Background: an optimization exercise with open tools, aiming at small area, a short achievable clock period and few clock cycles per item. Do not read the settings as production practice.
Where RTL was checked, it was by simulation tests only, not by an equivalence proof against the original.
Not every run is shown, and edits may drop behaviour that the tests do not exercise.
Only the layout flow was run in run 6; the RTL was not checked for function there.

$ cat flow/design.v
module modinv(clk, reset, number, prime, finished, gcd, inverse);
    input [31:0] number, prime;
    input wire clk,reset;
    output reg[31:0] gcd, inverse;
    output reg finished;
    parameter [2:0] IDLE = 3'b001, COMPUTING = 3'b010, COMPUTED = 3'b100;
    reg [2:0] state, state_next;
    integer a, b, c, q, p, r;
    integer a_next, b_next, p_next, r_next;
    always @ (posedge clk, posedge reset)
    begin
        if (reset == 1)
            begin
                state <= IDLE;
                a <= 0;
                b <= 0;
                p <= 0;
                r <= 0;
            end
        else
            begin              
                state <= state_next;
                a     <= a_next;
                b     <= b_next;
                p     <= p_next;
                r     <= r_next;
            end
    end
    always @*
    begin
        finished = 0;
        gcd = a;
        inverse = (p + prime) % prime;
        state_next = state;
        a_next = a;
        b_next = b;
        p_next = p;
        r_next = r;
        c = 0;
        q = 0;
        case (state)
            IDLE:
                begin
                    a_next = number;
                    b_next = prime;
                    p_next = 1;
                    r_next = 0;
                    state_next = COMPUTING;
                end
            COMPUTING:
                begin
                    c = a % b;
                    q = a / b;
                    a_next = b;
                    b_next = c;
                    r_next = p - q * r;
                    p_next = r;
                    if (b_next == 0)
                        begin
                            state_next = COMPUTED;
                        end
                    else
                        begin
                            state_next = COMPUTING;
                        end
                end
            COMPUTED:
                begin
                    finished = 1;
                end
            default:
                begin
                    state_next = state;
                end
        endcase
    end
endmodule
$ cat flow/run.sh
#!/bin/bash
# synth_recipe.tcl (not shown) runs the flow's synth.tcl, then flattens the netlist and writes it again
# the make line also repeats each setting of config.mk as NAME=value (left out here)
make -C /OpenROAD-flow-scripts/flow DESIGN_CONFIG=/design/flow/config.mk WORK_HOME=/design/flow/orfs CLKGATE_MAP_FILE= SYNTH_SCRIPT=/design/flow/synth_recipe.tcl finish
$ cat flow/config.mk
export PLATFORM = sky130hd
export DESIGN_NAME = modinv
export DESIGN_NICKNAME = modinv
export VERILOG_FILES = /design/flow/design.v
export SDC_FILE = /design/flow/constraint.sdc
export NUM_CORES = 4
export LEC_CHECK = 0
export CAP_MARGIN = 20
export CORE_MARGIN = 2
export CORE_UTILIZATION = 40
export SLEW_MARGIN = 20
$ cat flow/constraint.sdc
create_clock -name core_clock -period 140.0 [get_ports {clk}]
set_input_delay 28.0000 -clock core_clock [delete_from_list [all_inputs] [get_ports {clk}]]
set_output_delay 28.0000 -clock core_clock [all_outputs]
set_load 0.01 [all_outputs]
==> flow_metrics.env, run 1 <==
export IMPL_multi_input_area_um2=78600
export IMPL_setup_viol=0
export IMPL_worstSkewPairLatency_ns=0.45
export IMPL_grt_overflow_total=0
export IMPL_drtIter0Drc=8897
export IMPL_fin_util_pct=44.5
export IMPL_layout_min_cycle_time_ns=135.11
export IMPL_grt_max_degree=81
export IMPL_portBuffers=130
export IMPL_postSynthAreaPerCell_um2=7.13
export IMPL_crit_required_ns=112.00
export IMPL_fin_hold_ws_ns=0.482
export IMPL_fp_dieArea_um2=218000
export IMPL_highest_layer="met5"
export IMPL_ios=131
export IMPL_outcome="timing/DRC/antenna clean"
export IMPL_clock_skew_ns=0.0155
export IMPL_finalNonFillerCells=15000
export IMPL_worst_path_largest_cell_delay_ns=0.62
export IMPL_worst_setup_path_start_kind="input pin"
export IMPL_ys_seq_area_share_pct=3.82
export IMPL_rows=169
export IMPL_grt_pass1_vias=90000
export IMPL_worstSetupEndpointType="primary output"
export IMPL_cp_common_cell="o21a_1"
export IMPL_setup_ws_ns=4.89
export IMPL_route_met2_wl_um=172000
export IMPL_finalHoldViolCount=0
export IMPL_synthCells=12000
export IMPL_ys_flop_type="dfrtp_1"
export IMPL_clk_pin_slew_worst_paths_ns=0.06
export IMPL_layout_commonest_cell="nand2_1"
export IMPL_fin_crit_sh_pct=96.5
export IMPL_antenna_found_initial=16
export IMPL_cts_root_buf="clkbuf_16"
export IMPL_routed_via_density=6.20
export IMPL_core_um2=213000
export IMPL_gp_congestion=1.01
export IMPL_crit_arrival_ns=107.11
export IMPL_met3_length_um=28300
export IMPL_cts_buffer_depth=2
export IMPL_drv_cap=0
export IMPL_drt_first_pass_iters=7
export IMPL_numCtsBuffers=17
export IMPL_worst_pin_slew_ns=1.25
export IMPL_wl_per_cell_um=25.9
export IMPL_layout_nets=14000
export IMPL_yosysUniqueCellTypes=115
export IMPL_post_place_ws_ns=-2.11
export IMPL_drive_gt1_share_pct=8.55
export IMPL_async_reset_ff_share_pct=100
export IMPL_hpwl_um=313000
export IMPL_fill_cells=22000
export IMPL_hold_buffers=0
export IMPL_synth_area_um2=85800
export IMPL_synth_edf_count=0
export IMPL_ys_seq_elements=131
export IMPL_slew_violations=0
export IMPL_start_util_pct=40.4
export IMPL_dieHeight_um=467
export IMPL_grt_first_pass_wirelength_um=574000
export IMPL_crit_type="input pin to primary output"
export IMPL_final_cell_mix="nand2_1, ha_1, nor2_1"
export IMPL_ys_warn_count=1
export IMPL_regToRegSetupSlack_ns=31.48
export IMPL_cp_max_fo=31
export IMPL_drc=0
export IMPL_die_w_um=467
export IMPL_hold_class="register to register"
export IMPL_max_freq_ghz=0.00740
export IMPL_cp_slowest_cell="or4b_2"
export IMPL_syn2layout_area_growth_pct=10.2
export IMPL_dp_cells=15000
export IMPL_drtAntennaViolNets=0
export IMPL_wirelength_met1_um=169000
export IMPL_slew_headroom_pct=15.8
export IMPL_seq_area_um2=3280
export IMPL_track_usage_pct=34.4
export IMPL_cts_tree="built"
Testbench counts for the RTL of run 1, summed over its fixed seeds: cycles 7,218, items 480.
==> run 1: layer usage <==
| layer | vias to the layer above | GRT usage, % |
|---|---|---|
| met5 | - | 0 |
| met4 | 2 | 14.4 |
| met3 | 766 | 3.93 |
| met2 | 3973 | 55.1 |
| met1 | 45400 | 46.6 |
| li1 | 43100 | - |
==> run 1: layout make-up <==
cell class / instances / area share (%)
Antenna cell: 4 / 0.0106
Multi-Input combinational cell: 10500 / 83.2
Clock buffer: 17 / 0.450
Sequential cell: 131 / 3.47
Inverter: 941 / 3.74
Tap cell: 2821 / 3.74
Timing Repair Buffer: 592 / 5.18
Clock inverter: 15 / 0.242
==> run 1: cell families (layout without fill, tap and decap cells) <==
| family | count (synthesis) | count (layout) | synth area share, % |
|---|---|---|---|
| buffers and inverters | 1374 | 1565 | 6.09 |
| muxes | 200 | 200 | 2.54 |
| and+or+nand+nor | 4346 | 4347 | 23.9 |
| other | 0 | 4 | 0 |
| DFF | 131 | 131 | 3.82 |
| adders and majority gates | 1699 | 1699 | 28.7 |
| AOI/OAI and AO/OA | 3372 | 3372 | 25.8 |
| xor gates and xnor gates | 901 | 901 | 9.22 |
==> run 1: stage by stage <==
| step | setup TNS (ns) | instance area [um^2] |
|---|---|---|
| 2_1_floorplan | 0 | 85800 |
| 3_3_place_gp | -40.99 | 92800 |
| 3_5_place_dp | -55.00 | 92800 |
| 4_1_cts | 0 | 93600 |
| 5_1_grt | -5.45 | 94500 |
| 6_report | 0 | 94500 |
==> run 1: synthesized netlist by cell type (135+ instances only) <==
library cell,n,area [um^2]
nor3_1,392,1960
ha_1,1256,15700
o21ai_0,641,3210
inv_1,938,3520
nand3_1,265,1330
fa_1,443,8870
clkbuf_1,331,1240
nor2_1,1097,4120
nand2_1,1439,5400
a31oi_1,191,1190
mux2_2,135,1520
a21o_1,336,2520
or3_1,140,876
and2_1,254,1590
xnor2_1,576,5040
a21oi_1,852,4260
o21a_1,305,2290
xor2_1,324,2840
==> run 1: path summary, 6_finish.rpt <==
path | depth (start not counted) | startpoint | endpoint
worst min-delay path | 2 | r[7] | r[7]
min in group asynchronous | 2 | reset | a[28]
worst max-delay path | 389 | prime[21] | inverse[31]
worst min register to register | 2 | r[7] | r[7]
max in group asynchronous | 3 | reset | b[31]
worst max register to register | 356 | b[0] | r[30]
==> run 1: what timing repair did <==
item / CTS / global route
gates cloned: 0 / 3
endpoints found under the setup margin: 32 / 32
gates resized for setup: 35 / 209
pin swaps: 1 / 33
buffers inserted: 0 / 18
==> run 1: critical path, delay by kind of cell <==
kind / cells / cell delay, ns
AOI/OAI and AO/OA: 253 / 48.44
and+or+nand+nor: 64 / 12.53
adders and majority gates: 33 / 9.86
muxes: 10 / 2.48
xor gates and xnor gates: 1 / 0.19
buffers and inverters: 28 / 5.36
==> run 1: state kept, by name (all words and copies together) (netlist names) <==
name / flops
a: 32
b: 32
p: 32
r: 32
state: 3
Fig. 1: run 1, clock tree branches
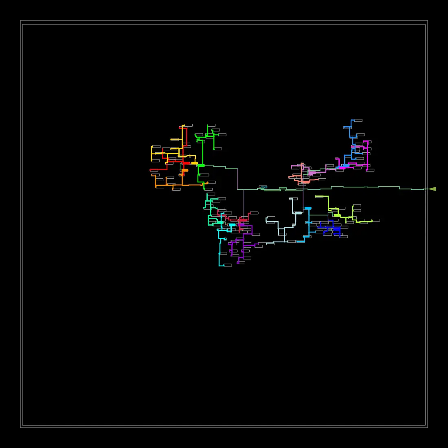
clock sinks: 131
H-tree levels: 4

Fig. 2: run 1, M1 wires
(1 px per um) Supply wires on this layer in grey. Cells faint in the background.
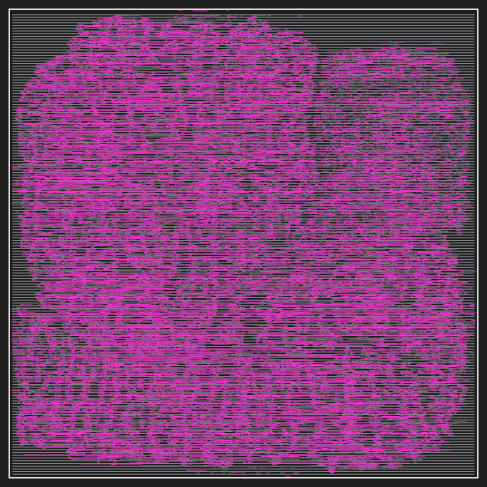
wire length on this layer = 169 mm
main direction = horizontal
total number of vias: 93.2k
Routed WL: 389000 um
met1 usage: 46.6%

Fig. 3: run 1, I/O nets highlighted
(1 px per um)
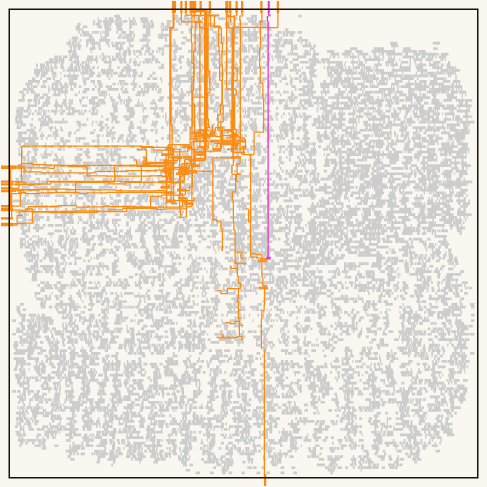
gcd -> orange  # bits 32, direction output, edge 19 north, 12 west, 1 south, end cells 32, buffers 33, wire 7840 um
finished -> magenta  # bits 1, direction output, edge north, end cells 1, buffers 1, wire 250 um

## Run 2: what changed since run 1
==> flow/design.v (replaced) <==
module modinv(clk, reset, number, prime, finished, gcd, inverse);
    input [31:0] number, prime;
    input wire clk, reset;
    output [31:0] gcd, inverse;
    output finished;
    reg [30:0] A, B, PA, PB, P0;
    reg par;
    reg done;
    function [4:0] blen;
        input [30:0] v;
        integer i;
        begin
            blen = 0;
            for (i = 0; i < 31; i = i + 1)
                if (v[i]) blen = i + 1;
        end
    endfunction
    wire [4:0] la = blen(A);
    wire [4:0] lb = blen(B);
    wire [5:0] kd = {1'b0, la} - {1'b0, lb};
    wire [4:0] k = kd[4:0];
    wire [30:0] Bk = B << k;
    wire [31:0] PBk = {1'b0, PB} << k;
    wire [31:0] d1 = {1'b0, A} - {1'b0, Bk};
    wire [31:0] d0 = {1'b0, A} - {2'b0, Bk[30:1]};
    wire sel1 = ~d1[31];
    wire lt = kd[5] | ((la == lb) & d1[31]);    
    wire [30:0] nA = lt ? A : (sel1 ? d1[30:0] : d0[30:0]);
    wire [30:0] nPA = PA + (sel1 ? PBk[30:0] : PBk[31:1]);
    wire swap = lt | (nA < B);
    wire fin = swap & (nA == 0);
    wire [30:0] inv = par ? PB : ((PB == 0) ? 31'd0 : P0 - PB);
    always @(posedge clk) begin
        if (reset) begin
            A <= number[30:0];
            B <= prime[30:0];
            PA <= 31'd1;
            PB <= 31'd0;
            P0 <= prime[30:0];
            par <= 1'b0;
        end else if (!done) begin
            if (swap) begin
                A <= B;
                B <= nA;
                PA <= fin ? inv : PB;
                PB <= lt ? PA : nPA;
                par <= ~par;
            end else begin
                A <= nA;
                PA <= nPA;
            end
        end
    end
    always @(posedge clk or posedge reset) begin
        if (reset)
            done <= 1'b0;
        else if (fin)
            done <= 1'b1;
    end
    assign finished = done;
    assign gcd = {1'b0, A};
    assign inverse = {1'b0, PA};
endmodule
Fig. 4: run 2, M1 wires
(2 px per um) Supply wires on this layer in grey. Cells faint in the background.
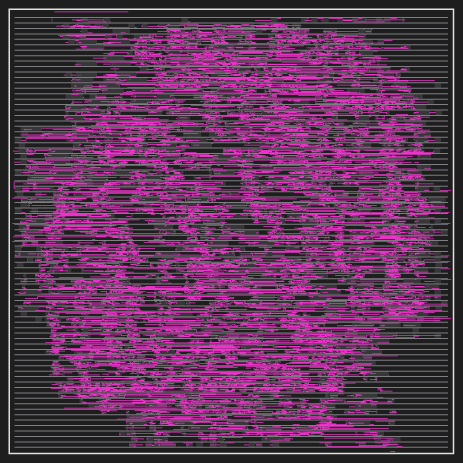
nets with wire on the layer = 2526
longest straight run = 76.4 um
wire length on this layer = 32.3 mm
main direction = horizontal
met1 usage: 40.5%
Routed WL: 74700 um
total number of vias: 19.9k

==> run 2 against run 1 <==
Effect of this change:
- still clean
- synthesized cell count decreased by 80%
- wire length shrank 81%
- die area is 78% lower
==> flow_metrics.env, run 2 <==
export IMPL_outcome="timing/DRC/antenna clean"
export IMPL_start_util_pct=40.6
export IMPL_grt_first_pass_wirelength_um=114000
export IMPL_clock_skew_ns=0.00948
export IMPL_min_path_cells=2
export IMPL_ys_warn_count=1
export IMPL_portBuffers=126
export IMPL_max_freq_ghz=0.0334
export IMPL_grt_overflow_total=0
export IMPL_finalNonFillerCells=3064
export IMPL_cp_max_fo=40
export IMPL_drtAntennaViolNets=0
export IMPL_grt_pass1_vias=18700
export IMPL_layout_min_cycle_time_ns=29.98
export IMPL_synthTopCellsByCount="nand2_1, nor2_1, a21oi_1"
export IMPL_synthTopCellsByArea="edfxtp_1, ha_1, dfxtp_1, nand2_1, a21oi_1"
export IMPL_routed_via_density=6.49
export IMPL_ys_flop_type="edfxtp_1"
export IMPL_ys_seq_elements=157
export IMPL_cts_resized=0
export IMPL_cts_buffer_depth=2
export IMPL_yosysMostFrequentCell="nand2_1"
export IMPL_fin_crit_sh_pct=21.4
export IMPL_h_tree_depth=4
export IMPL_ios=131
export IMPL_crit_type="register to primary output"
export IMPL_drive_gt1_share_pct=6.92
export IMPL_setup_ws_ns=110.02
export IMPL_layout_commonest_cell="nand2_1"
export IMPL_fin_setup_tns_ns=0
export IMPL_final_cell_mix="nand2_1, nor2_1, a21oi_1"
export IMPL_hold_class="register to register"
export IMPL_dp_cells=3032
export IMPL_synthCells=2410
export IMPL_dieHeight_um=221
export IMPL_cts_tree="built"
export IMPL_rows=79
export IMPL_slew_headroom_pct=27.7
export IMPL_crit_required_ns=112.00
export IMPL_cpLargestDelayFamily="buffers and inverters"
export IMPL_crit_arrival_ns=1.98
export IMPL_post_place_ws_ns=109.84
export IMPL_drc=0
export IMPL_hold_buffers=0
export IMPL_worst_path_largest_cell_delay_ns=0.65
export IMPL_drv_cap=0
export IMPL_post_synth_top_area_fraction_pct=14.8
export IMPL_syn2layout_area_growth_pct=12.8
export IMPL_finalHoldViolCount=0
export IMPL_hpwl_um=55900
export IMPL_cp_num_buf_inv=2
export IMPL_track_usage_pct=29.8
export IMPL_setup_viol=0
export IMPL_ys_seq_area_share_pct=21.6
export IMPL_slew_violations=0
export IMPL_yosysUniqueCellTypes=96
export IMPL_antenna_found_initial=0
export IMPL_cp_slowest_cell="clkdlybuf4s50_1"
export IMPL_die_w_um=221
export IMPL_cts_setup_buffers=0
export IMPL_drtIter0Drc=2437
export IMPL_synth_top_area_cell="edfxtp_1"
export IMPL_synth_area_um2=18900
export IMPL_fin_area_um2=21300
export IMPL_wl_per_cell_um=24.4
export IMPL_drt_first_pass_iters=6
export IMPL_synth_edf_count=93
export IMPL_r2r_cells=47
export IMPL_postSynthAreaPerCell_um2=7.84
export IMPL_worst_setup_path_start_kind="register"
export IMPL_clk_pin_slew_worst_paths_ns=0.07
export IMPL_gp_congestion=0.957
export IMPL_fin_util_pct=45.8
export IMPL_fp_dieArea_um2=49000
export IMPL_worstSkewPairLatency_ns=0.50
export IMPL_rsz0062_at_grt="no"
export IMPL_worst_pin_slew_ns=1.08
export IMPL_grt_max_degree=88
export IMPL_layout_nets=2671
export IMPL_worstSetupEndpointType="primary output"
export IMPL_path_cells="buf_4 > clkdlybuf4s50_1"
export IMPL_dpl_cell_area_um2=20700
export IMPL_critical_path_depth=2
export IMPL_core_um2=46600
export IMPL_num_antenna_cells=0
export IMPL_async_reset_ff_share_pct=0.637
export IMPL_fin_hold_ws_ns=0.525
Testbench counts for the RTL of run 2, summed over its fixed seeds: cycles 11,263, items 480.
Fig. 5: run 2, clock tree branches
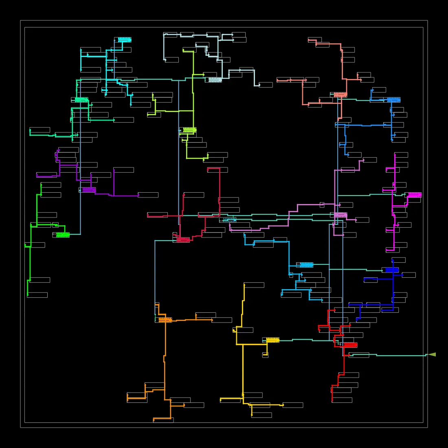
FFs & Latches: 157
Num CTS Buffers: 17
clock sinks: 157
Root Driver: clkbuf_16

==> run 2: path summary, 6_finish.rpt <==
path	startpoint	to	slack [ns]
setup / recovery	done	finished	110.02
hold / removal	PA[16]	PA[16]	0.52
setup reg to reg	B[2]	B[3]	126.95
hold reg to reg	PA[16]	PA[16]	0.52
max in group asynchronous	reset	done	111.68
min in group asynchronous	reset	done	27.91
==> run 2: cells by family after synthesis <==
| group | synth area share (%) |
|---|---|
| AO/OA/AOI/OAI | 28.4 |
| multiplexers | 9.98 |
| adder cells (fa/ha/maj) | 10.9 |
| buffers and inverters | 5.04 |
| AND/OR/NAND/NOR | 19.1 |
| other | 0.0198 |
| flip-flops | 21.6 |
| XOR/XNOR | 5.00 |
==> run 2: layout make-up <==
type / count / area, um^2
sequential: 157 / 4080
inverter: 105 / 394
clock buffer: 25 / 531
timing repair buffer: 154 / 1490
tap: 607 / 759
clock inverter: 7 / 71.3
multi-input combinational: 2009 / 14000
fill: 4655 / 25200
==> run 2: layer usage <==
layer | vias to the layer above | part of all wire (%) | GRT usage, %
li1 | 9156 | - | -
met1 | 9672 | 43 | 40.5
met2 | 930 | 46 | 47.6
met3 | 122 | 8.2 | 5.38
met4 | 0 | 2.9 | 10.4
met5 | - | 0 | 0
==> run 2: tightest hold or removal path, delay by kind of cell (launching register included) <==
family | cells | cell delay [ns]
AND/OR/NAND/NOR | 1 | 0.07
AO/OA/AOI/OAI | 1 | 0.06
flip-flops | 1 | 0.34
## Run 3: what changed since run 2
--- a/flow/design.v
+++ b/flow/design.v
@@ -17,2 +17,16 @@
     endfunction
+    function [32:0] radd;
+        input [31:0] a, b;
+        input ci;
+        integer i;
+        reg c;
+        begin
+            c = ci;
+            for (i = 0; i < 32; i = i + 1) begin
+                radd[i] = a[i] ^ b[i] ^ c;
+                c = (a[i] & b[i]) | (c & (a[i] ^ b[i]));
+            end
+            radd[32] = c;
+        end
+    endfunction
     wire [4:0] la = blen(A);
@@ -23,11 +37,15 @@
     wire [31:0] PBk = {1'b0, PB} << k;
-    wire [31:0] d1 = {1'b0, A} - {1'b0, Bk};
-    wire [31:0] d0 = {1'b0, A} - {2'b0, Bk[30:1]};
-    wire sel1 = ~d1[31];
-    wire lt = kd[5] | ((la == lb) & d1[31]);    
-    wire [30:0] nA = lt ? A : (sel1 ? d1[30:0] : d0[30:0]);
-    wire [30:0] nPA = PA + (sel1 ? PBk[30:0] : PBk[31:1]);
-    wire swap = lt | (nA < B);
+    wire [32:0] gex = radd({1'b0, A}, ~{1'b0, Bk}, 1'b1);
+    wire ge1 = gex[32];                        
+    wire lt = kd[5] | ((kd[4:0] == 0) & ~ge1);   
+    wire [30:0] Bs = lt ? 31'd0 : (ge1 ? Bk : {1'b0, Bk[30:1]});
+    wire [30:0] PBs = (lt | done) ? 31'd0 : (ge1 ? PBk[30:0] : PBk[31:1]);
+    wire [32:0] nAx = radd({1'b0, A}, ~{1'b0, Bs}, 1'b1);
+    wire [30:0] nA = nAx[30:0];
+    wire [32:0] nPAx = radd({1'b0, PA}, {1'b0, PBs}, 1'b0);
+    wire [30:0] nPA = nPAx[30:0];
+    wire swap = nA < B;
     wire fin = swap & (nA == 0);
-    wire [30:0] inv = par ? PB : ((PB == 0) ? 31'd0 : P0 - PB);
+    wire [32:0] p0x = radd({1'b0, P0}, ~{1'b0, PB}, 1'b1);
+    wire [30:0] inv = par ? PB : ((PB == 0) ? 31'd0 : p0x[30:0]);
     always @(posedge clk) begin
@@ -40,13 +58,11 @@
             par <= 1'b0;
-        end else if (!done) begin
-            if (swap) begin
-                A <= B;
-                B <= nA;
-                PA <= fin ? inv : PB;
-                PB <= lt ? PA : nPA;
-                par <= ~par;
-            end else begin
-                A <= nA;
-                PA <= nPA;
-            end
+        end else if (swap) begin
+            A <= B;
+            B <= nA;
+            PA <= fin ? inv : PB;
+            PB <= nPA;
+            par <= ~par;
+        end else begin
+            A <= nA;
+            PA <= nPA;
         end
==> flow/flow/run.sh (new file) <==
#!/bin/bash
set -euo pipefail
cd "$(dirname "$0")/.."
export BUFFER_PORTS_ARGS="-buffer_cell sky130_fd_sc_hd__buf_1"
bash standard.sh > standard.log 2>&1
==> flow/standard.sh (new file) <==
#!/bin/bash
# synth_recipe.tcl (not shown) runs the flow's synth.tcl, then flattens the netlist and writes it again
# the make line also repeats each setting of config.mk as NAME=value (left out here)
make -C /OpenROAD-flow-scripts/flow DESIGN_CONFIG=/design/flow/config.mk WORK_HOME=/design/flow/orfs CLKGATE_MAP_FILE= SYNTH_SCRIPT=/design/flow/synth_recipe.tcl "${@:-finish}"
removed: flow/run.sh
Fig. 6: run 3, supply network
(2 px per um) Pins as bars on the die edge.
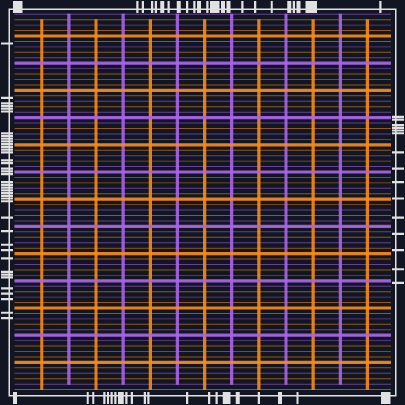
VSS -> orange
VDD -> purple
rows = 69
met1 rails = 70
met5 straps = 13
signal pins = 131

==> run 3 against run 2 <==
Effect of this change:
- highest routed layer unchanged
- via count decreased by 38%
- clock skew rose by 0.0073 ns
- synthesized area is 25% lower
- critical endpoint is now B[24]
- largest cell class unchanged
- utilization down 1.6 points
- first-iteration DRC count down 50%
- worst setup slack lost 0.010 ns
- synthesized cell count down 36%
- worst hold slack better by 0.049 ns
==> flow_metrics.env, run 3 <==
export IMPL_hpwl_um=34700
export IMPL_rr_endpoint="PA[18]"
export IMPL_crit_arrival_ns=30.19
export IMPL_postSynthAreaPerCell_um2=9.18
export IMPL_cts_setup_buffers=0
export IMPL_drtIter0Drc=1217
export IMPL_outcome="timing/DRC/antenna clean"
export IMPL_cts_root_buf="clkbuf_16"
export IMPL_wl_per_cell_um=21.7
export IMPL_cts_tree="built"
export IMPL_track_usage_pct=25.2
export IMPL_clk_pin_slew_worst_paths_ns=0.08
export IMPL_rows=69
export IMPL_drc=0
export IMPL_fp_dieArea_um2=37100
export IMPL_grt_first_pass_wirelength_um=70200
export IMPL_layout_min_cycle_time_ns=29.99
export IMPL_ys_flop_type="dfxtp_1"
export IMPL_numCtsBuffers=17
export IMPL_reg2reg_from="B[1]"
export IMPL_synthTopCellsByCount="nand2_1, nor2_1, inv_1"
export IMPL_ys_seq_area_share_pct=26.5
export IMPL_cts_resized=0
export IMPL_syn2layout_area_growth_pct=9.87
export IMPL_hold_class="register to register"
export IMPL_start_util_pct=40.3
export IMPL_fill_cells=3495
export IMPL_seq_area_um2=3770
export IMPL_num_antenna_cells=0
export IMPL_yosysUniqueCellTypes=73
export IMPL_synth_edf_count=62
export IMPL_async_reset_ff_share_pct=0.637
export IMPL_ys_warn_count=1
export IMPL_die_w_um=193
export IMPL_ys_seq_elements=157
export IMPL_synth_top_area_cell="dfxtp_1"
export IMPL_crit_required_ns=140.21
export IMPL_drtAntennaViolNets=0
export IMPL_grt_max_degree=86
export IMPL_layout_nets=1830
export IMPL_worst_path_largest_cell_delay_ns=0.73
export IMPL_regToRegSetupSlack_ns=114.17
export IMPL_grt_overflow_total=0
export IMPL_worstSetupEndpointType="register"
export IMPL_portBuffers=126
export IMPL_synthTopCellsByArea="dfxtp_1, edfxtp_1, fa_1, mux4_2, nand2_1"
export IMPL_crit_type="input pin to register"
export IMPL_cts_sinks=157
export IMPL_synthCells=1549
export IMPL_min_path_cells=2
export IMPL_fin_setup_tns_ns=0
export IMPL_post_synth_top_area_fraction_pct=13.2
export IMPL_dp_cells=2050
export IMPL_ios=131
export IMPL_holdPathEnd="par"
export IMPL_cp_num_buf_inv=3
export IMPL_multi_input_area_um2=9650
export IMPL_yosysMostFrequentCell="nand2_1"
export IMPL_cp_max_fo=85
export IMPL_cp_slowest_cell="buf_4"
export IMPL_drv_cap=0
export IMPL_cpLargestDelayFamily="buffers and inverters"
export IMPL_worstSkewPairLatency_ns=0.47
export IMPL_drive_gt1_share_pct=10.3
export IMPL_antenna_found_initial=0
export IMPL_slew_violations=0
export IMPL_core_um2=35300
export IMPL_layout_commonest_cell="nand2_1"
export IMPL_final_cell_mix="nand2_1, buf_1, nor2_1"
export IMPL_r2r_cells=68
export IMPL_clock_skew_ns=0.0168
export IMPL_finalNonFillerCells=2082
export IMPL_path_cells="clkbuf_4 > buf_4 > buf_4 > mux2_2"
export IMPL_gp_congestion=0.942
export IMPL_cts_buffer_depth=2
export IMPL_drt_first_pass_iters=5
export IMPL_finalHoldViolCount=0
export IMPL_slew_headroom_pct=30.1
export IMPL_routed_via_density=5.90
export IMPL_setup_viol=0
Testbench counts for the RTL of run 3, summed over its fixed seeds: cycles 11,263, items 480.
Fig. 7: run 3, M1 wires
(3 px per um) Supply wires on this layer in grey. Cells faint in the background.
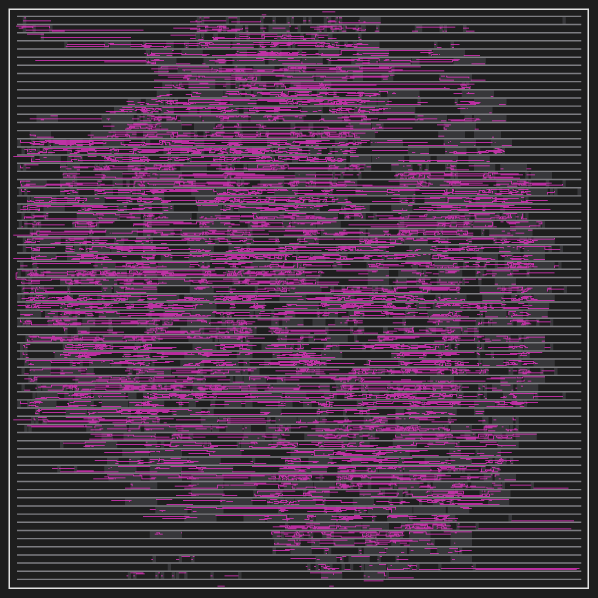
nets with wire on the layer = 1700
share of all routed wire = 43%
Routed WL: 45200 um
met1 usage: 33.9%
total number of vias: 12.3k

==> run 3: kinds of logic after synthesis <==
logic type / after synthesis / synth area share [%]
xor gates and xnor gates: 11 / 0.783
and+or+nand+nor: 519 / 16.1
buffers and inverters: 222 / 6.32
DFF: 157 / 26.5
other: 1 / 0.0264
muxes: 174 / 17.4
AOI/OAI and AO/OA: 309 / 14.5
adders and majority gates: 156 / 18.4
==> run 3: per-stage QoR <==
stage	hold WS (ns)	area, um^2	util [%]	worst slack, ns
2_1_floorplan	0.507	14200	-	110.05
3_3_place_gp	0.553	15000	42.6	109.55
3_5_place_dp	0.564	15000	42.6	109.50
4_1_cts	0.576	15600	44.2	110.00
5_1_grt	0.592	15600	44.2	109.86
6_report	0.574	15600	44.2	110.01
==> run 3: worst max path at each step <==
stage / slack [ns] / to / cells past startpoint / from
6_report: 110.01 / B[24] / 4 / reset
5_1_grt: 109.86 / B[24] / 4 / reset
3_5_place_dp: 109.50 / B[24] / 4 / reset
2_1_floorplan: 110.05 / B[0] / 4 / reset
3_3_place_gp: 109.55 / B[28] / 4 / reset
4_1_cts: 110.00 / B[24] / 4 / reset
==> run 3: layer usage <==
layer	up-vias	global-route usage [%]	share of wire, %
met5	-	0	0
met4	0	7.84	2.6
met3	66	4.86	6.6
met2	454	41.0	48
met1	6053	33.9	43
li1	5716	-	-
==> run 3: final cells by class <==
cell class	instances	share of cell area [%]
multi-input combinational	1171	61.8
sequential	157	24.1
timing repair buffer	146	4.01
tap	461	3.69
clock buffer	20	2.93
inverter	115	2.76
clock inverter	12	0.713
==> run 3: worst min-delay path: cells and delay by family, from the launching register on <==
| kind | cells | cell delay (ns) |
|---|---|---|
| XOR/XNOR | 1 | 0.16 |
| flip-flops | 1 | 0.35 |
| AND/OR/NAND/NOR | 1 | 0.03 |
## Run 4: what changed since run 3
==> flow/run.sh (new file) <==
#!/bin/bash
# synth_recipe.tcl (not shown) runs the flow's synth.tcl, then flattens the netlist and writes it again
# the make line also repeats each setting of config.mk as NAME=value (left out here)
make -C /OpenROAD-flow-scripts/flow DESIGN_CONFIG=/design/flow/config.mk WORK_HOME=/design/flow/orfs CLKGATE_MAP_FILE= SYNTH_SCRIPT=/design/flow/synth_recipe.tcl finish
removed: flow/flow/run.sh
removed: flow/standard.sh
Fig. 8: run 4, gate-type map
(2 px per um)
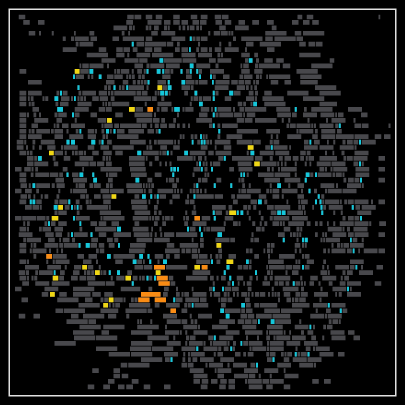
NOR gates -> cyan  # cells 177, most used nor2_1
AND-OR and OR-AND gates -> yellow  # cells 22, most used a21o_1
XOR/XNOR gates -> orange  # cells 11, most used xnor2_1
Non-Filler Instances: 2082
fraction of area in multi-input gates: 58.7%

==> run 4 against run 3 <==
Effect of this change:
- utilization increased by 2.3 points
- wire length increased by 3.1%
- clock skew decreased by 0.0026 ns
- register-to-register slack got worse by 0.03 ns
- first-iteration DRC count decreased by 3.5%
- die area unchanged
- worst hold slack improved by 0.0094 ns
- worst setup slack improved by 0.041 ns
==> flow_metrics.env, run 4 <==
export IMPL_outcome="timing/DRC/antenna clean"
export IMPL_gp_congestion=0.930
export IMPL_rsz0062_at_grt="no"
export IMPL_worst_setup_path_start_kind="input pin"
export IMPL_hold_buffers=0
export IMPL_worstSetupEndpointType="register"
export IMPL_synth_area_um2=14200
export IMPL_ys_warn_count=1
export IMPL_crit_required_ns=140.21
export IMPL_slew_headroom_pct=24.5
export IMPL_wl_per_cell_um=22.4
export IMPL_yosysMostFrequentCell="nand2_1"
export IMPL_fp_dieArea_um2=37100
export IMPL_max_freq_ghz=0.0334
export IMPL_fill_cells=3443
export IMPL_synth_edf_count=62
export IMPL_crit_arrival_ns=30.16
export IMPL_ys_flop_type="dfxtp_1"
export IMPL_cts_resized=0
export IMPL_clk_pin_slew_worst_paths_ns=0.07
export IMPL_vias=12300
export IMPL_numCtsBuffers=17
export IMPL_slew_violations=0
export IMPL_drt_first_pass_iters=6
export IMPL_drtAntennaViolNets=0
export IMPL_ys_seq_area_share_pct=26.5
export IMPL_grt_overflow_total=0
export IMPL_fin_area_um2=16400
export IMPL_grt_first_pass_wirelength_um=71800
export IMPL_seq_area_um2=3770
export IMPL_grt_max_degree=71
export IMPL_multi_input_area_um2=9640
export IMPL_finalHoldViolCount=0
export IMPL_setup_viol=0
export IMPL_async_reset_ff_share_pct=0.637
export IMPL_cts_buffer_depth=2
export IMPL_rows=69
export IMPL_drtIter0Drc=1174
export IMPL_post_synth_top_area_fraction_pct=13.2
export IMPL_start_util_pct=40.3
export IMPL_synthTopCellsByCount="nand2_1, nor2_1, inv_1"
export IMPL_layout_commonest_cell="nand2_1"
export IMPL_worst_pin_slew_ns=1.13
export IMPL_die_w_um=193
export IMPL_synth_top_area_cell="dfxtp_1"
export IMPL_drv_cap=0
export IMPL_cts_setup_buffers=0
export IMPL_cts_tree="built"
export IMPL_final_cell_mix="nand2_1, clkdlybuf4s50_1, nor2_1"
export IMPL_fin_crit_sh_pct=21.4
export IMPL_postSynthAreaPerCell_um2=9.18
export IMPL_synthCells=1549
export IMPL_num_antenna_cells=0
export IMPL_worstSkewPairLatency_ns=0.46
export IMPL_hold_class="register to register"
export IMPL_cts_root_buf="clkbuf_16"
export IMPL_ios=131
export IMPL_syn2layout_area_growth_pct=15.6
export IMPL_track_usage_pct=25.8
export IMPL_yosysUniqueCellTypes=73
export IMPL_finalWirelength_um=46600
export IMPL_hpwl_um=35100
export IMPL_routed_via_density=5.93
export IMPL_layout_nets=1831
export IMPL_crit_type="input pin to register"
export IMPL_cp_max_fo=70
export IMPL_h_tree_depth=4
export IMPL_clock_skew_ns=0.0141
export IMPL_portBuffers=126
export IMPL_drc=0
export IMPL_dieHeight_um=193
export IMPL_grt_pass1_vias=11900
export IMPL_ys_seq_elements=157
export IMPL_drive_gt1_share_pct=10.3
export IMPL_synthTopCellsByArea="dfxtp_1, edfxtp_1, fa_1, mux4_2, nand2_1"
export IMPL_fin_setup_tns_ns=0
export IMPL_layout_min_cycle_time_ns=29.95
export IMPL_antenna_found_initial=0
export IMPL_cts_sinks=157
export IMPL_dpl_cell_area_um2=15800
export IMPL_core_um2=35300
Fig. 9: run 4, M1 wires
(3 px per um) Supply wires on this layer in grey. Cells faint in the background.
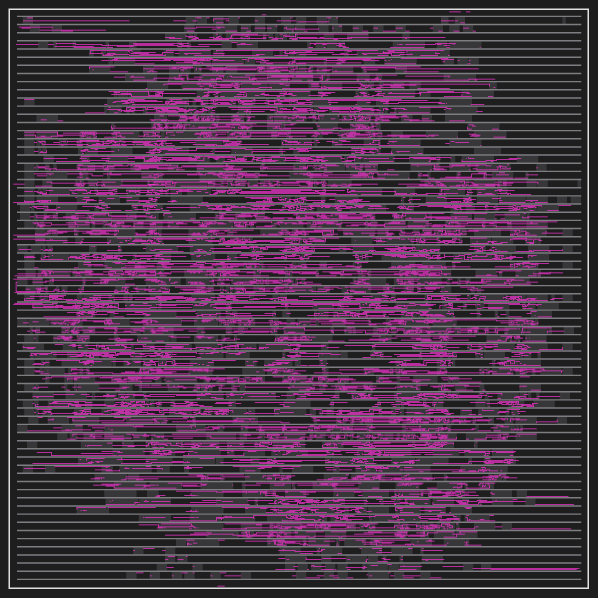
share of all routed wire = 43%
main direction = horizontal
longest straight run = 83.5 um
nets with wire on the layer = 1695
wire length on this layer = 20000 um

[run 4: cell families (layout without fill, tap and decap cells)]
kind of cell,count (synthesis),count (layout),share of synthesized area [%]
buffers and inverters,222,293,6.32
adder cells (fa/ha/maj),156,156,18.4
AO/OA/AOI/OAI,309,309,14.5
other,1,2,0.0264
flip-flops,157,157,26.5
XOR/XNOR,11,11,0.783
multiplexers,174,174,17.4
AND/OR/NAND/NOR,519,519,16.1
[run 4: path summary, 6_finish.rpt]
path | depth (start not counted) | end | start | slack (ns)
max in group asynchronous | 2 | done | reset | 112.04
max reg2reg | 69 | PA[22] | B[1] | 114.14
min | 2 | PB[21] | PB[21] | 0.58
min in group asynchronous | 2 | done | reset | 27.75
max | 4 | B[5] | reset | 110.05
min reg2reg | 2 | PB[21] | PB[21] | 0.58
[run 4: cell type report]
class | instances | area share [%]
well taps | 461 | 3.51
clock inverters | 13 | 1.02
multi-input cells | 1171 | 58.7
clock buffers | 18 | 2.61
inverters | 115 | 2.63
flip-flops and latches | 157 | 22.9
repair buffers | 147 | 8.62
[run 4: stage by stage]
stage	hold WS (ns)	cells	util [%]	setup slack, ns
2_1_floorplan	0.507	1550	-	110.05
3_3_place_gp	0.552	2051	44.8	109.55
3_5_place_dp	0.561	2051	44.8	109.49
4_1_cts	0.580	2082	46.5	109.99
5_1_grt	0.598	2082	46.5	109.90
6_report	0.583	2082	46.5	110.05
[run 4: per-layer routing]
metal	vias up	routed length, um	global-route usage [%]
li1	5714	-	-
met1	6112	20000	34.6
met2	446	22700	43.2
met3	64	2850	4.26
met4	0	1030	6.90
met5	-	0	0
[run 4: critical path, cell delays in order]
cell and delay (ns):
buf_4 0.40, buf_4 0.63, buf_4 0.67, mux2_2 0.41
## Run 5: what changed since run 4
--- a/flow/design.v
+++ b/flow/design.v
@@ -56,3 +56,2 @@
             PB <= 31'd0;
-            P0 <= prime[30:0];
             par <= 1'b0;
@@ -69,2 +68,4 @@
     end
+    always @(posedge clk)
+        P0 <= prime[30:0];
     always @(posedge clk or posedge reset) begin
==> flow/flow/run.sh (new file) <==
#!/bin/bash
# The standard layout with three changes, none to the design or constraints:
#  - ABC maps for area (flow/abc_area.script replaces the speed script),
#    and adders are left to ABC instead of being mapped to full-adder cells
#    first (ADDER_MAP_FILE empty); registers are mapped exactly as before;
#  - the port buffers are the smallest buffer (buf_1).
set -euo pipefail
cd "$(dirname "$0")/.."
rm -rf scripts_area
cp -r "$FLOW_HOME/scripts" scripts_area
cp flow/abc_area.script scripts_area/abc_speed.script
export SCRIPTS_DIR="$PWD/scripts_area"
export BUFFER_PORTS_ARGS="-buffer_cell sky130_fd_sc_hd__buf_1"
bash standard.sh ADDER_MAP_FILE= finish > standard.log 2>&1
==> flow/flow/abc_area.script (new file) <==
strash
dch
amap
topo
stime -c
upsize -c -D 22000
dnsize -c -D 22000
stime -c
==> flow/standard.sh (new file) <==
#!/bin/bash
# synth_recipe.tcl (not shown) runs the flow's synth.tcl, then flattens the netlist and writes it again
# the make line also repeats each setting of config.mk as NAME=value (left out here)
make -C /OpenROAD-flow-scripts/flow DESIGN_CONFIG=/design/flow/config.mk WORK_HOME=/design/flow/orfs CLKGATE_MAP_FILE= SYNTH_SCRIPT=/design/flow/synth_recipe.tcl "${@:-finish}"
removed: flow/run.sh
Fig. 10: run 5, supply network
(3 px per um) Pins as bars on the die edge.
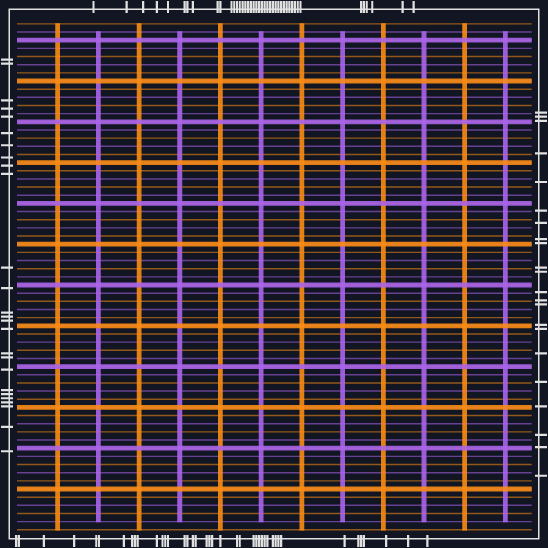
VSS -> orange
VDD -> purple
met5 straps = 12
met1 rails = 63
signal pins = 131
met4 straps = 12

==> run 5 against run 4 <==
Effect of this change:
- worst hold slack got worse by 0.14 ns
- wire length decreased by 7.0%
- first-iteration DRC count decreased by 7.8%
- non-clock buffer count decreased by 2
- clock skew decreased by 0.00052 ns
- global-route usage increased by 2.0 points
==> flow_metrics.env, run 5 <==
export IMPL_h_tree_depth=4
export IMPL_slew_headroom_pct=44.1
export IMPL_post_synth_top_area_fraction_pct=21.1
export IMPL_fill_cells=3116
export IMPL_finalHoldViolCount=0
export IMPL_ys_warn_count=1
export IMPL_core_um2=28900
export IMPL_synth_edf_count=31
export IMPL_worst_setup_path_start_kind="input pin"
export IMPL_synthTopCellsByArea="dfxtp_1, nor2_1, o21ai_0, edfxtp_1, o22ai_1"
export IMPL_layout_nets=1919
export IMPL_rows=62
export IMPL_fin_crit_sh_pct=21.4
export IMPL_hpwl_um=31900
export IMPL_worstSetupEndpointType="register"
export IMPL_cts_buffer_depth=2
export IMPL_drtAntennaViolNets=0
export IMPL_path_cells="clkbuf_4 > clkinv_1 > nand2_4 > buf_4 > clkinv_1 > nand2_1 > nand2_1"
export IMPL_setup_viol=0
export IMPL_dp_cells=2218
export IMPL_syn2layout_area_growth_pct=14.3
export IMPL_min_path_cells=1
export IMPL_synthTopCellsByCount="nor2_1, o21ai_0, nand2_1"
export IMPL_fp_dieArea_um2=31000
export IMPL_cp_max_fo=62
export IMPL_synth_top_area_cell="dfxtp_1"
export IMPL_start_util_pct=40.9
export IMPL_grt_first_pass_wirelength_um=68400
export IMPL_fin_setup_tns_ns=0
export IMPL_track_usage_pct=27.8
export IMPL_ios=131
export IMPL_slew_violations=0
export IMPL_grt_pass1_vias=12800
export IMPL_cts_root_buf="clkbuf_16"
export IMPL_clock_skew_ns=0.0136
export IMPL_holdPathEnd="par"
export IMPL_final_cell_mix="nor2_1, o21ai_0, nand2_1"
export IMPL_finalNonFillerCells=2250
export IMPL_cts_sinks=157
export IMPL_clk_pin_slew_worst_paths_ns=0.07
export IMPL_cts_resized=0
export IMPL_reg2reg_from="B[1]"
export IMPL_ys_flop_type="dfxtp_1"
export IMPL_drtIter0Drc=1082
export IMPL_die_w_um=176
export IMPL_worstSkewPairLatency_ns=0.45
export IMPL_async_reset_ff_share_pct=0.637
export IMPL_fin_util_pct=46.7
export IMPL_max_freq_ghz=0.0333
export IMPL_crit_arrival_ns=30.36
export IMPL_grt_max_degree=64
export IMPL_worst_pin_slew_ns=0.833
export IMPL_synth_area_um2=11800
export IMPL_outcome="timing/DRC/antenna clean"
export IMPL_cp_slowest_cell="buf_4"
export IMPL_layout_min_cycle_time_ns=30.03
export IMPL_gp_congestion=0.959
export IMPL_ys_seq_area_share_pct=29.2
export IMPL_drt_first_pass_iters=6
export IMPL_regToRegSetupSlack_ns=120.80
export IMPL_r2r_cells=137
export IMPL_crit_required_ns=140.34
export IMPL_hold_buffers=0
export IMPL_yosysMostFrequentCell="nor2_1"
export IMPL_worst_path_largest_cell_delay_ns=0.70
export IMPL_num_antenna_cells=0
export IMPL_drive_gt1_share_pct=3.22
export IMPL_rr_endpoint="PA[25]"
export IMPL_antenna_found_initial=1
export IMPL_rsz0062_at_grt="no"
export IMPL_drv_cap=0
export IMPL_synthCells=1690
export IMPL_yosysUniqueCellTypes=46
export IMPL_dieHeight_um=176
export IMPL_worstHoldStart="par"
export IMPL_wl_per_cell_um=19.3
export IMPL_grt_overflow_total=0
export IMPL_cts_setup_buffers=0
export IMPL_cts_tree="built"
export IMPL_drc=0
export IMPL_hold_class="register to register"
export IMPL_portBuffers=126
export IMPL_routed_via_density=6.16
export IMPL_postSynthAreaPerCell_um2=7.00
export IMPL_ys_seq_elements=157
export IMPL_numCtsBuffers=17
export IMPL_crit_type="input pin to register"
export IMPL_layout_commonest_cell="nor2_1"
Testbench counts for the RTL of run 5, summed over its fixed seeds: cycles 11,263, items 480.
Fig. 11: run 5, M1 wires
(3 px per um) Supply wires on this layer in grey. Cells faint in the background.
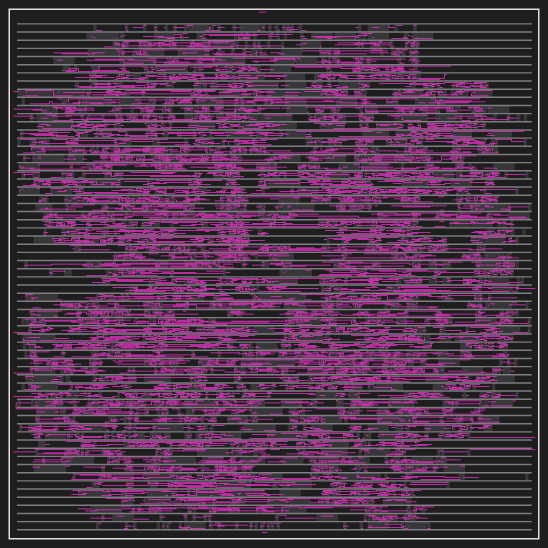
share of all routed wire = 44%
longest straight run = 77.3 um
nets with wire on the layer = 1822
Routed WL: 43300 um
met1 usage: 36.1%
total number of vias: 13.9k

-- run 5: changes by cell type in the layout (fill, tap and decap cells not counted), sizes merged, moves of 68 or more --
cell           delta
o21ai           +137
buf             +122
o22ai           +133
nor2            +151
ha               -68
clkinv          +180
clkdlybuf4s50   -125
fa               -88
inv             -111
a22oi            +76
mux2i            -78
-- run 5: cells by family after synthesis --
| kind of cell | share of synthesized area [%] |
|---|---|
| compound gates | 46.9 |
| simple gates | 18.0 |
| buf+inv | 5.82 |
| flops | 29.2 |
| other cells | 0.0317 |
-- run 5: worst max path at each step --
stage,depth (start not counted),slack (ns),to,startpoint
after floorplan,4,109.66,PA[0],reset
after global routing,7,109.77,PA[1],reset
after detailed placement,6,109.53,PA[0],reset
after global placement,6,109.60,PA[0],reset
final,7,109.97,PA[1],reset
after CTS,6,109.98,PA[0],reset
-- run 5: metrics by stage --
| step | setup slack (ns) | hold slack, ns | instance area, um^2 |
|---|---|---|---|
| final | 109.97 | 0.446 | 13500 |
| after global routing | 109.77 | 0.483 | 13500 |
| after CTS | 109.98 | 0.451 | 13500 |
| after detailed placement | 109.53 | 0.440 | 13000 |
| after global placement | 109.60 | 0.433 | 13000 |
| after floorplan | 109.66 | 0.423 | 11800 |
-- run 5: critical path, delay by kind of cell --
kind	cells	cell delay, ns
buffers and inverters	4	1.70
and+or+nand+nor	3	0.60
-- run 5: layout make-up --
type / instances / area, um^2 / area share [%]
repair buffers: 145 / 619 / 4.58
clock buffers: 19 / 433 / 3.20
flip-flops and latches: 157 / 3460 / 25.6
multi-input cells: 1354 / 7760 / 57.4
clock inverters: 13 / 98.8 / 0.731
inverters: 178 / 673 / 4.98
well taps: 384 / 480 / 3.55
-- run 5: per-layer routing --
metal	vias to the layer above	track usage, %	share of wire, %
met3	63	3.49	5.0
met1	6455	36.1	44
li1	6873	-	-
met2	463	48.5	49
met5	-	0	0
met4	0	7.54	1.8
## Run 6: what changed since run 5
--- a/flow/design.v
+++ b/flow/design.v
@@ -54,2 +54,11 @@
             B <= prime[30:0];
+        end else if (swap) begin
+            A <= B;
+            B <= nA;
+        end else begin
+            A <= nA;
+        end
+    end
+    always @(posedge clk or posedge reset) begin
+        if (reset) begin
             PA <= 31'd1;
@@ -58,4 +67,2 @@
         end else if (swap) begin
-            A <= B;
-            B <= nA;
             PA <= fin ? inv : PB;
@@ -64,3 +71,2 @@
         end else begin
-            A <= nA;
             PA <= nPA;
--- a/flow/config.mk
+++ b/flow/config.mk
@@ -10,2 +10,3 @@
 export CORE_UTILIZATION = 40
+export CTS_BUF_LIST = sky130_fd_sc_hd__clkbuf_8
 export SLEW_MARGIN = 20
Fig. 12: run 6, I/O nets highlighted
(3 px per um)
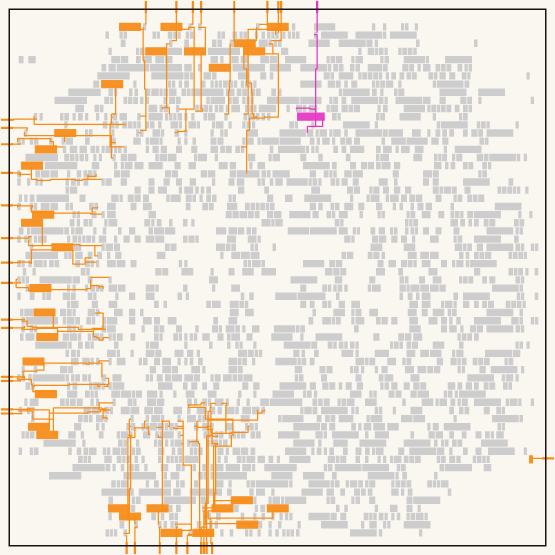
finished -> magenta  # bits 1, direction output, edge north, end cells 1, buffers 1, wire 56.3 um
gcd -> orange  # bits 32, direction output, edge 14 west, 9 south, 8 north, 1 east, end cells 32, buffers 31, wire 1670 um
I/O Buffers: 126
I/O pin cnt: 131

==> run 6 against run 5 <==
Effect of this change:
- still clean on timing, DRC and antenna
- utilization shrank 0.98 points
- clock skew grew 0.0019 ns
- die area grew 2.7%
- count of clock-buffer cells in the layout shrank 1
- cell count grew 1.9%
- flip-flop and latch count is the same
- critical path type unchanged
- highest routed layer unchanged
==> flow_metrics.env, run 6 <==
export IMPL_outcome="timing/DRC/antenna clean"
export IMPL_ys_warn_count=1
export IMPL_wl_per_cell_um=18.4
export IMPL_crit_type="input pin to register"
export IMPL_final_cell_mix="nor2_1, nand2_1, o21ai_0"
export IMPL_post_synth_top_area_fraction_pct=13.0
export IMPL_seq_area_um2=3770
export IMPL_synth_area_um2=12200
export IMPL_worstSetupEndpointType="register"
export IMPL_max_freq_ghz=0.0336
export IMPL_multi_input_area_um2=7780
export IMPL_synthCells=1727
export IMPL_synthTopCellsByCount="nor2_1, nand2_1, o21ai_0"
export IMPL_drt_first_pass_iters=6
export IMPL_setup_viol=0
export IMPL_drtIter0Drc=1036
export IMPL_fin_crit_sh_pct=21.3
export IMPL_postSynthAreaPerCell_um2=7.04
export IMPL_fin_area_um2=13600
export IMPL_slew_headroom_pct=28.4
export IMPL_grt_max_degree=94
export IMPL_synth_top_area_cell="dfrtp_1"
export IMPL_endpoint="B[28]"
export IMPL_cts_buffer_depth=2
export IMPL_cts_resized=0
export IMPL_die_w_um=178
export IMPL_dp_cells=2260
export IMPL_fin_hold_ws_ns=0.534
export IMPL_grt_first_pass_wirelength_um=66500
export IMPL_ys_seq_elements=157
export IMPL_num_antenna_cells=0
export IMPL_cts_sinks=157
export IMPL_hold_class="register to register"
export IMPL_rr_endpoint="PA[30]"
export IMPL_cts_setup_buffers=0
export IMPL_grt_pass1_vias=12700
export IMPL_core_um2=29800
export IMPL_drc=0
export IMPL_dpl_cell_area_um2=13300
export IMPL_crit_required_ns=140.13
export IMPL_fp_dieArea_um2=31800
export IMPL_routed_via_density=6.08
export IMPL_synth_xor_area_share_pct=0
export IMPL_synth_compound_area_share_pct=43.7
export IMPL_synth_fa_ha_area_share_pct=0
export IMPL_h_tree_depth=4
export IMPL_grt_overflow_total=0
export IMPL_worst_setup_path_start_kind="input pin"
export IMPL_cts_tree="built"
export IMPL_worstSkewPairLatency_ns=0.49
export IMPL_rows=63
export IMPL_yosysUniqueCellTypes=50
export IMPL_rsz0062_at_grt="no"
export IMPL_reg2reg_from="B[2]"
export IMPL_fin_setup_tns_ns=0
export IMPL_synthTopCellsByArea="dfrtp_1, dfxtp_1, o22ai_1, o21ai_0, nor2_1"
export IMPL_hold_buffers=0
export IMPL_fill_cells=3159
export IMPL_finalHoldViolCount=0
export IMPL_syn2layout_area_growth_pct=12.1
export IMPL_synth_area_mux_share_pct=0
export IMPL_worst_pin_slew_ns=1.07
export IMPL_crit_path_start="reset"
export IMPL_regToRegSetupSlack_ns=120.92
export IMPL_clk_pin_slew_worst_paths_ns=0.09
export IMPL_clock_skew_ns=0.0155
export IMPL_finalWirelength_um=42200
export IMPL_vias=13900
export IMPL_hpwl_um=31000
export IMPL_layout_nets=1955
export IMPL_antenna_found_initial=1
export IMPL_synth_top_family_by_area="compound AO/OA/AOI/OAI gates"
export IMPL_async_reset_ff_share_pct=40.8
export IMPL_gp_congestion=0.936
export IMPL_track_usage_pct=26.6
export IMPL_dieHeight_um=178
export IMPL_layout_min_cycle_time_ns=29.78
export IMPL_synth_edf_count=31
export IMPL_drive_gt1_share_pct=3.58
export IMPL_cp_max_fo=63
export IMPL_yosysMostFrequentCell="nor2_1"
export IMPL_crit_arrival_ns=29.90
export IMPL_start_util_pct=40.8
export IMPL_drv_cap=0
export IMPL_slew_violations=0
export IMPL_ys_seq_area_share_pct=31.0
export IMPL_yosys_area_share_simple_pct=19.8
export IMPL_fin_util_pct=45.8
export IMPL_ys_flop_type="dfrtp_1"
export IMPL_cts_root_buf="clkbuf_8"
export IMPL_drtAntennaViolNets=0
export IMPL_r2r_cells=127
export IMPL_numCtsBuffers=17
Fig. 13: run 6, gate-type map
(2 px per um)
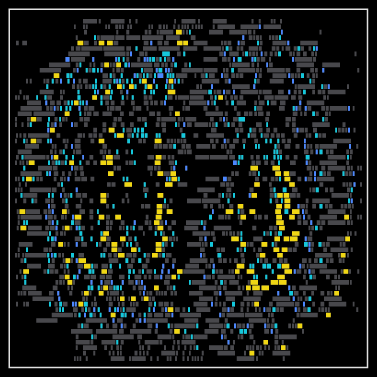
inverters -> blue  # cells 169, most used clkinv_1, where widely spread
NOR gates -> cyan  # cells 330, most used nor2_1, where widely spread
AND-OR and OR-AND gates -> yellow  # cells 148, most used o22a_1
most common cell after layout, fill and taps aside: nor2_1
fraction of area in multi-input gates: 57.1%
Non-Filler Instances: 2292

-- run 6: logic make-up (layout without fill, tap and decap cells) --
kind of cell | after synthesis | count (layout)
simple gates | 585 | 585
other cells | 1 | 2
flops | 157 | 157
compound gates | 813 | 813
buf+inv | 171 | 345
-- run 6: worst min-delay path by stage --
stage          from   to  slack [ns]  depth (start not counted)
6_report        par  par        0.53                          1
5_1_grt         par  par        0.56                          1
4_1_cts         par  par        0.51                          1
3_5_place_dp    par  par        0.49                          1
3_3_place_gp    par  par        0.48                          1
2_1_floorplan   par  par        0.46                          1
-- run 6: metal layers --
metal | vias to the layer above | share of wire [%] | track usage (%)
li1 | 6963 | - | -
met5 | - | 0 | 0
met4 | 0 | 2.6 | 9.59
met3 | 69 | 5.3 | 3.24
met2 | 450 | 47 | 44.1
met1 | 6464 | 45 | 35.6
-- run 6: cell type report --
cell class	count	share of cell area (%)
clock buffers	18	1.82
clock inverters	14	0.587
inverters	169	4.75
multi-input cells	1400	57.1
flip-flops and latches	157	27.7
well taps	390	3.58
repair buffers	144	4.47
-- run 6: stage by stage --
step	worst slack (ns)
floorplan	107.57
global placement	109.72
detailed placement	109.68
CTS	110.22
global route	110.05
finish	110.22
-- run 6: critical path: stages --
cell and delay, ns:
clkbuf_2 0.07, buf_4 0.48, inv_4 0.31, buf_4 0.42
nand2_1 0.12, buf_4 0.41
## Run 7: what changed since run 6
--- a/flow/design.v
+++ b/flow/design.v
@@ -54,11 +54,2 @@
             B <= prime[30:0];
-        end else if (swap) begin
-            A <= B;
-            B <= nA;
-        end else begin
-            A <= nA;
-        end
-    end
-    always @(posedge clk or posedge reset) begin
-        if (reset) begin
             PA <= 31'd1;
@@ -67,2 +58,4 @@
         end else if (swap) begin
+            A <= B;
+            B <= nA;
             PA <= fin ? inv : PB;
@@ -71,2 +64,3 @@
         end else begin
+            A <= nA;
             PA <= nPA;
Fig. 14: run 7, gate-type map
(2 px per um)
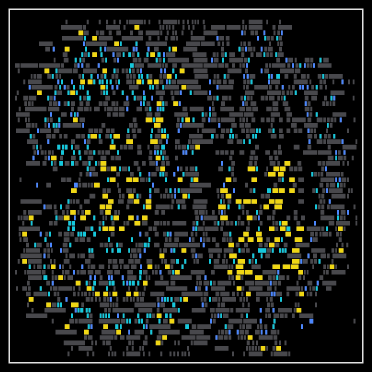
AND-OR and OR-AND gates -> yellow  # cells 161, most used o22a_1
inverters -> blue  # cells 178, most used clkinv_1, where widely spread
NOR gates -> cyan  # cells 307, most used nor2_1
fraction of area in multi-input gates: 58.2%
Non-Filler Instances: 2250

==> run 7 against run 6 <==
Effect of this change:
- fmax fell by 0.86%
- global-route usage rose by 1.1 points
- worst hold slack got worse by 0.084 ns
- highest routed layer unchanged
==> flow_metrics.env, run 7 <==
export IMPL_drc=0
export IMPL_dieHeight_um=176
export IMPL_finalHoldViolCount=0
export IMPL_drt_first_pass_iters=7
export IMPL_routed_via_density=6.15
export IMPL_track_usage_pct=27.7
export IMPL_fin_setup_tns_ns=0
export IMPL_final_cell_mix="nor2_1, o21ai_0, nand2_1"
export IMPL_drv_cap=0
export IMPL_drtIter0Drc=1031
export IMPL_crit_type="input pin to register"
export IMPL_num_antenna_cells=0
export IMPL_hpwl_um=31900
export IMPL_worst_pin_slew_ns=0.856
export IMPL_fin_crit_sh_pct=21.5
export IMPL_rsz0062_at_grt="no"
export IMPL_clk_pin_slew_worst_paths_ns=0.10
export IMPL_synth_area_um2=11800
export IMPL_synth_compound_area_share_pct=46.9
export IMPL_post_synth_top_area_fraction_pct=21.1
export IMPL_postSynthAreaPerCell_um2=7.00
export IMPL_synth_edf_count=31
export IMPL_async_reset_ff_share_pct=0.637
export IMPL_ys_seq_elements=157
export IMPL_start_util_pct=40.9
export IMPL_post_place_ws_ns=109.53
export IMPL_grt_first_pass_wirelength_um=68300
export IMPL_numCtsBuffers=17
export IMPL_crit_arrival_ns=30.41
export IMPL_min_path_cells=1
export IMPL_antenna_found_initial=1
export IMPL_hold_buffers=0
export IMPL_synth_top_family_by_area="compound AO/OA/AOI/OAI gates"
export IMPL_cpLargestDelayFamily="buffers and inverters"
export IMPL_setup_viol=0
export IMPL_holdPathEnd="par"
export IMPL_layout_nets=1919
export IMPL_ys_seq_area_share_pct=29.2
export IMPL_worstHoldStart="par"
export IMPL_fp_dieArea_um2=31000
export IMPL_grt_overflow_total=0
export IMPL_regToRegSetupSlack_ns=120.77
export IMPL_synthTopCellsByArea="dfxtp_1, nor2_1, o21ai_0, edfxtp_1, o22ai_1"
export IMPL_synth_top_area_cell="dfxtp_1"
export IMPL_drive_gt1_share_pct=3.22
export IMPL_reg2reg_from="B[1]"
export IMPL_yosysUniqueCellTypes=46
export IMPL_ios=131
export IMPL_slew_headroom_pct=42.6
export IMPL_synthTopCellsByCount="nor2_1, o21ai_0, nand2_1"
export IMPL_cts_sinks=157
export IMPL_yosys_area_share_simple_pct=18.0
export IMPL_finalWirelength_um=43400
export IMPL_r2r_cells=137
export IMPL_worst_setup_path_start_kind="input pin"
export IMPL_slew_violations=0
export IMPL_yosysMostFrequentCell="nor2_1"
export IMPL_cp_max_fo=62
export IMPL_portBuffers=126
export IMPL_synthCells=1690
export IMPL_ys_flop_type="dfxtp_1"
export IMPL_drtAntennaViolNets=0
export IMPL_outcome="timing/DRC/antenna clean"
export IMPL_worstSkewPairLatency_ns=0.48
export IMPL_synth_area_mux_share_pct=0
export IMPL_rows=62
export IMPL_clock_skew_ns=0.0186
export IMPL_synth_xor_area_share_pct=0
export IMPL_wl_per_cell_um=19.3
export IMPL_hold_class="register to register"
export IMPL_grt_pass1_vias=12800
export IMPL_cts_buffer_depth=2
export IMPL_worst_path_largest_cell_delay_ns=0.71
export IMPL_layout_min_cycle_time_ns=30.04
export IMPL_h_tree_depth=4
export IMPL_grt_max_degree=64
export IMPL_vias=13800
export IMPL_cts_tree="built"
export IMPL_layout_commonest_cell="nor2_1"
export IMPL_syn2layout_area_growth_pct=12.7
export IMPL_cts_resized=0
export IMPL_die_w_um=176
export IMPL_max_freq_ghz=0.0333
export IMPL_cts_setup_buffers=0
export IMPL_gp_congestion=0.959
export IMPL_cp_num_buf_inv=4
export IMPL_cp_slowest_cell="buf_4"
export IMPL_fin_util_pct=46.1
export IMPL_worstSetupEndpointType="register"
export IMPL_setup_ws_ns=109.96
export IMPL_path_cells="clkbuf_4 > clkinv_1 > nand2_4 > buf_4 > clkinv_1 > nand2_1 > nand2_1"
export IMPL_ys_warn_count=1
export IMPL_core_um2=28900
export IMPL_synth_fa_ha_area_share_pct=0
export IMPL_crit_required_ns=140.38
export IMPL_rr_endpoint="PA[25]"
Testbench counts for the RTL of run 7, summed over its fixed seeds: cycles 11,263, items 480.
Fig. 15: run 7, clock tree branches
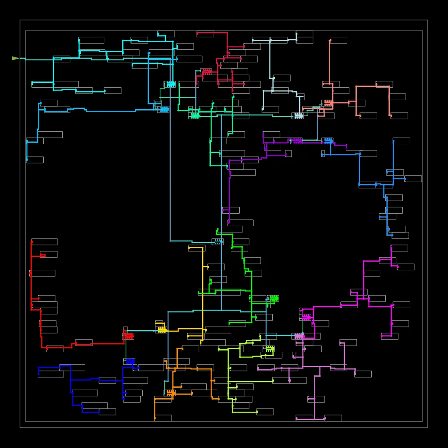
Root Driver: clkbuf_8

## run 7: per-stage QoR
step | hold slack (ns) | instances | cell area [um^2]
global route | 0.488 | 2250 | 13300
CTS | 0.456 | 2250 | 13300
floorplan | 0.423 | 1691 | 11800
detailed placement | 0.440 | 2218 | 13000
finish | 0.450 | 2250 | 13300
global placement | 0.433 | 2218 | 13000
## run 7: cell families after synthesis
group	count (synthesis)
simple gates	529
buf+inv	180
flops	157
compound gates	823
other cells	1
## run 7: worst reg2reg max path: cells and delay by family (launching register included)
| family | cells | cell delay, ns |
|---|---|---|
| buffers and inverters | 10 | 3.52 |
| AO/OA/AOI/OAI | 77 | 10.88 |
| flip-flops | 1 | 0.41 |
| AND/OR/NAND/NOR | 50 | 4.27 |
## run 7: cell type report
type | count | area (um^2)
clock inverters | 15 | 106
flip-flops and latches | 157 | 3460
multi-input cells | 1354 | 7760
well taps | 384 | 480
repair buffers | 145 | 619
inverters | 178 | 673
clock buffers | 17 | 234
fillers | 3133 | 15600
## run 7: per-layer routing
layer / GRT usage, % / share of wire, % / up-vias
met3: 3.17 / 4.9 / 54
met1: 36.1 / 44 / 6464
met5: 0 / 0 / -
met2: 48.6 / 49 / 455
li1: - / - / 6868
met4: 7.61 / 1.6 / 0
## run 7: how the worst max path moves through the flow
stage,start,end,depth (start not counted)
6_report,reset,PA[1],7
5_1_grt,reset,PA[1],7
4_1_cts,reset,PA[0],6
3_5_place_dp,reset,PA[0],6
3_3_place_gp,reset,PA[0],6
2_1_floorplan,reset,PA[0],4
## Run 8: what changed since run 7
--- a/flow/config.mk
+++ b/flow/config.mk
@@ -11,2 +11,4 @@
 export CTS_BUF_LIST = sky130_fd_sc_hd__clkbuf_8
+export CTS_CLUSTER_DIAMETER = 100
+export CTS_CLUSTER_SIZE = 40
 export SLEW_MARGIN = 20
Fig. 16: run 8, I/O nets highlighted
(3 px per um)
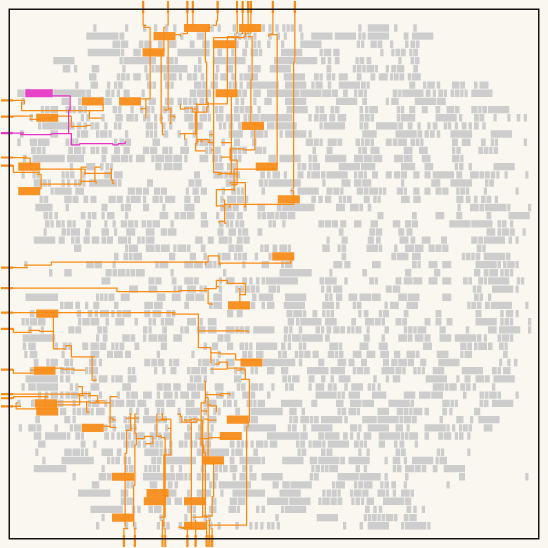
finished -> magenta  # bits 1, direction output, edge west, end cells 1, buffers 1, wire 63.9 um
gcd -> orange  # bits 32, direction output, edge 12 west, 11 north, 9 south, end cells 32, buffers 31, wire 2000 um

==> run 8 against run 7 <==
Effect of this change:
- still clean on timing, DRC and antenna
- non-clock buffer count unchanged
- first-iteration DRC count is the same
- synthesized cell count unchanged
- count of clock-buffer cells in the layout unchanged
- via count unchanged
- clock skew unchanged
- wire length is the same
- largest cell class unchanged
==> flow_metrics.env, run 8 <==
export IMPL_outcome="timing/DRC/antenna clean"
export IMPL_drc=0
export IMPL_clk_pin_slew_worst_paths_ns=0.10
export IMPL_ys_seq_elements=157
export IMPL_drtIter0Drc=1031
export IMPL_cp_max_fo=62
export IMPL_layout_commonest_cell="nor2_1"
export IMPL_synth_edf_count=31
export IMPL_track_usage_pct=27.7
export IMPL_fill_cells=3133
export IMPL_numCtsBuffers=17
export IMPL_layout_min_cycle_time_ns=30.04
export IMPL_grt_max_degree=64
export IMPL_post_place_ws_ns=109.53
export IMPL_setup_viol=0
export IMPL_cts_tree="built"
export IMPL_fin_util_pct=46.1
export IMPL_worst_pin_slew_ns=0.856
export IMPL_fin_setup_tns_ns=0
export IMPL_drt_first_pass_iters=7
export IMPL_postSynthAreaPerCell_um2=7.00
export IMPL_drv_cap=0
export IMPL_rows=62
export IMPL_post_synth_top_area_fraction_pct=21.1
export IMPL_crit_required_ns=140.38
export IMPL_gp_congestion=0.959
export IMPL_antenna_found_initial=1
export IMPL_final_cell_mix="nor2_1, o21ai_0, nand2_1"
export IMPL_hpwl_um=31900
export IMPL_rr_endpoint="PA[25]"
export IMPL_r2r_cells=137
export IMPL_async_reset_ff_share_pct=0.637
export IMPL_drive_gt1_share_pct=3.22
export IMPL_portBuffers=126
export IMPL_dpl_cell_area_um2=13000
export IMPL_yosysMostFrequentCell="nor2_1"
export IMPL_finalHoldViolCount=0
export IMPL_crit_arrival_ns=30.41
export IMPL_fp_dieArea_um2=31000
export IMPL_synth_area_um2=11800
export IMPL_max_freq_ghz=0.0333
export IMPL_crit_path_start="reset"
export IMPL_route_met2_wl_um=21400
export IMPL_yosysUniqueCellTypes=46
export IMPL_cts_sinks=157
export IMPL_vias=13800
export IMPL_core_um2=28900
export IMPL_worstSkewPairLatency_ns=0.48
export IMPL_worstSetupEndpointType="register"
export IMPL_endpoint="PA[1]"
export IMPL_met3_length_um=2140
export IMPL_regToRegSetupSlack_ns=120.77
export IMPL_finalWirelength_um=43400
export IMPL_ios=131
export IMPL_multi_input_area_um2=7760
export IMPL_wl_per_cell_um=19.3
export IMPL_synthTopCellsByCount="nor2_1, o21ai_0, nand2_1"
export IMPL_clock_skew_ns=0.0186
export IMPL_cts_resized=0
export IMPL_num_antenna_cells=0
export IMPL_dieHeight_um=176
export IMPL_rsz0062_at_grt="no"
export IMPL_fin_crit_sh_pct=21.5
export IMPL_hold_buffers=0
export IMPL_slew_violations=0
export IMPL_ys_seq_area_share_pct=29.2
export IMPL_cts_buffer_depth=2
export IMPL_synthTopCellsByArea="dfxtp_1, nor2_1, o21ai_0, edfxtp_1, o22ai_1"
export IMPL_setup_ws_ns=109.96
export IMPL_hold_class="register to register"
export IMPL_syn2layout_area_growth_pct=12.7
export IMPL_drtAntennaViolNets=0
export IMPL_cts_root_buf="clkbuf_8"
export IMPL_synthCells=1690
export IMPL_crit_type="input pin to register"
export IMPL_layout_nets=1919
export IMPL_highest_layer="met4"
export IMPL_ys_warn_count=1
export IMPL_grt_first_pass_wirelength_um=68300
export IMPL_routed_via_density=6.15
export IMPL_cts_setup_buffers=0
export IMPL_slew_headroom_pct=42.6
export IMPL_fin_area_um2=13300
export IMPL_start_util_pct=40.9
export IMPL_wirelength_met1_um=19200
export IMPL_grt_pass1_vias=12800
export IMPL_h_tree_depth=4
export IMPL_grt_overflow_total=0
export IMPL_seq_area_um2=3460
export IMPL_synth_top_area_cell="dfxtp_1"
export IMPL_ys_flop_type="dfxtp_1"
export IMPL_die_w_um=176
export IMPL_worst_setup_path_start_kind="input pin"
export IMPL_reg2reg_from="B[1]"
Fig. 17: run 8, M1 wires
(3 px per um) Supply wires on this layer in grey. Cells faint in the background.
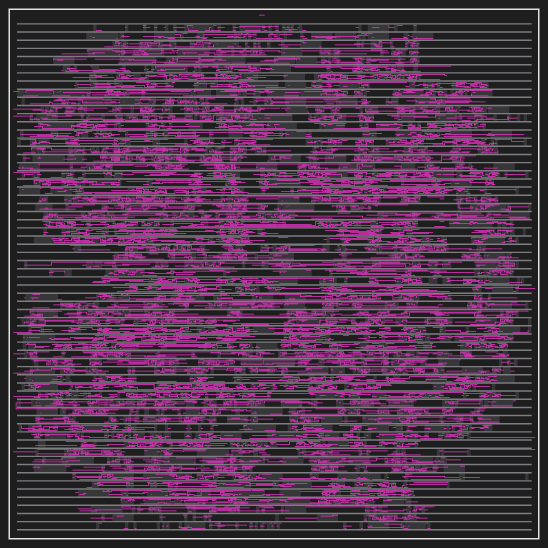
longest straight run = 74.1 um
wire length on this layer = 19200 um
main direction = horizontal
share of all routed wire = 44%
nets with wire on the layer = 1829

-- run 8: cell counts after synthesis --
Identical to the previous run, type by type.
-- run 8: layout make-up --
| type | count | share of cell area (%) |
|---|---|---|
| well taps | 384 | 3.60 |
| clock buffers | 17 | 1.76 |
| clock inverters | 15 | 0.798 |
| flip-flops and latches | 157 | 25.9 |
| repair buffers | 145 | 4.65 |
| inverters | 178 | 5.05 |
| multi-input cells | 1354 | 58.2 |
-- run 8: worst min-delay path by stage --
stage | from | to | slack (ns) | depth (start not counted)
after detailed placement | par | par | 0.44 | 1
after global placement | par | par | 0.43 | 1
after floorplan | par | par | 0.42 | 1
after global routing | par | par | 0.49 | 1
final | par | par | 0.45 | 1
after CTS | par | par | 0.46 | 1
-- run 8: cells by family (layout without fill, tap and decap cells) --
logic type | after synthesis | count (layout) | share of synthesized area (%)
AND/OR/NAND/NOR | 529 | 529 | 18.0
other | 1 | 2 | 0.0317
buffers and inverters | 180 | 355 | 5.82
AO/OA/AOI/OAI | 823 | 823 | 46.9
flip-flops | 157 | 157 | 29.2
-- run 8: metal layers --
layer / vias to the layer above / GRT usage [%]
li1: 6868 / -
met1: 6464 / 36.1
met2: 455 / 48.6
met3: 54 / 3.17
met4: 0 / 7.61
met5: - / 0
-- run 8: critical path, stage by stage --
cell      delay (ns)
clkbuf_4        0.45
clkinv_1        0.32
nand2_4         0.47
buf_4           0.71
clkinv_1        0.25
nand2_1         0.12
nand2_1         0.05
-- run 8: metrics by stage --
stage,cells,hold slack (ns)
after detailed placement,2218,0.440
after global routing,2250,0.488
final,2250,0.450
after global placement,2218,0.433
after CTS,2250,0.456
after floorplan,1691,0.423
## Run 9: what changed since run 8
--- a/flow/config.mk
+++ b/flow/config.mk
@@ -9,6 +9,4 @@
 export CORE_MARGIN = 2
-export CORE_UTILIZATION = 40
+export CORE_UTILIZATION = 65
 export CTS_BUF_LIST = sky130_fd_sc_hd__clkbuf_8
-export CTS_CLUSTER_DIAMETER = 100
-export CTS_CLUSTER_SIZE = 40
 export SLEW_MARGIN = 20
Fig. 18: run 9, gate-type map
(3 px per um)
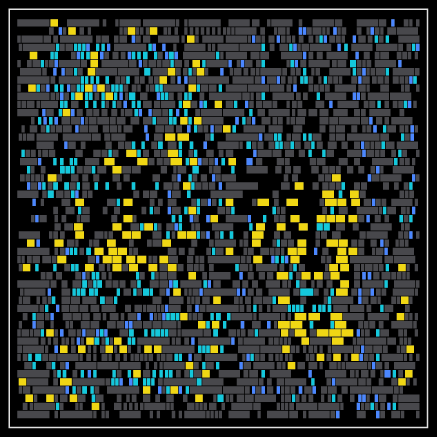
NOR gates -> cyan  # cells 307, most used nor2_1, where widely spread
AND-OR and OR-AND gates -> yellow  # cells 161, most used o22a_1, where widely spread
inverters -> blue  # cells 178, most used clkinv_1, where widely spread
Non-Filler Instances: 2094
fraction of area in multi-input gates: 58.7%

==> run 9 against run 8 <==
Effect of this change:
- highest routed layer unchanged
- synthesized area is the same
==> flow_metrics.env, run 9 <==
export IMPL_outcome="timing/DRC/antenna clean"
export IMPL_crit_type="input pin to register"
export IMPL_cp_num_buf_inv=4
export IMPL_cts_buffer_depth=2
export IMPL_crit_arrival_ns=29.95
export IMPL_cp_max_fo=93
export IMPL_regToRegSetupSlack_ns=120.52
export IMPL_portBuffers=126
export IMPL_max_freq_ghz=0.0338
export IMPL_path_cells="buf_2 > buf_4 > clkinv_1 > nand2_8 > clkinv_1 > a32oi_1"
export IMPL_die_w_um=139
export IMPL_ys_seq_area_share_pct=29.2
export IMPL_layout_nets=1919
export IMPL_synth_area_um2=11800
export IMPL_drv_cap=0
export IMPL_clock_skew_ns=0.0167
export IMPL_start_util_pct=66.1
export IMPL_worstSetupEndpointType="register"
export IMPL_h_tree_depth=4
export IMPL_finalWirelength_um=40300
export IMPL_grt_pass1_vias=13600
export IMPL_worst_setup_path_start_kind="input pin"
export IMPL_rr_endpoint="PA[17]"
export IMPL_numCtsBuffers=17
export IMPL_track_usage_pct=40.6
export IMPL_drt_first_pass_iters=8
export IMPL_finalHoldViolCount=0
export IMPL_cts_resized=0
export IMPL_antenna_found_initial=0
export IMPL_cts_tree="built"
export IMPL_drtAntennaViolNets=0
export IMPL_dp_cells=2063
export IMPL_postSynthAreaPerCell_um2=7.00
export IMPL_rows=49
export IMPL_cts_setup_buffers=0
export IMPL_multi_input_area_um2=7770
export IMPL_rsz0062_at_grt="no"
export IMPL_cpLargestDelayFamily="buffers and inverters"
export IMPL_grt_overflow_total=0
export IMPL_fin_setup_tns_ns=0
export IMPL_async_reset_ff_share_pct=0.637
export IMPL_dieHeight_um=139
export IMPL_synth_edf_count=31
export IMPL_post_synth_top_area_fraction_pct=21.1
export IMPL_synthTopCellsByCount="nor2_1, o21ai_0, nand2_1"
export IMPL_drtIter0Drc=1632
export IMPL_slew_violations=0
export IMPL_worstSkewPairLatency_ns=0.47
export IMPL_clk_pin_slew_worst_paths_ns=0.09
export IMPL_worst_pin_slew_ns=0.808
export IMPL_layout_commonest_cell="nor2_1"
export IMPL_reg2reg_from="B[1]"
export IMPL_crit_path_start="reset"
export IMPL_slew_headroom_pct=45.8
export IMPL_endpoint="PA[0]"
export IMPL_setup_viol=0
export IMPL_r2r_cells=139
export IMPL_layout_min_cycle_time_ns=29.57
export IMPL_ios=131
export IMPL_fp_dieArea_um2=19300
export IMPL_synthTopCellsByArea="dfxtp_1, nor2_1, o21ai_0, edfxtp_1, o22ai_1"
export IMPL_hold_class="register to register"
export IMPL_hold_buffers=0
export IMPL_ys_seq_elements=157
export IMPL_fin_crit_sh_pct=21.1
export IMPL_ys_warn_count=1
export IMPL_hpwl_um=28800
export IMPL_core_um2=17900
export IMPL_drive_gt1_share_pct=3.49
export IMPL_cp_slowest_cell="nand2_8"
export IMPL_critical_path_depth=6
export IMPL_cts_sinks=157
export IMPL_seq_area_um2=3460
export IMPL_worst_path_largest_cell_delay_ns=0.55
export IMPL_fill_cells=1524
export IMPL_cts_root_buf="clkbuf_8"
export IMPL_gp_congestion=0.987
export IMPL_synth_top_area_cell="dfxtp_1"
Fig. 19: run 9, clock tree branches
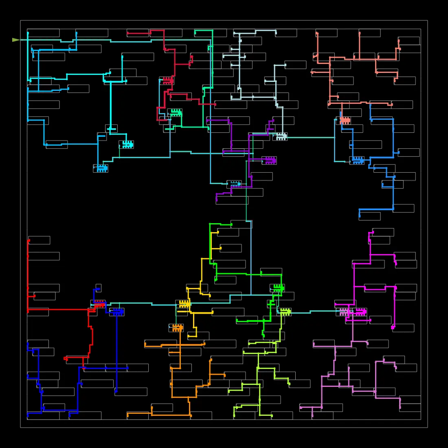

-- run 9: routing by layer --
layer | share of wire (%) | track usage [%]
met5 | 0 | 0
met4 | 4.1 | 18.6
met3 | 9.0 | 7.11
met2 | 48 | 70.1
met1 | 39 | 49.5
-- run 9: cells by family (layout without fill, tap and decap cells) --
logic type,Yosys count,count (layout),share of synthesized area (%)
AOI/OAI and AO/OA,823,823,46.9
and+or+nand+nor,529,529,18.0
DFF,157,157,29.2
buffers and inverters,180,354,5.82
other,1,2,0.0317
-- run 9: area by class of cell --
cell class / count / share of cell area (%)
clock inverters: 13 / 1.34
flip-flops and latches: 157 / 26.1
multi-input cells: 1354 / 58.7
well taps: 229 / 2.17
clock buffers: 18 / 1.87
inverters: 178 / 5.09
repair buffers: 145 / 4.66
-- run 9: how the worst min path moves through the flow --
stage | cells after the start | endpoint | startpoint | slack [ns]
after floorplan | 1 | par | par | 0.42
after global placement | 1 | par | par | 0.43
after detailed placement | 1 | par | par | 0.49
after CTS | 1 | par | par | 0.50
after global routing | 1 | par | par | 0.53
final | 1 | par | par | 0.51
-- run 9: per-stage QoR --
step | hold WS [ns] | setup slack [ns] | area [um^2] | util [%]
detailed placement | 0.490 | 109.76 | 12800 | 71.5
CTS | 0.505 | 110.14 | 13200 | 73.8
global route | 0.527 | 110.30 | 13200 | 73.9
floorplan | 0.423 | 109.66 | 11800 | -
global placement | 0.433 | 109.83 | 12800 | 71.5
finish | 0.515 | 110.43 | 13200 | 73.9
## Run 10: what changed since run 9
--- a/flow/flow/run.sh
+++ b/flow/flow/run.sh
@@ -5,3 +5,4 @@
 #    first (ADDER_MAP_FILE empty); registers are mapped exactly as before;
-#  - the port buffers are the smallest buffer (buf_1).
+#  - the port buffers are the smallest buffer (buf_1);
+#  - clock tree synthesis inserts no dummy loads.
 set -euo pipefail
@@ -13,2 +14,3 @@
 export BUFFER_PORTS_ARGS="-buffer_cell sky130_fd_sc_hd__buf_1"
+export CTS_ARGS="-sink_clustering_enable -repair_clock_nets -buf_list sky130_fd_sc_hd__clkbuf_8 -dont_use_dummy_load"
 bash standard.sh ADDER_MAP_FILE= finish > standard.log 2>&1
Fig. 20: run 10, supply network
(3 px per um) Pins as bars on the die edge.
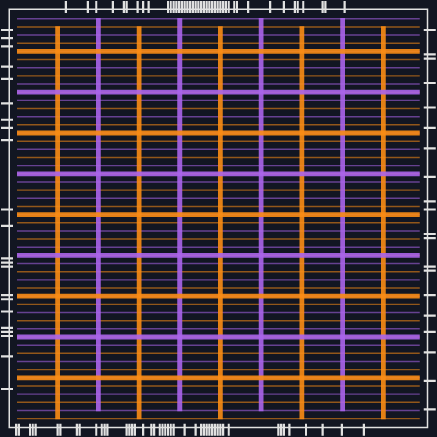
VSS -> orange
VDD -> purple
met4 straps = 9
met5 straps = 9
rows = 49
met1 rails = 50
total core area: 17900 um^2
DIE WIDTH: 139 um
Die Ht: 139 um

==> run 10 against run 9 <==
Effect of this change:
- cell count decreased by 0.67%
- critical path depth unchanged
- register-to-register slack improved by 0.12 ns
- global-route usage decreased by 0.59 points
- largest cell class unchanged
- worst setup slack improved by 0.041 ns
- via count decreased by 0.96%
- fmax increased by 0.14%
- count of clock-buffer cells in the layout decreased by 1
==> flow_metrics.env, run 10 <==
export IMPL_dpl_cell_area_um2=12800
export IMPL_cp_max_fo=93
export IMPL_finalHoldViolCount=0
export IMPL_track_usage_pct=40.0
export IMPL_clk_pin_slew_worst_paths_ns=0.08
export IMPL_synth_area_um2=11800
export IMPL_worst_path_largest_cell_delay_ns=0.55
export IMPL_hold_class="register to register"
export IMPL_fin_setup_tns_ns=0
export IMPL_worst_setup_path_start_kind="input pin"
export IMPL_ys_flop_type="dfxtp_1"
export IMPL_cts_root_buf="clkbuf_8"
export IMPL_grt_max_degree=94
export IMPL_slew_headroom_pct=46.8
export IMPL_rr_endpoint="PA[17]"
export IMPL_hold_buffers=0
export IMPL_worstSetupEndpointType="register"
export IMPL_cp_common_cell="clkinv_1"
export IMPL_synth_edf_count=31
export IMPL_r2r_cells=139
export IMPL_routed_via_density=6.95
export IMPL_regToRegSetupSlack_ns=120.64
export IMPL_worst_pin_slew_ns=0.793
export IMPL_cts_buffer_depth=2
export IMPL_fin_util_pct=72.8
export IMPL_layout_min_cycle_time_ns=29.53
export IMPL_grt_first_pass_wirelength_um=63800
export IMPL_antenna_found_initial=0
export IMPL_final_cell_mix="nor2_1, o21ai_0, nand2_1"
export IMPL_rows=49
export IMPL_outcome="timing/DRC/antenna clean"
export IMPL_syn2layout_area_growth_pct=10.2
export IMPL_cts_resized=0
export IMPL_cts_setup_buffers=0
export IMPL_wl_per_cell_um=19.1
export IMPL_yosysMostFrequentCell="nor2_1"
export IMPL_ys_warn_count=1
export IMPL_drtIter0Drc=1623
export IMPL_cp_slowest_cell="nand2_8"
export IMPL_synth_top_area_cell="dfxtp_1"
export IMPL_h_tree_depth=4
export IMPL_setup_viol=0
export IMPL_cts_sinks=157
export IMPL_start_util_pct=66.1
export IMPL_gp_congestion=0.987
export IMPL_ios=131
export IMPL_holdPathEnd="par"
export IMPL_layout_commonest_cell="nor2_1"
export IMPL_worstSkewPairLatency_ns=0.48
export IMPL_path_cells="buf_2 > buf_4 > clkinv_1 > nand2_8 > clkinv_1 > a32oi_1"
export IMPL_reg2reg_from="B[1]"
export IMPL_postSynthAreaPerCell_um2=7.00
export IMPL_drive_gt1_share_pct=2.76
export IMPL_min_path_cells=1
export IMPL_synthTopCellsByCount="nor2_1, o21ai_0, nand2_1"
export IMPL_drt_first_pass_iters=8
export IMPL_cts_tree="built"
export IMPL_grt_pass1_vias=13400
export IMPL_drc=0
export IMPL_yosys_area_share_simple_pct=18.0
export IMPL_crit_required_ns=140.38
export IMPL_fin_area_um2=13000
export IMPL_ys_seq_area_share_pct=29.2
export IMPL_grt_overflow_total=0
export IMPL_synth_xor_area_share_pct=0
export IMPL_vias=14500
export IMPL_drtAntennaViolNets=0
export IMPL_slew_violations=0
export IMPL_synth_area_mux_share_pct=0
export IMPL_crit_type="input pin to register"
export IMPL_fp_dieArea_um2=19300
export IMPL_clock_skew_ns=0.0422
export IMPL_async_reset_ff_share_pct=0.637
export IMPL_synth_fa_ha_area_share_pct=0
export IMPL_synth_compound_area_share_pct=46.9
export IMPL_synthTopCellsByArea="dfxtp_1, nor2_1, o21ai_0, edfxtp_1, o22ai_1"
export IMPL_crit_arrival_ns=29.91
export IMPL_num_antenna_cells=0
export IMPL_yosysUniqueCellTypes=46
export IMPL_worstHoldStart="par"
export IMPL_ys_seq_elements=157
export IMPL_drv_cap=0
export IMPL_finalWirelength_um=39800
export IMPL_hpwl_um=28800
export IMPL_synthCells=1690
export IMPL_fin_crit_sh_pct=21.1
export IMPL_rsz0062_at_grt="no"
export IMPL_max_freq_ghz=0.0339
export IMPL_synth_top_family_by_area="compound AO/OA/AOI/OAI gates"
export IMPL_layout_nets=1919
export IMPL_numCtsBuffers=17
export IMPL_portBuffers=126
export IMPL_post_synth_top_area_fraction_pct=21.1
Fig. 21: run 10, M1 wires
(4 px per um) Supply wires on this layer in grey. Cells faint in the background.
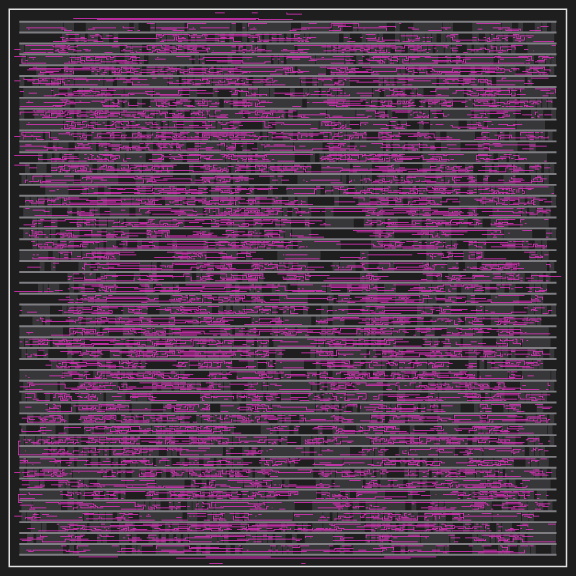
longest straight run = 58.4 um
main direction = horizontal
nets with wire on the layer = 1816
wire length on this layer = 15400 um

-- run 10: cell counts after synthesis --
Identical to the previous run, type by type.
-- run 10: worst max-delay path by stage --
stage / from / to / cells past startpoint
final: reset / PA[0] / 6
after global routing: reset / PA[1] / 7
after CTS: reset / PA[0] / 6
after global placement: reset / PA[1] / 7
after detailed placement: reset / PA[0] / 6
after floorplan: reset / PA[0] / 4
-- run 10: stage by stage --
stage,instances,worst slack [ns],hold slack (ns)
after floorplan,1691,109.66,0.423
final,2080,110.48,0.512
after global placement,2063,109.83,0.433
after CTS,2080,110.21,0.503
after detailed placement,2063,109.76,0.490
after global routing,2080,110.34,0.526
-- run 10: per-layer routing --
metal	share of wire, %	routed length [um]	track usage (%)	vias up
met5	0	0	0	-
met2	49	19300	69.2	791
met4	3.8	1490	16.7	0
met1	39	15400	49.3	6677
met3	9.0	3580	7.01	151
li1	-	-	-	6837
-- run 10: final cells by class --
class                   count  area [um^2]
clock buffers              17          234
fillers                  1547         4870
inverters                 178          673
multi-input cells        1354         7770
flip-flops and latches    157         3460
well taps                 229          287
repair buffers            145          617
-- run 10: cells by family (layout without fill, tap and decap cells) --
| logic type | Yosys count | after routing |
|---|---|---|
| AO/OA/AOI/OAI | 823 | 823 |
| AND/OR/NAND/NOR | 529 | 529 |
| buffers and inverters | 180 | 340 |
| flip-flops | 157 | 157 |
| other | 1 | 2 |
-- run 10: critical path, delay by kind of cell --
family / cells / cell delay [ns]
buffers and inverters: 4 / 1.07
AOI/OAI and AO/OA: 1 / 0.20
and+or+nand+nor: 1 / 0.55
## Run 11: what changed since run 10
--- a/flow/flow/run.sh
+++ b/flow/flow/run.sh
@@ -1,3 +1,3 @@
 #!/bin/bash
-# The standard layout with three changes, none to the design or constraints:
+# The standard layout with these changes, none to the design or constraints:
 #  - ABC maps for area (flow/abc_area.script replaces the speed script),
--- a/flow/config.mk
+++ b/flow/config.mk
@@ -11,2 +11,2 @@
 export CTS_BUF_LIST = sky130_fd_sc_hd__clkbuf_8
-export SLEW_MARGIN = 20
+export SLEW_MARGIN = 60
Fig. 22: run 11, clock tree branches
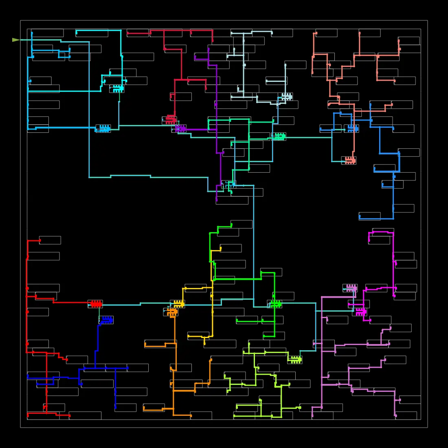

==> run 11 against run 10 <==
Effect of this change:
- still clean
- critical path depth is 3 higher
- via count shrank 0.28%
- first-iteration DRC count up 4.1%
- count of clock-buffer cells in the layout is the same
- clock skew grew 0.0046 ns
- largest cell class unchanged
==> flow_metrics.env, run 11 <==
export IMPL_postSynthAreaPerCell_um2=7.00
export IMPL_worst_pin_slew_ns=0.577
export IMPL_drc=0
export IMPL_grt_first_pass_wirelength_um=63600
export IMPL_hpwl_um=29100
export IMPL_synthTopCellsByArea="dfxtp_1, nor2_1, o21ai_0, edfxtp_1, o22ai_1"
export IMPL_drv_cap=0
export IMPL_synth_area_um2=11800
export IMPL_ys_seq_area_share_pct=29.2
export IMPL_hold_buffers=0
export IMPL_clock_skew_ns=0.0468
export IMPL_route_met2_wl_um=19100
export IMPL_rows=49
export IMPL_layout_commonest_cell="nor2_1"
export IMPL_track_usage_pct=39.8
export IMPL_cts_buffer_depth=2
export IMPL_vias=14400
export IMPL_slew_headroom_pct=61.4
export IMPL_fill_cells=1503
export IMPL_grt_overflow_total=0
export IMPL_dp_cells=2068
export IMPL_ys_warn_count=1
export IMPL_worst_setup_path_start_kind="input pin"
export IMPL_post_synth_top_area_fraction_pct=21.1
export IMPL_wirelength_met1_um=15700
export IMPL_num_antenna_cells=0
export IMPL_grt_max_degree=68
export IMPL_clk_pin_slew_worst_paths_ns=0.08
export IMPL_slew_violations=0
export IMPL_antenna_found_initial=0
export IMPL_cts_resized=0
export IMPL_worstSkewPairLatency_ns=0.50
export IMPL_finalHoldViolCount=0
export IMPL_numCtsBuffers=17
export IMPL_drt_first_pass_iters=8
export IMPL_drive_gt1_share_pct=3.12
export IMPL_crit_arrival_ns=29.89
export IMPL_synthCells=1690
export IMPL_syn2layout_area_growth_pct=11.0
export IMPL_synth_xor_area_share_pct=0
export IMPL_h_tree_depth=4
export IMPL_synth_top_area_cell="dfxtp_1"
export IMPL_crit_type="input pin to register"
export IMPL_worstSetupEndpointType="register"
export IMPL_regToRegSetupSlack_ns=120.89
export IMPL_synth_compound_area_share_pct=46.9
export IMPL_dieHeight_um=139
export IMPL_synth_edf_count=31
export IMPL_fin_crit_sh_pct=21.1
export IMPL_synthTopCellsByCount="nor2_1, o21ai_0, nand2_1"
export IMPL_cts_root_buf="clkbuf_8"
export IMPL_gp_congestion=0.987
export IMPL_met3_length_um=3380
export IMPL_drtAntennaViolNets=0
export IMPL_crit_required_ns=140.36
export IMPL_cts_setup_buffers=0
export IMPL_highest_layer="met4"
export IMPL_outcome="timing/DRC/antenna clean"
export IMPL_yosysMostFrequentCell="nor2_1"
export IMPL_synth_area_mux_share_pct=0
export IMPL_async_reset_ff_share_pct=0.637
export IMPL_rsz0062_at_grt="no"
export IMPL_layout_min_cycle_time_ns=29.53
export IMPL_max_freq_ghz=0.0339
export IMPL_ys_seq_elements=157
export IMPL_wl_per_cell_um=19.0
export IMPL_cts_sinks=157
export IMPL_synth_fa_ha_area_share_pct=0
export IMPL_setup_viol=0
export IMPL_ys_flop_type="dfxtp_1"
export IMPL_die_w_um=139
export IMPL_start_util_pct=66.1
export IMPL_cp_max_fo=48
export IMPL_yosysUniqueCellTypes=46
export IMPL_final_cell_mix="nor2_1, o21ai_0, nand2_1"
export IMPL_portBuffers=126
export IMPL_layout_nets=1926
export IMPL_fp_dieArea_um2=19300
export IMPL_finalWirelength_um=39800
export IMPL_synth_top_family_by_area="compound AO/OA/AOI/OAI gates"
export IMPL_routed_via_density=6.91
export IMPL_cts_tree="built"
export IMPL_grt_pass1_vias=13300
export IMPL_yosys_area_share_simple_pct=18.0
export IMPL_core_um2=17900
export IMPL_drtIter0Drc=1690
export IMPL_ios=131
export IMPL_hold_class="register to register"
export IMPL_fin_setup_tns_ns=0
Fig. 23: run 11, gate-type map
(3 px per um)
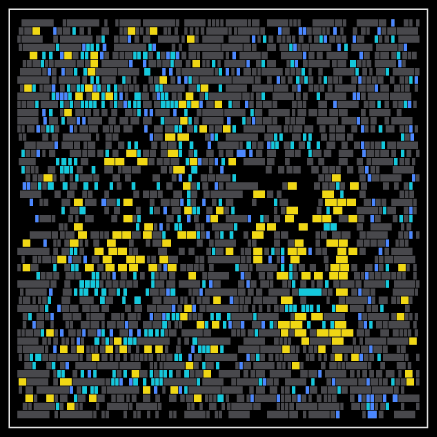
inverters -> blue  # cells 178, most used clkinv_1, where widely spread
NOR gates -> cyan  # cells 307, most used nor2_1, where widely spread
AND-OR and OR-AND gates -> yellow  # cells 161, most used o22a_1, where widely spread
fraction of area in multi-input gates: 59.2%
Non-Filler Instances: 2087

==> run 11: critical path, cell delays in order <==
cell and delay [ns]:
buf_2 0.08, buf_4 0.39, clkinv_1 0.36, nand2_8 0.24
buf_12 0.26, buf_12 0.24, clkinv_1 0.13, nand2_1 0.07
nand2_1 0.05
==> run 11: cell families (layout without fill, tap and decap cells) <==
group                  Yosys count  in the layout
AOI/OAI and AO/OA              823            823
other                            1              2
DFF                            157            157
buffers and inverters          180            347
and+or+nand+nor                529            529
==> run 11: per-stage QoR <==
stage | setup slack, ns | util [%] | cell area, um^2 | hold slack, ns
5_1_grt | 110.36 | 73.4 | 13100 | 0.522
4_1_cts | 110.50 | 73.2 | 13100 | 0.504
2_1_floorplan | 109.66 | - | 11800 | 0.423
6_report | 110.47 | 73.4 | 13100 | 0.502
3_3_place_gp | 109.83 | 71.5 | 12800 | 0.433
3_5_place_dp | 110.05 | 71.9 | 12900 | 0.491
==> run 11: worst paths after layout <==
kind                       startpoint      to  depth (start not counted)
min                               par     par                          1
max in group asynchronous       reset    done                          3
max reg2reg                      B[1]  PA[17]                        141
min in group asynchronous       reset    done                          3
max                             reset   PA[1]                          9
min reg2reg                       par     par                          1
==> run 11: final cells by class <==
type                    count  area, um^2  share of cell area [%]
multi-input cells        1354        7780                    59.2
flip-flops and latches    157        3460                    26.3
repair buffers            152         696                    5.29
inverters                 178         681                    5.18
well taps                 229         287                    2.18
clock buffers              17         234                    1.78
==> run 11: metal layers <==
metal / vias up / GRT usage (%)
met5: - / 0
met4: 0 / 17.3
met3: 159 / 6.25
met2: 798 / 68.4
met1: 6588 / 49.7
li1: 6871 / -
## Run 12: what changed since run 11
--- a/flow/config.mk
+++ b/flow/config.mk
@@ -11,2 +11,2 @@
 export CTS_BUF_LIST = sky130_fd_sc_hd__clkbuf_8
-export SLEW_MARGIN = 60
+export SLEW_MARGIN = 20
Fig. 24: run 12, I/O nets highlighted
(4 px per um)
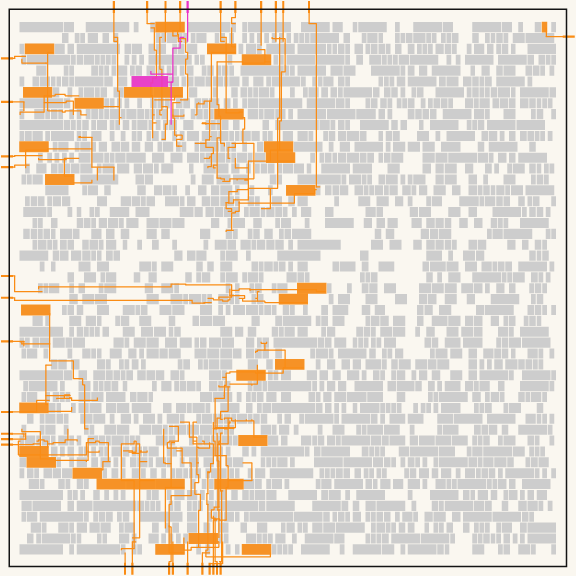
finished -> magenta  # bits 1, direction output, edge north, end cells 1, buffers 1, wire 40.2 um
gcd -> orange  # bits 32, direction output, edge 11 west, 10 south, 10 north, 1 east, end cells 32, buffers 31, wire 1790 um

==> run 12 against run 11 <==
Effect of this change:
- fmax hardly changed
- largest cell class unchanged
- still clean on timing, DRC and antenna
- critical endpoint is now PA[0]
- synthesized cell count stayed put
==> flow_metrics.env, run 12 <==
export IMPL_ys_flop_type="dfxtp_1"
export IMPL_layout_commonest_cell="nor2_1"
export IMPL_fin_setup_tns_ns=0
export IMPL_rr_endpoint="PA[17]"
export IMPL_start_util_pct=66.1
export IMPL_die_w_um=139
export IMPL_setup_viol=0
export IMPL_drive_gt1_share_pct=2.76
export IMPL_worstHoldStart="par"
export IMPL_drt_first_pass_iters=8
export IMPL_ys_seq_elements=157
export IMPL_fin_area_um2=13000
export IMPL_crit_required_ns=140.38
export IMPL_cp_max_fo=93
export IMPL_finalHoldViolCount=0
export IMPL_outcome="timing/DRC/antenna clean"
export IMPL_drtAntennaViolNets=0
export IMPL_reg2reg_from="B[1]"
export IMPL_ios=131
export IMPL_track_usage_pct=40.0
export IMPL_hold_buffers=0
export IMPL_worst_setup_path_start_kind="input pin"
export IMPL_layout_min_cycle_time_ns=29.53
export IMPL_syn2layout_area_growth_pct=10.2
export IMPL_grt_first_pass_wirelength_um=63800
export IMPL_fp_dieArea_um2=19300
export IMPL_clock_skew_ns=0.0422
export IMPL_synth_edf_count=31
export IMPL_drv_cap=0
export IMPL_routed_via_density=6.95
export IMPL_hold_class="register to register"
export IMPL_clk_pin_slew_worst_paths_ns=0.08
export IMPL_slew_headroom_pct=46.8
export IMPL_synth_top_area_cell="dfxtp_1"
export IMPL_postSynthAreaPerCell_um2=7.00
export IMPL_cp_slowest_cell="nand2_8"
export IMPL_portBuffers=126
export IMPL_async_reset_ff_share_pct=0.637
export IMPL_holdPathEnd="par"
export IMPL_worstSkewPairLatency_ns=0.48
export IMPL_grt_max_degree=94
export IMPL_core_um2=17900
export IMPL_regToRegSetupSlack_ns=120.64
export IMPL_synthCells=1690
export IMPL_post_synth_top_area_fraction_pct=21.1
export IMPL_cts_resized=0
export IMPL_slew_violations=0
export IMPL_cts_sinks=157
export IMPL_wl_per_cell_um=19.1
export IMPL_cts_setup_buffers=0
export IMPL_cts_buffer_depth=2
export IMPL_path_cells="buf_2 > buf_4 > clkinv_1 > nand2_8 > clkinv_1 > a32oi_1"
export IMPL_gp_congestion=0.987
export IMPL_antenna_found_initial=0
export IMPL_hpwl_um=28800
export IMPL_h_tree_depth=4
export IMPL_worstSetupEndpointType="register"
export IMPL_drc=0
export IMPL_finalWirelength_um=39800
export IMPL_cp_num_buf_inv=4
export IMPL_rsz0062_at_grt="no"
export IMPL_layout_nets=1919
export IMPL_cts_tree="built"
export IMPL_drtIter0Drc=1623
export IMPL_r2r_cells=139
export IMPL_numCtsBuffers=17
export IMPL_ys_seq_area_share_pct=29.2
export IMPL_final_cell_mix="nor2_1, o21ai_0, nand2_1"
export IMPL_fin_crit_sh_pct=21.1
export IMPL_dieHeight_um=139
export IMPL_crit_type="input pin to register"
export IMPL_dpl_cell_area_um2=12800
export IMPL_yosysUniqueCellTypes=46
export IMPL_ys_warn_count=1
export IMPL_synth_area_um2=11800
export IMPL_worst_path_largest_cell_delay_ns=0.55
export IMPL_synthTopCellsByArea="dfxtp_1, nor2_1, o21ai_0, edfxtp_1, o22ai_1"
export IMPL_cp_common_cell="clkinv_1"
export IMPL_yosysMostFrequentCell="nor2_1"
export IMPL_grt_pass1_vias=13400
export IMPL_rows=49
export IMPL_grt_overflow_total=0
export IMPL_num_antenna_cells=0
export IMPL_worst_pin_slew_ns=0.793
export IMPL_cpLargestDelayFamily="buffers and inverters"
export IMPL_min_path_cells=1
export IMPL_vias=14500
export IMPL_max_freq_ghz=0.0339
export IMPL_crit_arrival_ns=29.91
Fig. 25: run 12, clock tree branches
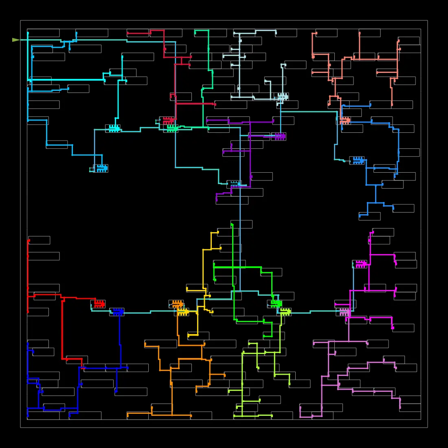

[run 12: cell count changes in the layout (fill, tap and decap cells not counted), sizes merged]
cell	delta
buf	-5
clkbuf	-2
[run 12: cells by family (layout without fill, tap and decap cells)]
logic type	Yosys count	count (layout)	synth area share, %
compound gates	823	823	46.9
simple gates	529	529	18.0
flops	157	157	29.2
buf+inv	180	340	5.82
other cells	1	2	0.0317
[run 12: how the worst max path moves through the flow]
| stage | start | to | slack (ns) | cells past startpoint |
|---|---|---|---|---|
| finish | reset | PA[0] | 110.48 | 6 |
| global route | reset | PA[1] | 110.34 | 7 |
| CTS | reset | PA[0] | 110.21 | 6 |
| detailed placement | reset | PA[0] | 109.76 | 6 |
| global placement | reset | PA[1] | 109.83 | 7 |
| floorplan | reset | PA[0] | 109.66 | 4 |
[run 12: layout make-up]
type	count	area (um^2)
Inverter	178	673
Fill cell	1547	4870
Tap cell	229	287
Timing Repair Buffer	145	617
Multi-Input combinational cell	1354	7770
Clock buffer	17	234
Sequential cell	157	3460
[run 12: through the flow]
step	instances	hold slack (ns)	worst slack (ns)	util (%)
detailed placement	2063	0.490	109.76	71.5
floorplan	1691	0.423	109.66	-
global placement	2063	0.433	109.83	71.5
CTS	2080	0.503	110.21	72.8
global route	2080	0.526	110.34	72.8
finish	2080	0.512	110.48	72.8
[run 12: worst register-to-register path: cells and delay by family (launching register included)]
family                 cells  cell delay [ns]
AND/OR/NAND/NOR           56             5.13
flip-flops                 1             0.40
AO/OA/AOI/OAI             74            10.36
buffers and inverters      9             3.37
[run 12: metal layers]
layer | track usage, % | vias up | wire length [um] | share of wire, %
met1 | 49.3 | 6677 | 15400 | 39
li1 | - | 6837 | - | -
met2 | 69.2 | 791 | 19300 | 49
met3 | 7.01 | 151 | 3580 | 9.0
met4 | 16.7 | 0 | 1490 | 3.8
met5 | 0 | - | 0 | 0
## Run 13: what changed since run 12
--- a/flow/design.v
+++ b/flow/design.v
@@ -42,5 +42,16 @@
     wire [30:0] PBs = (lt | done) ? 31'd0 : (ge1 ? PBk[30:0] : PBk[31:1]);
-    wire [32:0] nAx = radd({1'b0, A}, ~{1'b0, Bs}, 1'b1);
-    wire [30:0] nA = nAx[30:0];
-    wire [32:0] nPAx = radd({1'b0, PA}, {1'b0, PBs}, 1'b0);
+    wire kk0 = ge1 ? (k == 0) : (k == 1);       
+    wire [30:0] Bh = {1'b0, Bs[30:1]};
+    wire [30:0] PBh = {1'b0, PBs[30:1]};
+    wire [32:0] r1x = radd({1'b0, A}, ~{1'b0, Bs}, 1'b1);
+    wire [31:0] t1 = {1'b0, A}, t2 = ~{1'b0, Bs}, t3 = ~{1'b0, Bh};
+    wire [31:0] ts = t1 ^ t2 ^ t3;
+    wire [31:0] tc = (t1 & t2) | (t1 & t3) | (t2 & t3);
+    wire [32:0] r2x = radd(ts, {tc[30:0], 1'b1}, 1'b1);
+    wire q2 = ~r2x[31] & ~kk0 & ~lt;
+    wire [30:0] nA = q2 ? r2x[30:0] : r1x[30:0];
+    wire [31:0] u1 = {1'b0, PA}, u2 = {1'b0, PBs}, u3 = q2 ? {1'b0, PBh} : 32'd0;
+    wire [31:0] us = u1 ^ u2 ^ u3;
+    wire [31:0] uc = (u1 & u2) | (u1 & u3) | (u2 & u3);
+    wire [32:0] nPAx = radd(us, {uc[30:0], 1'b0}, 1'b0);
     wire [30:0] nPA = nPAx[30:0];
==> flow/flow/abc_area.script (replaced) <==
strash
dch
amap
topo
stime -c
upsize -c -D 27000
dnsize -c -D 27000
stime -c
--- a/flow/config.mk
+++ b/flow/config.mk
@@ -11,2 +11,2 @@
 export CTS_BUF_LIST = sky130_fd_sc_hd__clkbuf_8
-export SLEW_MARGIN = 20
+export SLEW_MARGIN = 60
Fig. 26: run 13, gate-type map
(2 px per um)
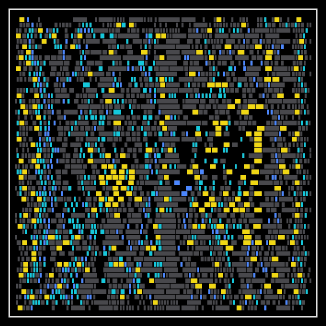
AND-OR and OR-AND gates -> yellow  # cells 237, most used o22a_1, where widely spread
inverters -> blue  # cells 214, most used clkinv_1, where widely spread
NOR gates -> cyan  # cells 436, most used nor2_1, where widely spread

==> run 13 against run 12 <==
Effect of this change:
- worst hold slack worse by 0.048 ns
- still clean
- non-clock buffer count is the same
- wire length grew 23%
- highest routed layer is now met5
- via count grew 24%
==> flow_metrics.env, run 13 <==
export IMPL_crit_arrival_ns=30.18
export IMPL_synthTopCellsByArea="dfxtp_1, nor2_1, o22ai_1, o21ai_0, nand2_1"
export IMPL_synth_top_area_cell="dfxtp_1"
export IMPL_path_cells="buf_4 > nor2_2 > buf_4 > clkinv_2 > buf_4 > o21ai_0"
export IMPL_hpwl_um=36600
export IMPL_async_reset_ff_share_pct=0.637
export IMPL_cp_slowest_cell="clkinv_2"
export IMPL_finalHoldViolCount=0
export IMPL_cp_max_fo=36
export IMPL_cts_sinks=157
export IMPL_synthCells=2179
export IMPL_grt_pass1_vias=16100
export IMPL_dp_cells=2603
export IMPL_antenna_found_initial=1
export IMPL_cts_root_buf="clkbuf_8"
export IMPL_wl_per_cell_um=18.6
export IMPL_layout_nets=2408
export IMPL_cp_common_cell="buf_4"
export IMPL_portBuffers=126
export IMPL_clock_skew_ns=0.0314
export IMPL_drive_gt1_share_pct=3.16
export IMPL_cts_resized=0
export IMPL_fin_crit_sh_pct=21.3
export IMPL_seq_area_um2=3460
export IMPL_rsz0062_at_grt="no"
export IMPL_h_tree_depth=4
export IMPL_min_path_cells=1
export IMPL_dieHeight_um=153
export IMPL_layout_min_cycle_time_ns=29.82
export IMPL_drtIter0Drc=2162
export IMPL_ios=131
export IMPL_ys_flop_type="dfxtp_1"
export IMPL_ys_seq_area_share_pct=24.0
export IMPL_gp_congestion=0.998
export IMPL_finalWirelength_um=48800
export IMPL_clk_pin_slew_worst_paths_ns=0.09
export IMPL_grt_max_degree=79
export IMPL_post_synth_top_area_fraction_pct=17.3
export IMPL_slew_violations=0
export IMPL_max_freq_ghz=0.0335
export IMPL_worst_path_largest_cell_delay_ns=0.51
export IMPL_worstSkewPairLatency_ns=0.49
export IMPL_vias=18000
export IMPL_fin_setup_tns_ns=0
export IMPL_hold_buffers=0
export IMPL_r2r_cells=162
export IMPL_core_um2=21800
export IMPL_postSynthAreaPerCell_um2=6.63
export IMPL_synth_area_um2=14400
export IMPL_ys_warn_count=1
export IMPL_numCtsBuffers=17
export IMPL_drc=0
export IMPL_post_place_ws_ns=109.70
export IMPL_track_usage_pct=40.0
export IMPL_finalNonFillerCells=2620
export IMPL_rows=54
export IMPL_routed_via_density=6.86
export IMPL_worst_pin_slew_ns=0.691
export IMPL_drtAntennaViolNets=0
export IMPL_outcome="timing/DRC/antenna clean"
export IMPL_fp_dieArea_um2=23400
export IMPL_multi_input_area_um2=10300
export IMPL_grt_first_pass_wirelength_um=77400
export IMPL_yosysMostFrequentCell="nor2_1"
export IMPL_cts_buffer_depth=2
export IMPL_setup_viol=0
export IMPL_grt_overflow_total=0
export IMPL_setup_ws_ns=110.18
export IMPL_die_w_um=153
export IMPL_slew_headroom_pct=53.9
export IMPL_cts_setup_buffers=0
export IMPL_cts_tree="built"
export IMPL_final_cell_mix="nor2_1, nand2_1, o21ai_0"
export IMPL_fill_cells=1860
export IMPL_crit_type="input pin to register"
export IMPL_ys_seq_elements=157
export IMPL_syn2layout_area_growth_pct=9.80
export IMPL_num_antenna_cells=0
export IMPL_layout_commonest_cell="nor2_1"
export IMPL_start_util_pct=66.2
export IMPL_yosysUniqueCellTypes=54
export IMPL_crit_required_ns=140.36
export IMPL_drv_cap=0
export IMPL_worstSetupEndpointType="register"
export IMPL_worst_setup_path_start_kind="input pin"
export IMPL_hold_class="register to register"
export IMPL_drt_first_pass_iters=8
export IMPL_synthTopCellsByCount="nor2_1, nand2_1, o21ai_0"
export IMPL_synth_edf_count=31
Testbench counts for the RTL of run 13, summed over its fixed seeds: cycles 9,142, items 480.
Fig. 27: run 13, M1 wires
(4 px per um) Supply wires on this layer in grey. Cells faint in the background.
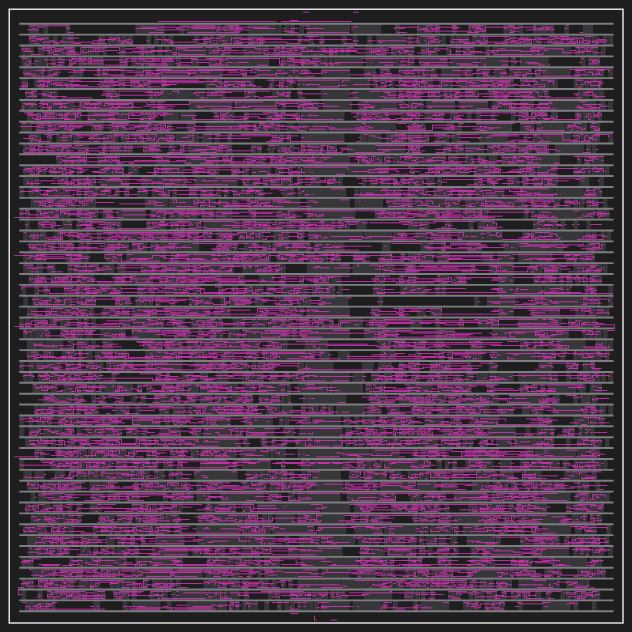
share of all routed wire = 39%
wire length on this layer = 19100 um
longest straight run = 45.5 um

-- run 13: changes by cell type after synthesis, moves of 24 or more --
cell | before | now
o211a_1 | 0 | 28
o21a_1 | 31 | 55
nor2_1 | 274 | 379
a21oi_1 | 85 | 113
clkinv_1 | 173 | 199
o22ai_1 | 138 | 192
nand2_1 | 181 | 283
-- run 13: worst max-delay path, delay by kind of cell --
| kind | cells | cell delay [ns] |
|---|---|---|
| buffers and inverters | 4 | 1.59 |
| AOI/OAI and AO/OA | 1 | 0.41 |
| and+or+nand+nor | 1 | 0.15 |
-- run 13: metrics by stage --
stage,utilization [%],instance area [um^2],hold WS [ns]
after detailed placement,71.3,15600,0.449
after CTS,72.4,15800,0.464
after global placement,70.8,15500,0.443
after floorplan,-,14400,0.434
final,72.6,15900,0.464
after global routing,72.6,15900,0.497
-- run 13: cells by family after synthesis --
logic type,after synthesis,share of synthesized area [%]
AOI/OAI and AO/OA,1031,48.4
buffers and inverters,216,5.74
DFF,157,24.0
other,1,0.0260
and+or+nand+nor,774,21.9
-- run 13: cell type report --
| type | count | share of cell area (%) |
|---|---|---|
| clock buffer | 17 | 1.48 |
| inverter | 214 | 5.20 |
| multi-input combinational | 1807 | 65.1 |
| sequential | 157 | 21.8 |
| tap | 280 | 2.21 |
| timing repair buffer | 145 | 4.21 |
-- run 13: worst paths after layout --
| check | start | slack [ns] | end |
|---|---|---|---|
| max | reset | 110.18 | A[22] |
| max reg2reg | B[2] | 116.78 | PB[30] |
| max in group asynchronous | reset | 112.20 | done |
| min | par | 0.46 | par |
| min reg2reg | par | 0.46 | par |
| min in group asynchronous | reset | 27.61 | done |
-- run 13: routing by layer --
layer  track usage, %  vias up  wire length, um  share of wire, %
met5                0        -               11             0.023
met4             20.8        2             2420               5.0
met3             6.58      193             4680               9.6
met2             66.6      967            22500                46
met1             50.0     8141            19100                39
li1                 -     8660                -                 -

## Gallery

Clock tree branches.
panel A
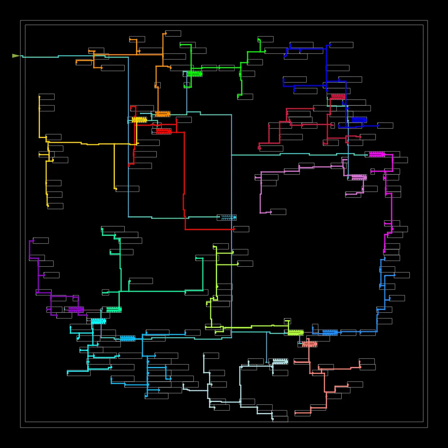
panel B
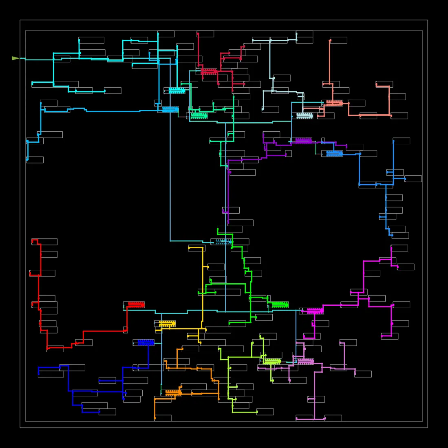
panel C
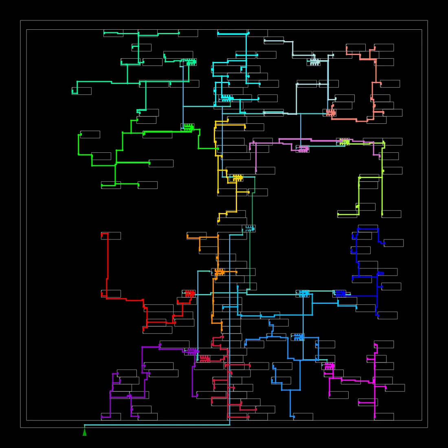
panel D
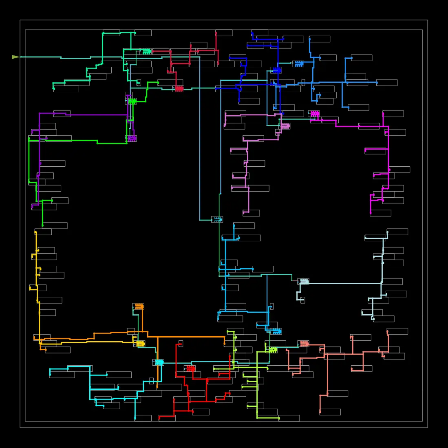
| picture | from |
|---|---|
| panel C | run 13 |
| panel B | run 5 |
| panel D | run 6 |
| panel A | run 4 |


==> gallery <==
Supply network.
(a)
(2 px per um) Pins as bars on the die edge.
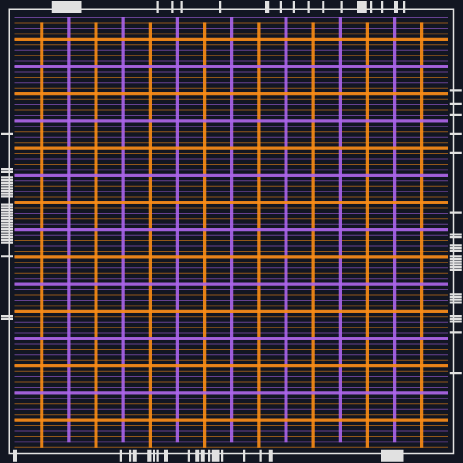
(b)
(3 px per um) Pins as bars on the die edge.
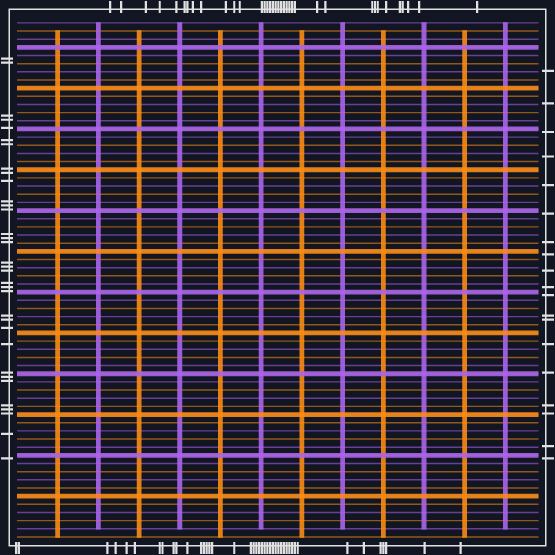
(c)
(1 px per um) Pins as bars on the die edge.
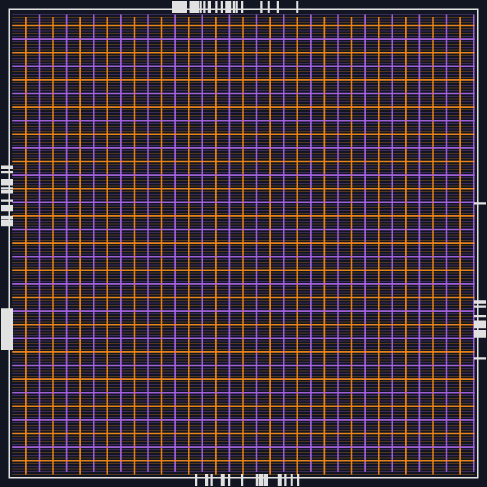
Run 6 is (b).
Run 2 is (a).
Run 1 is (c).
Of these, largest die: (c)
Of these, smallest die: (b)

Key to (a):
VSS -> orange
VDD -> purple
rows = 79
met1 rails = 80

-- separate check: timing with driven ports --
The results above use ideal ports. As a check the final layouts listed here were re-extracted and re-timed, cells and wires unchanged. Step 1: set_driving_cell puts a clkbuf_16 on clk and a buf_2 on each other input, an assumption about the parent block. Step 2, shift: input delay + t, output delay - t, t = (earliest + latest rising clock arrival at the registers) / 2. This alone moves slack from input paths to output paths. Three values: ideal ports, drivers, drivers and shift; two values: the first two.
run | t, ns | setup WS [ns] | pins driven straight from the clock port
run 1 | 0.505 | 4.889 / 4.797 / 4.797 | 1
run 2 | 0.548 | 110.022 / 109.966 / 109.867 | 1
run 3 | 0.516 | 110.012 / 110.032 / 109.516 | 1
run 4 | 0.506 | 110.053 / 110.082 / 109.576 | 1
run 5 | 0.495 | 109.974 / 110.000 / 109.505 | 1
run 6 | 0.530 | 110.221 / 110.247 / 109.717 | 1
run 7 | 0.524 | 109.964 / 109.986 / 109.462 | 1
run 8 | 0.524 | 109.964 / 109.986 / 109.462 | 1
run 9 | 0.506 | 110.434 / 110.453 / 109.947 | 1
run 10 | 0.503 | 110.475 / 110.492 / 109.989 | 1
run 11 | 0.518 | 110.469 / 110.488 / 109.970 | 1
run 12 | 0.503 | 110.475 / 110.492 / 109.989 | 1
run 13 | 0.516 | 110.179 / 110.198 / 109.682 | 1
After both steps setup and hold are still met in every run listed. For run 6, which loses most, drivers alone change the setup slack by +0.026 ns; drivers and shift together by -0.504 ns.
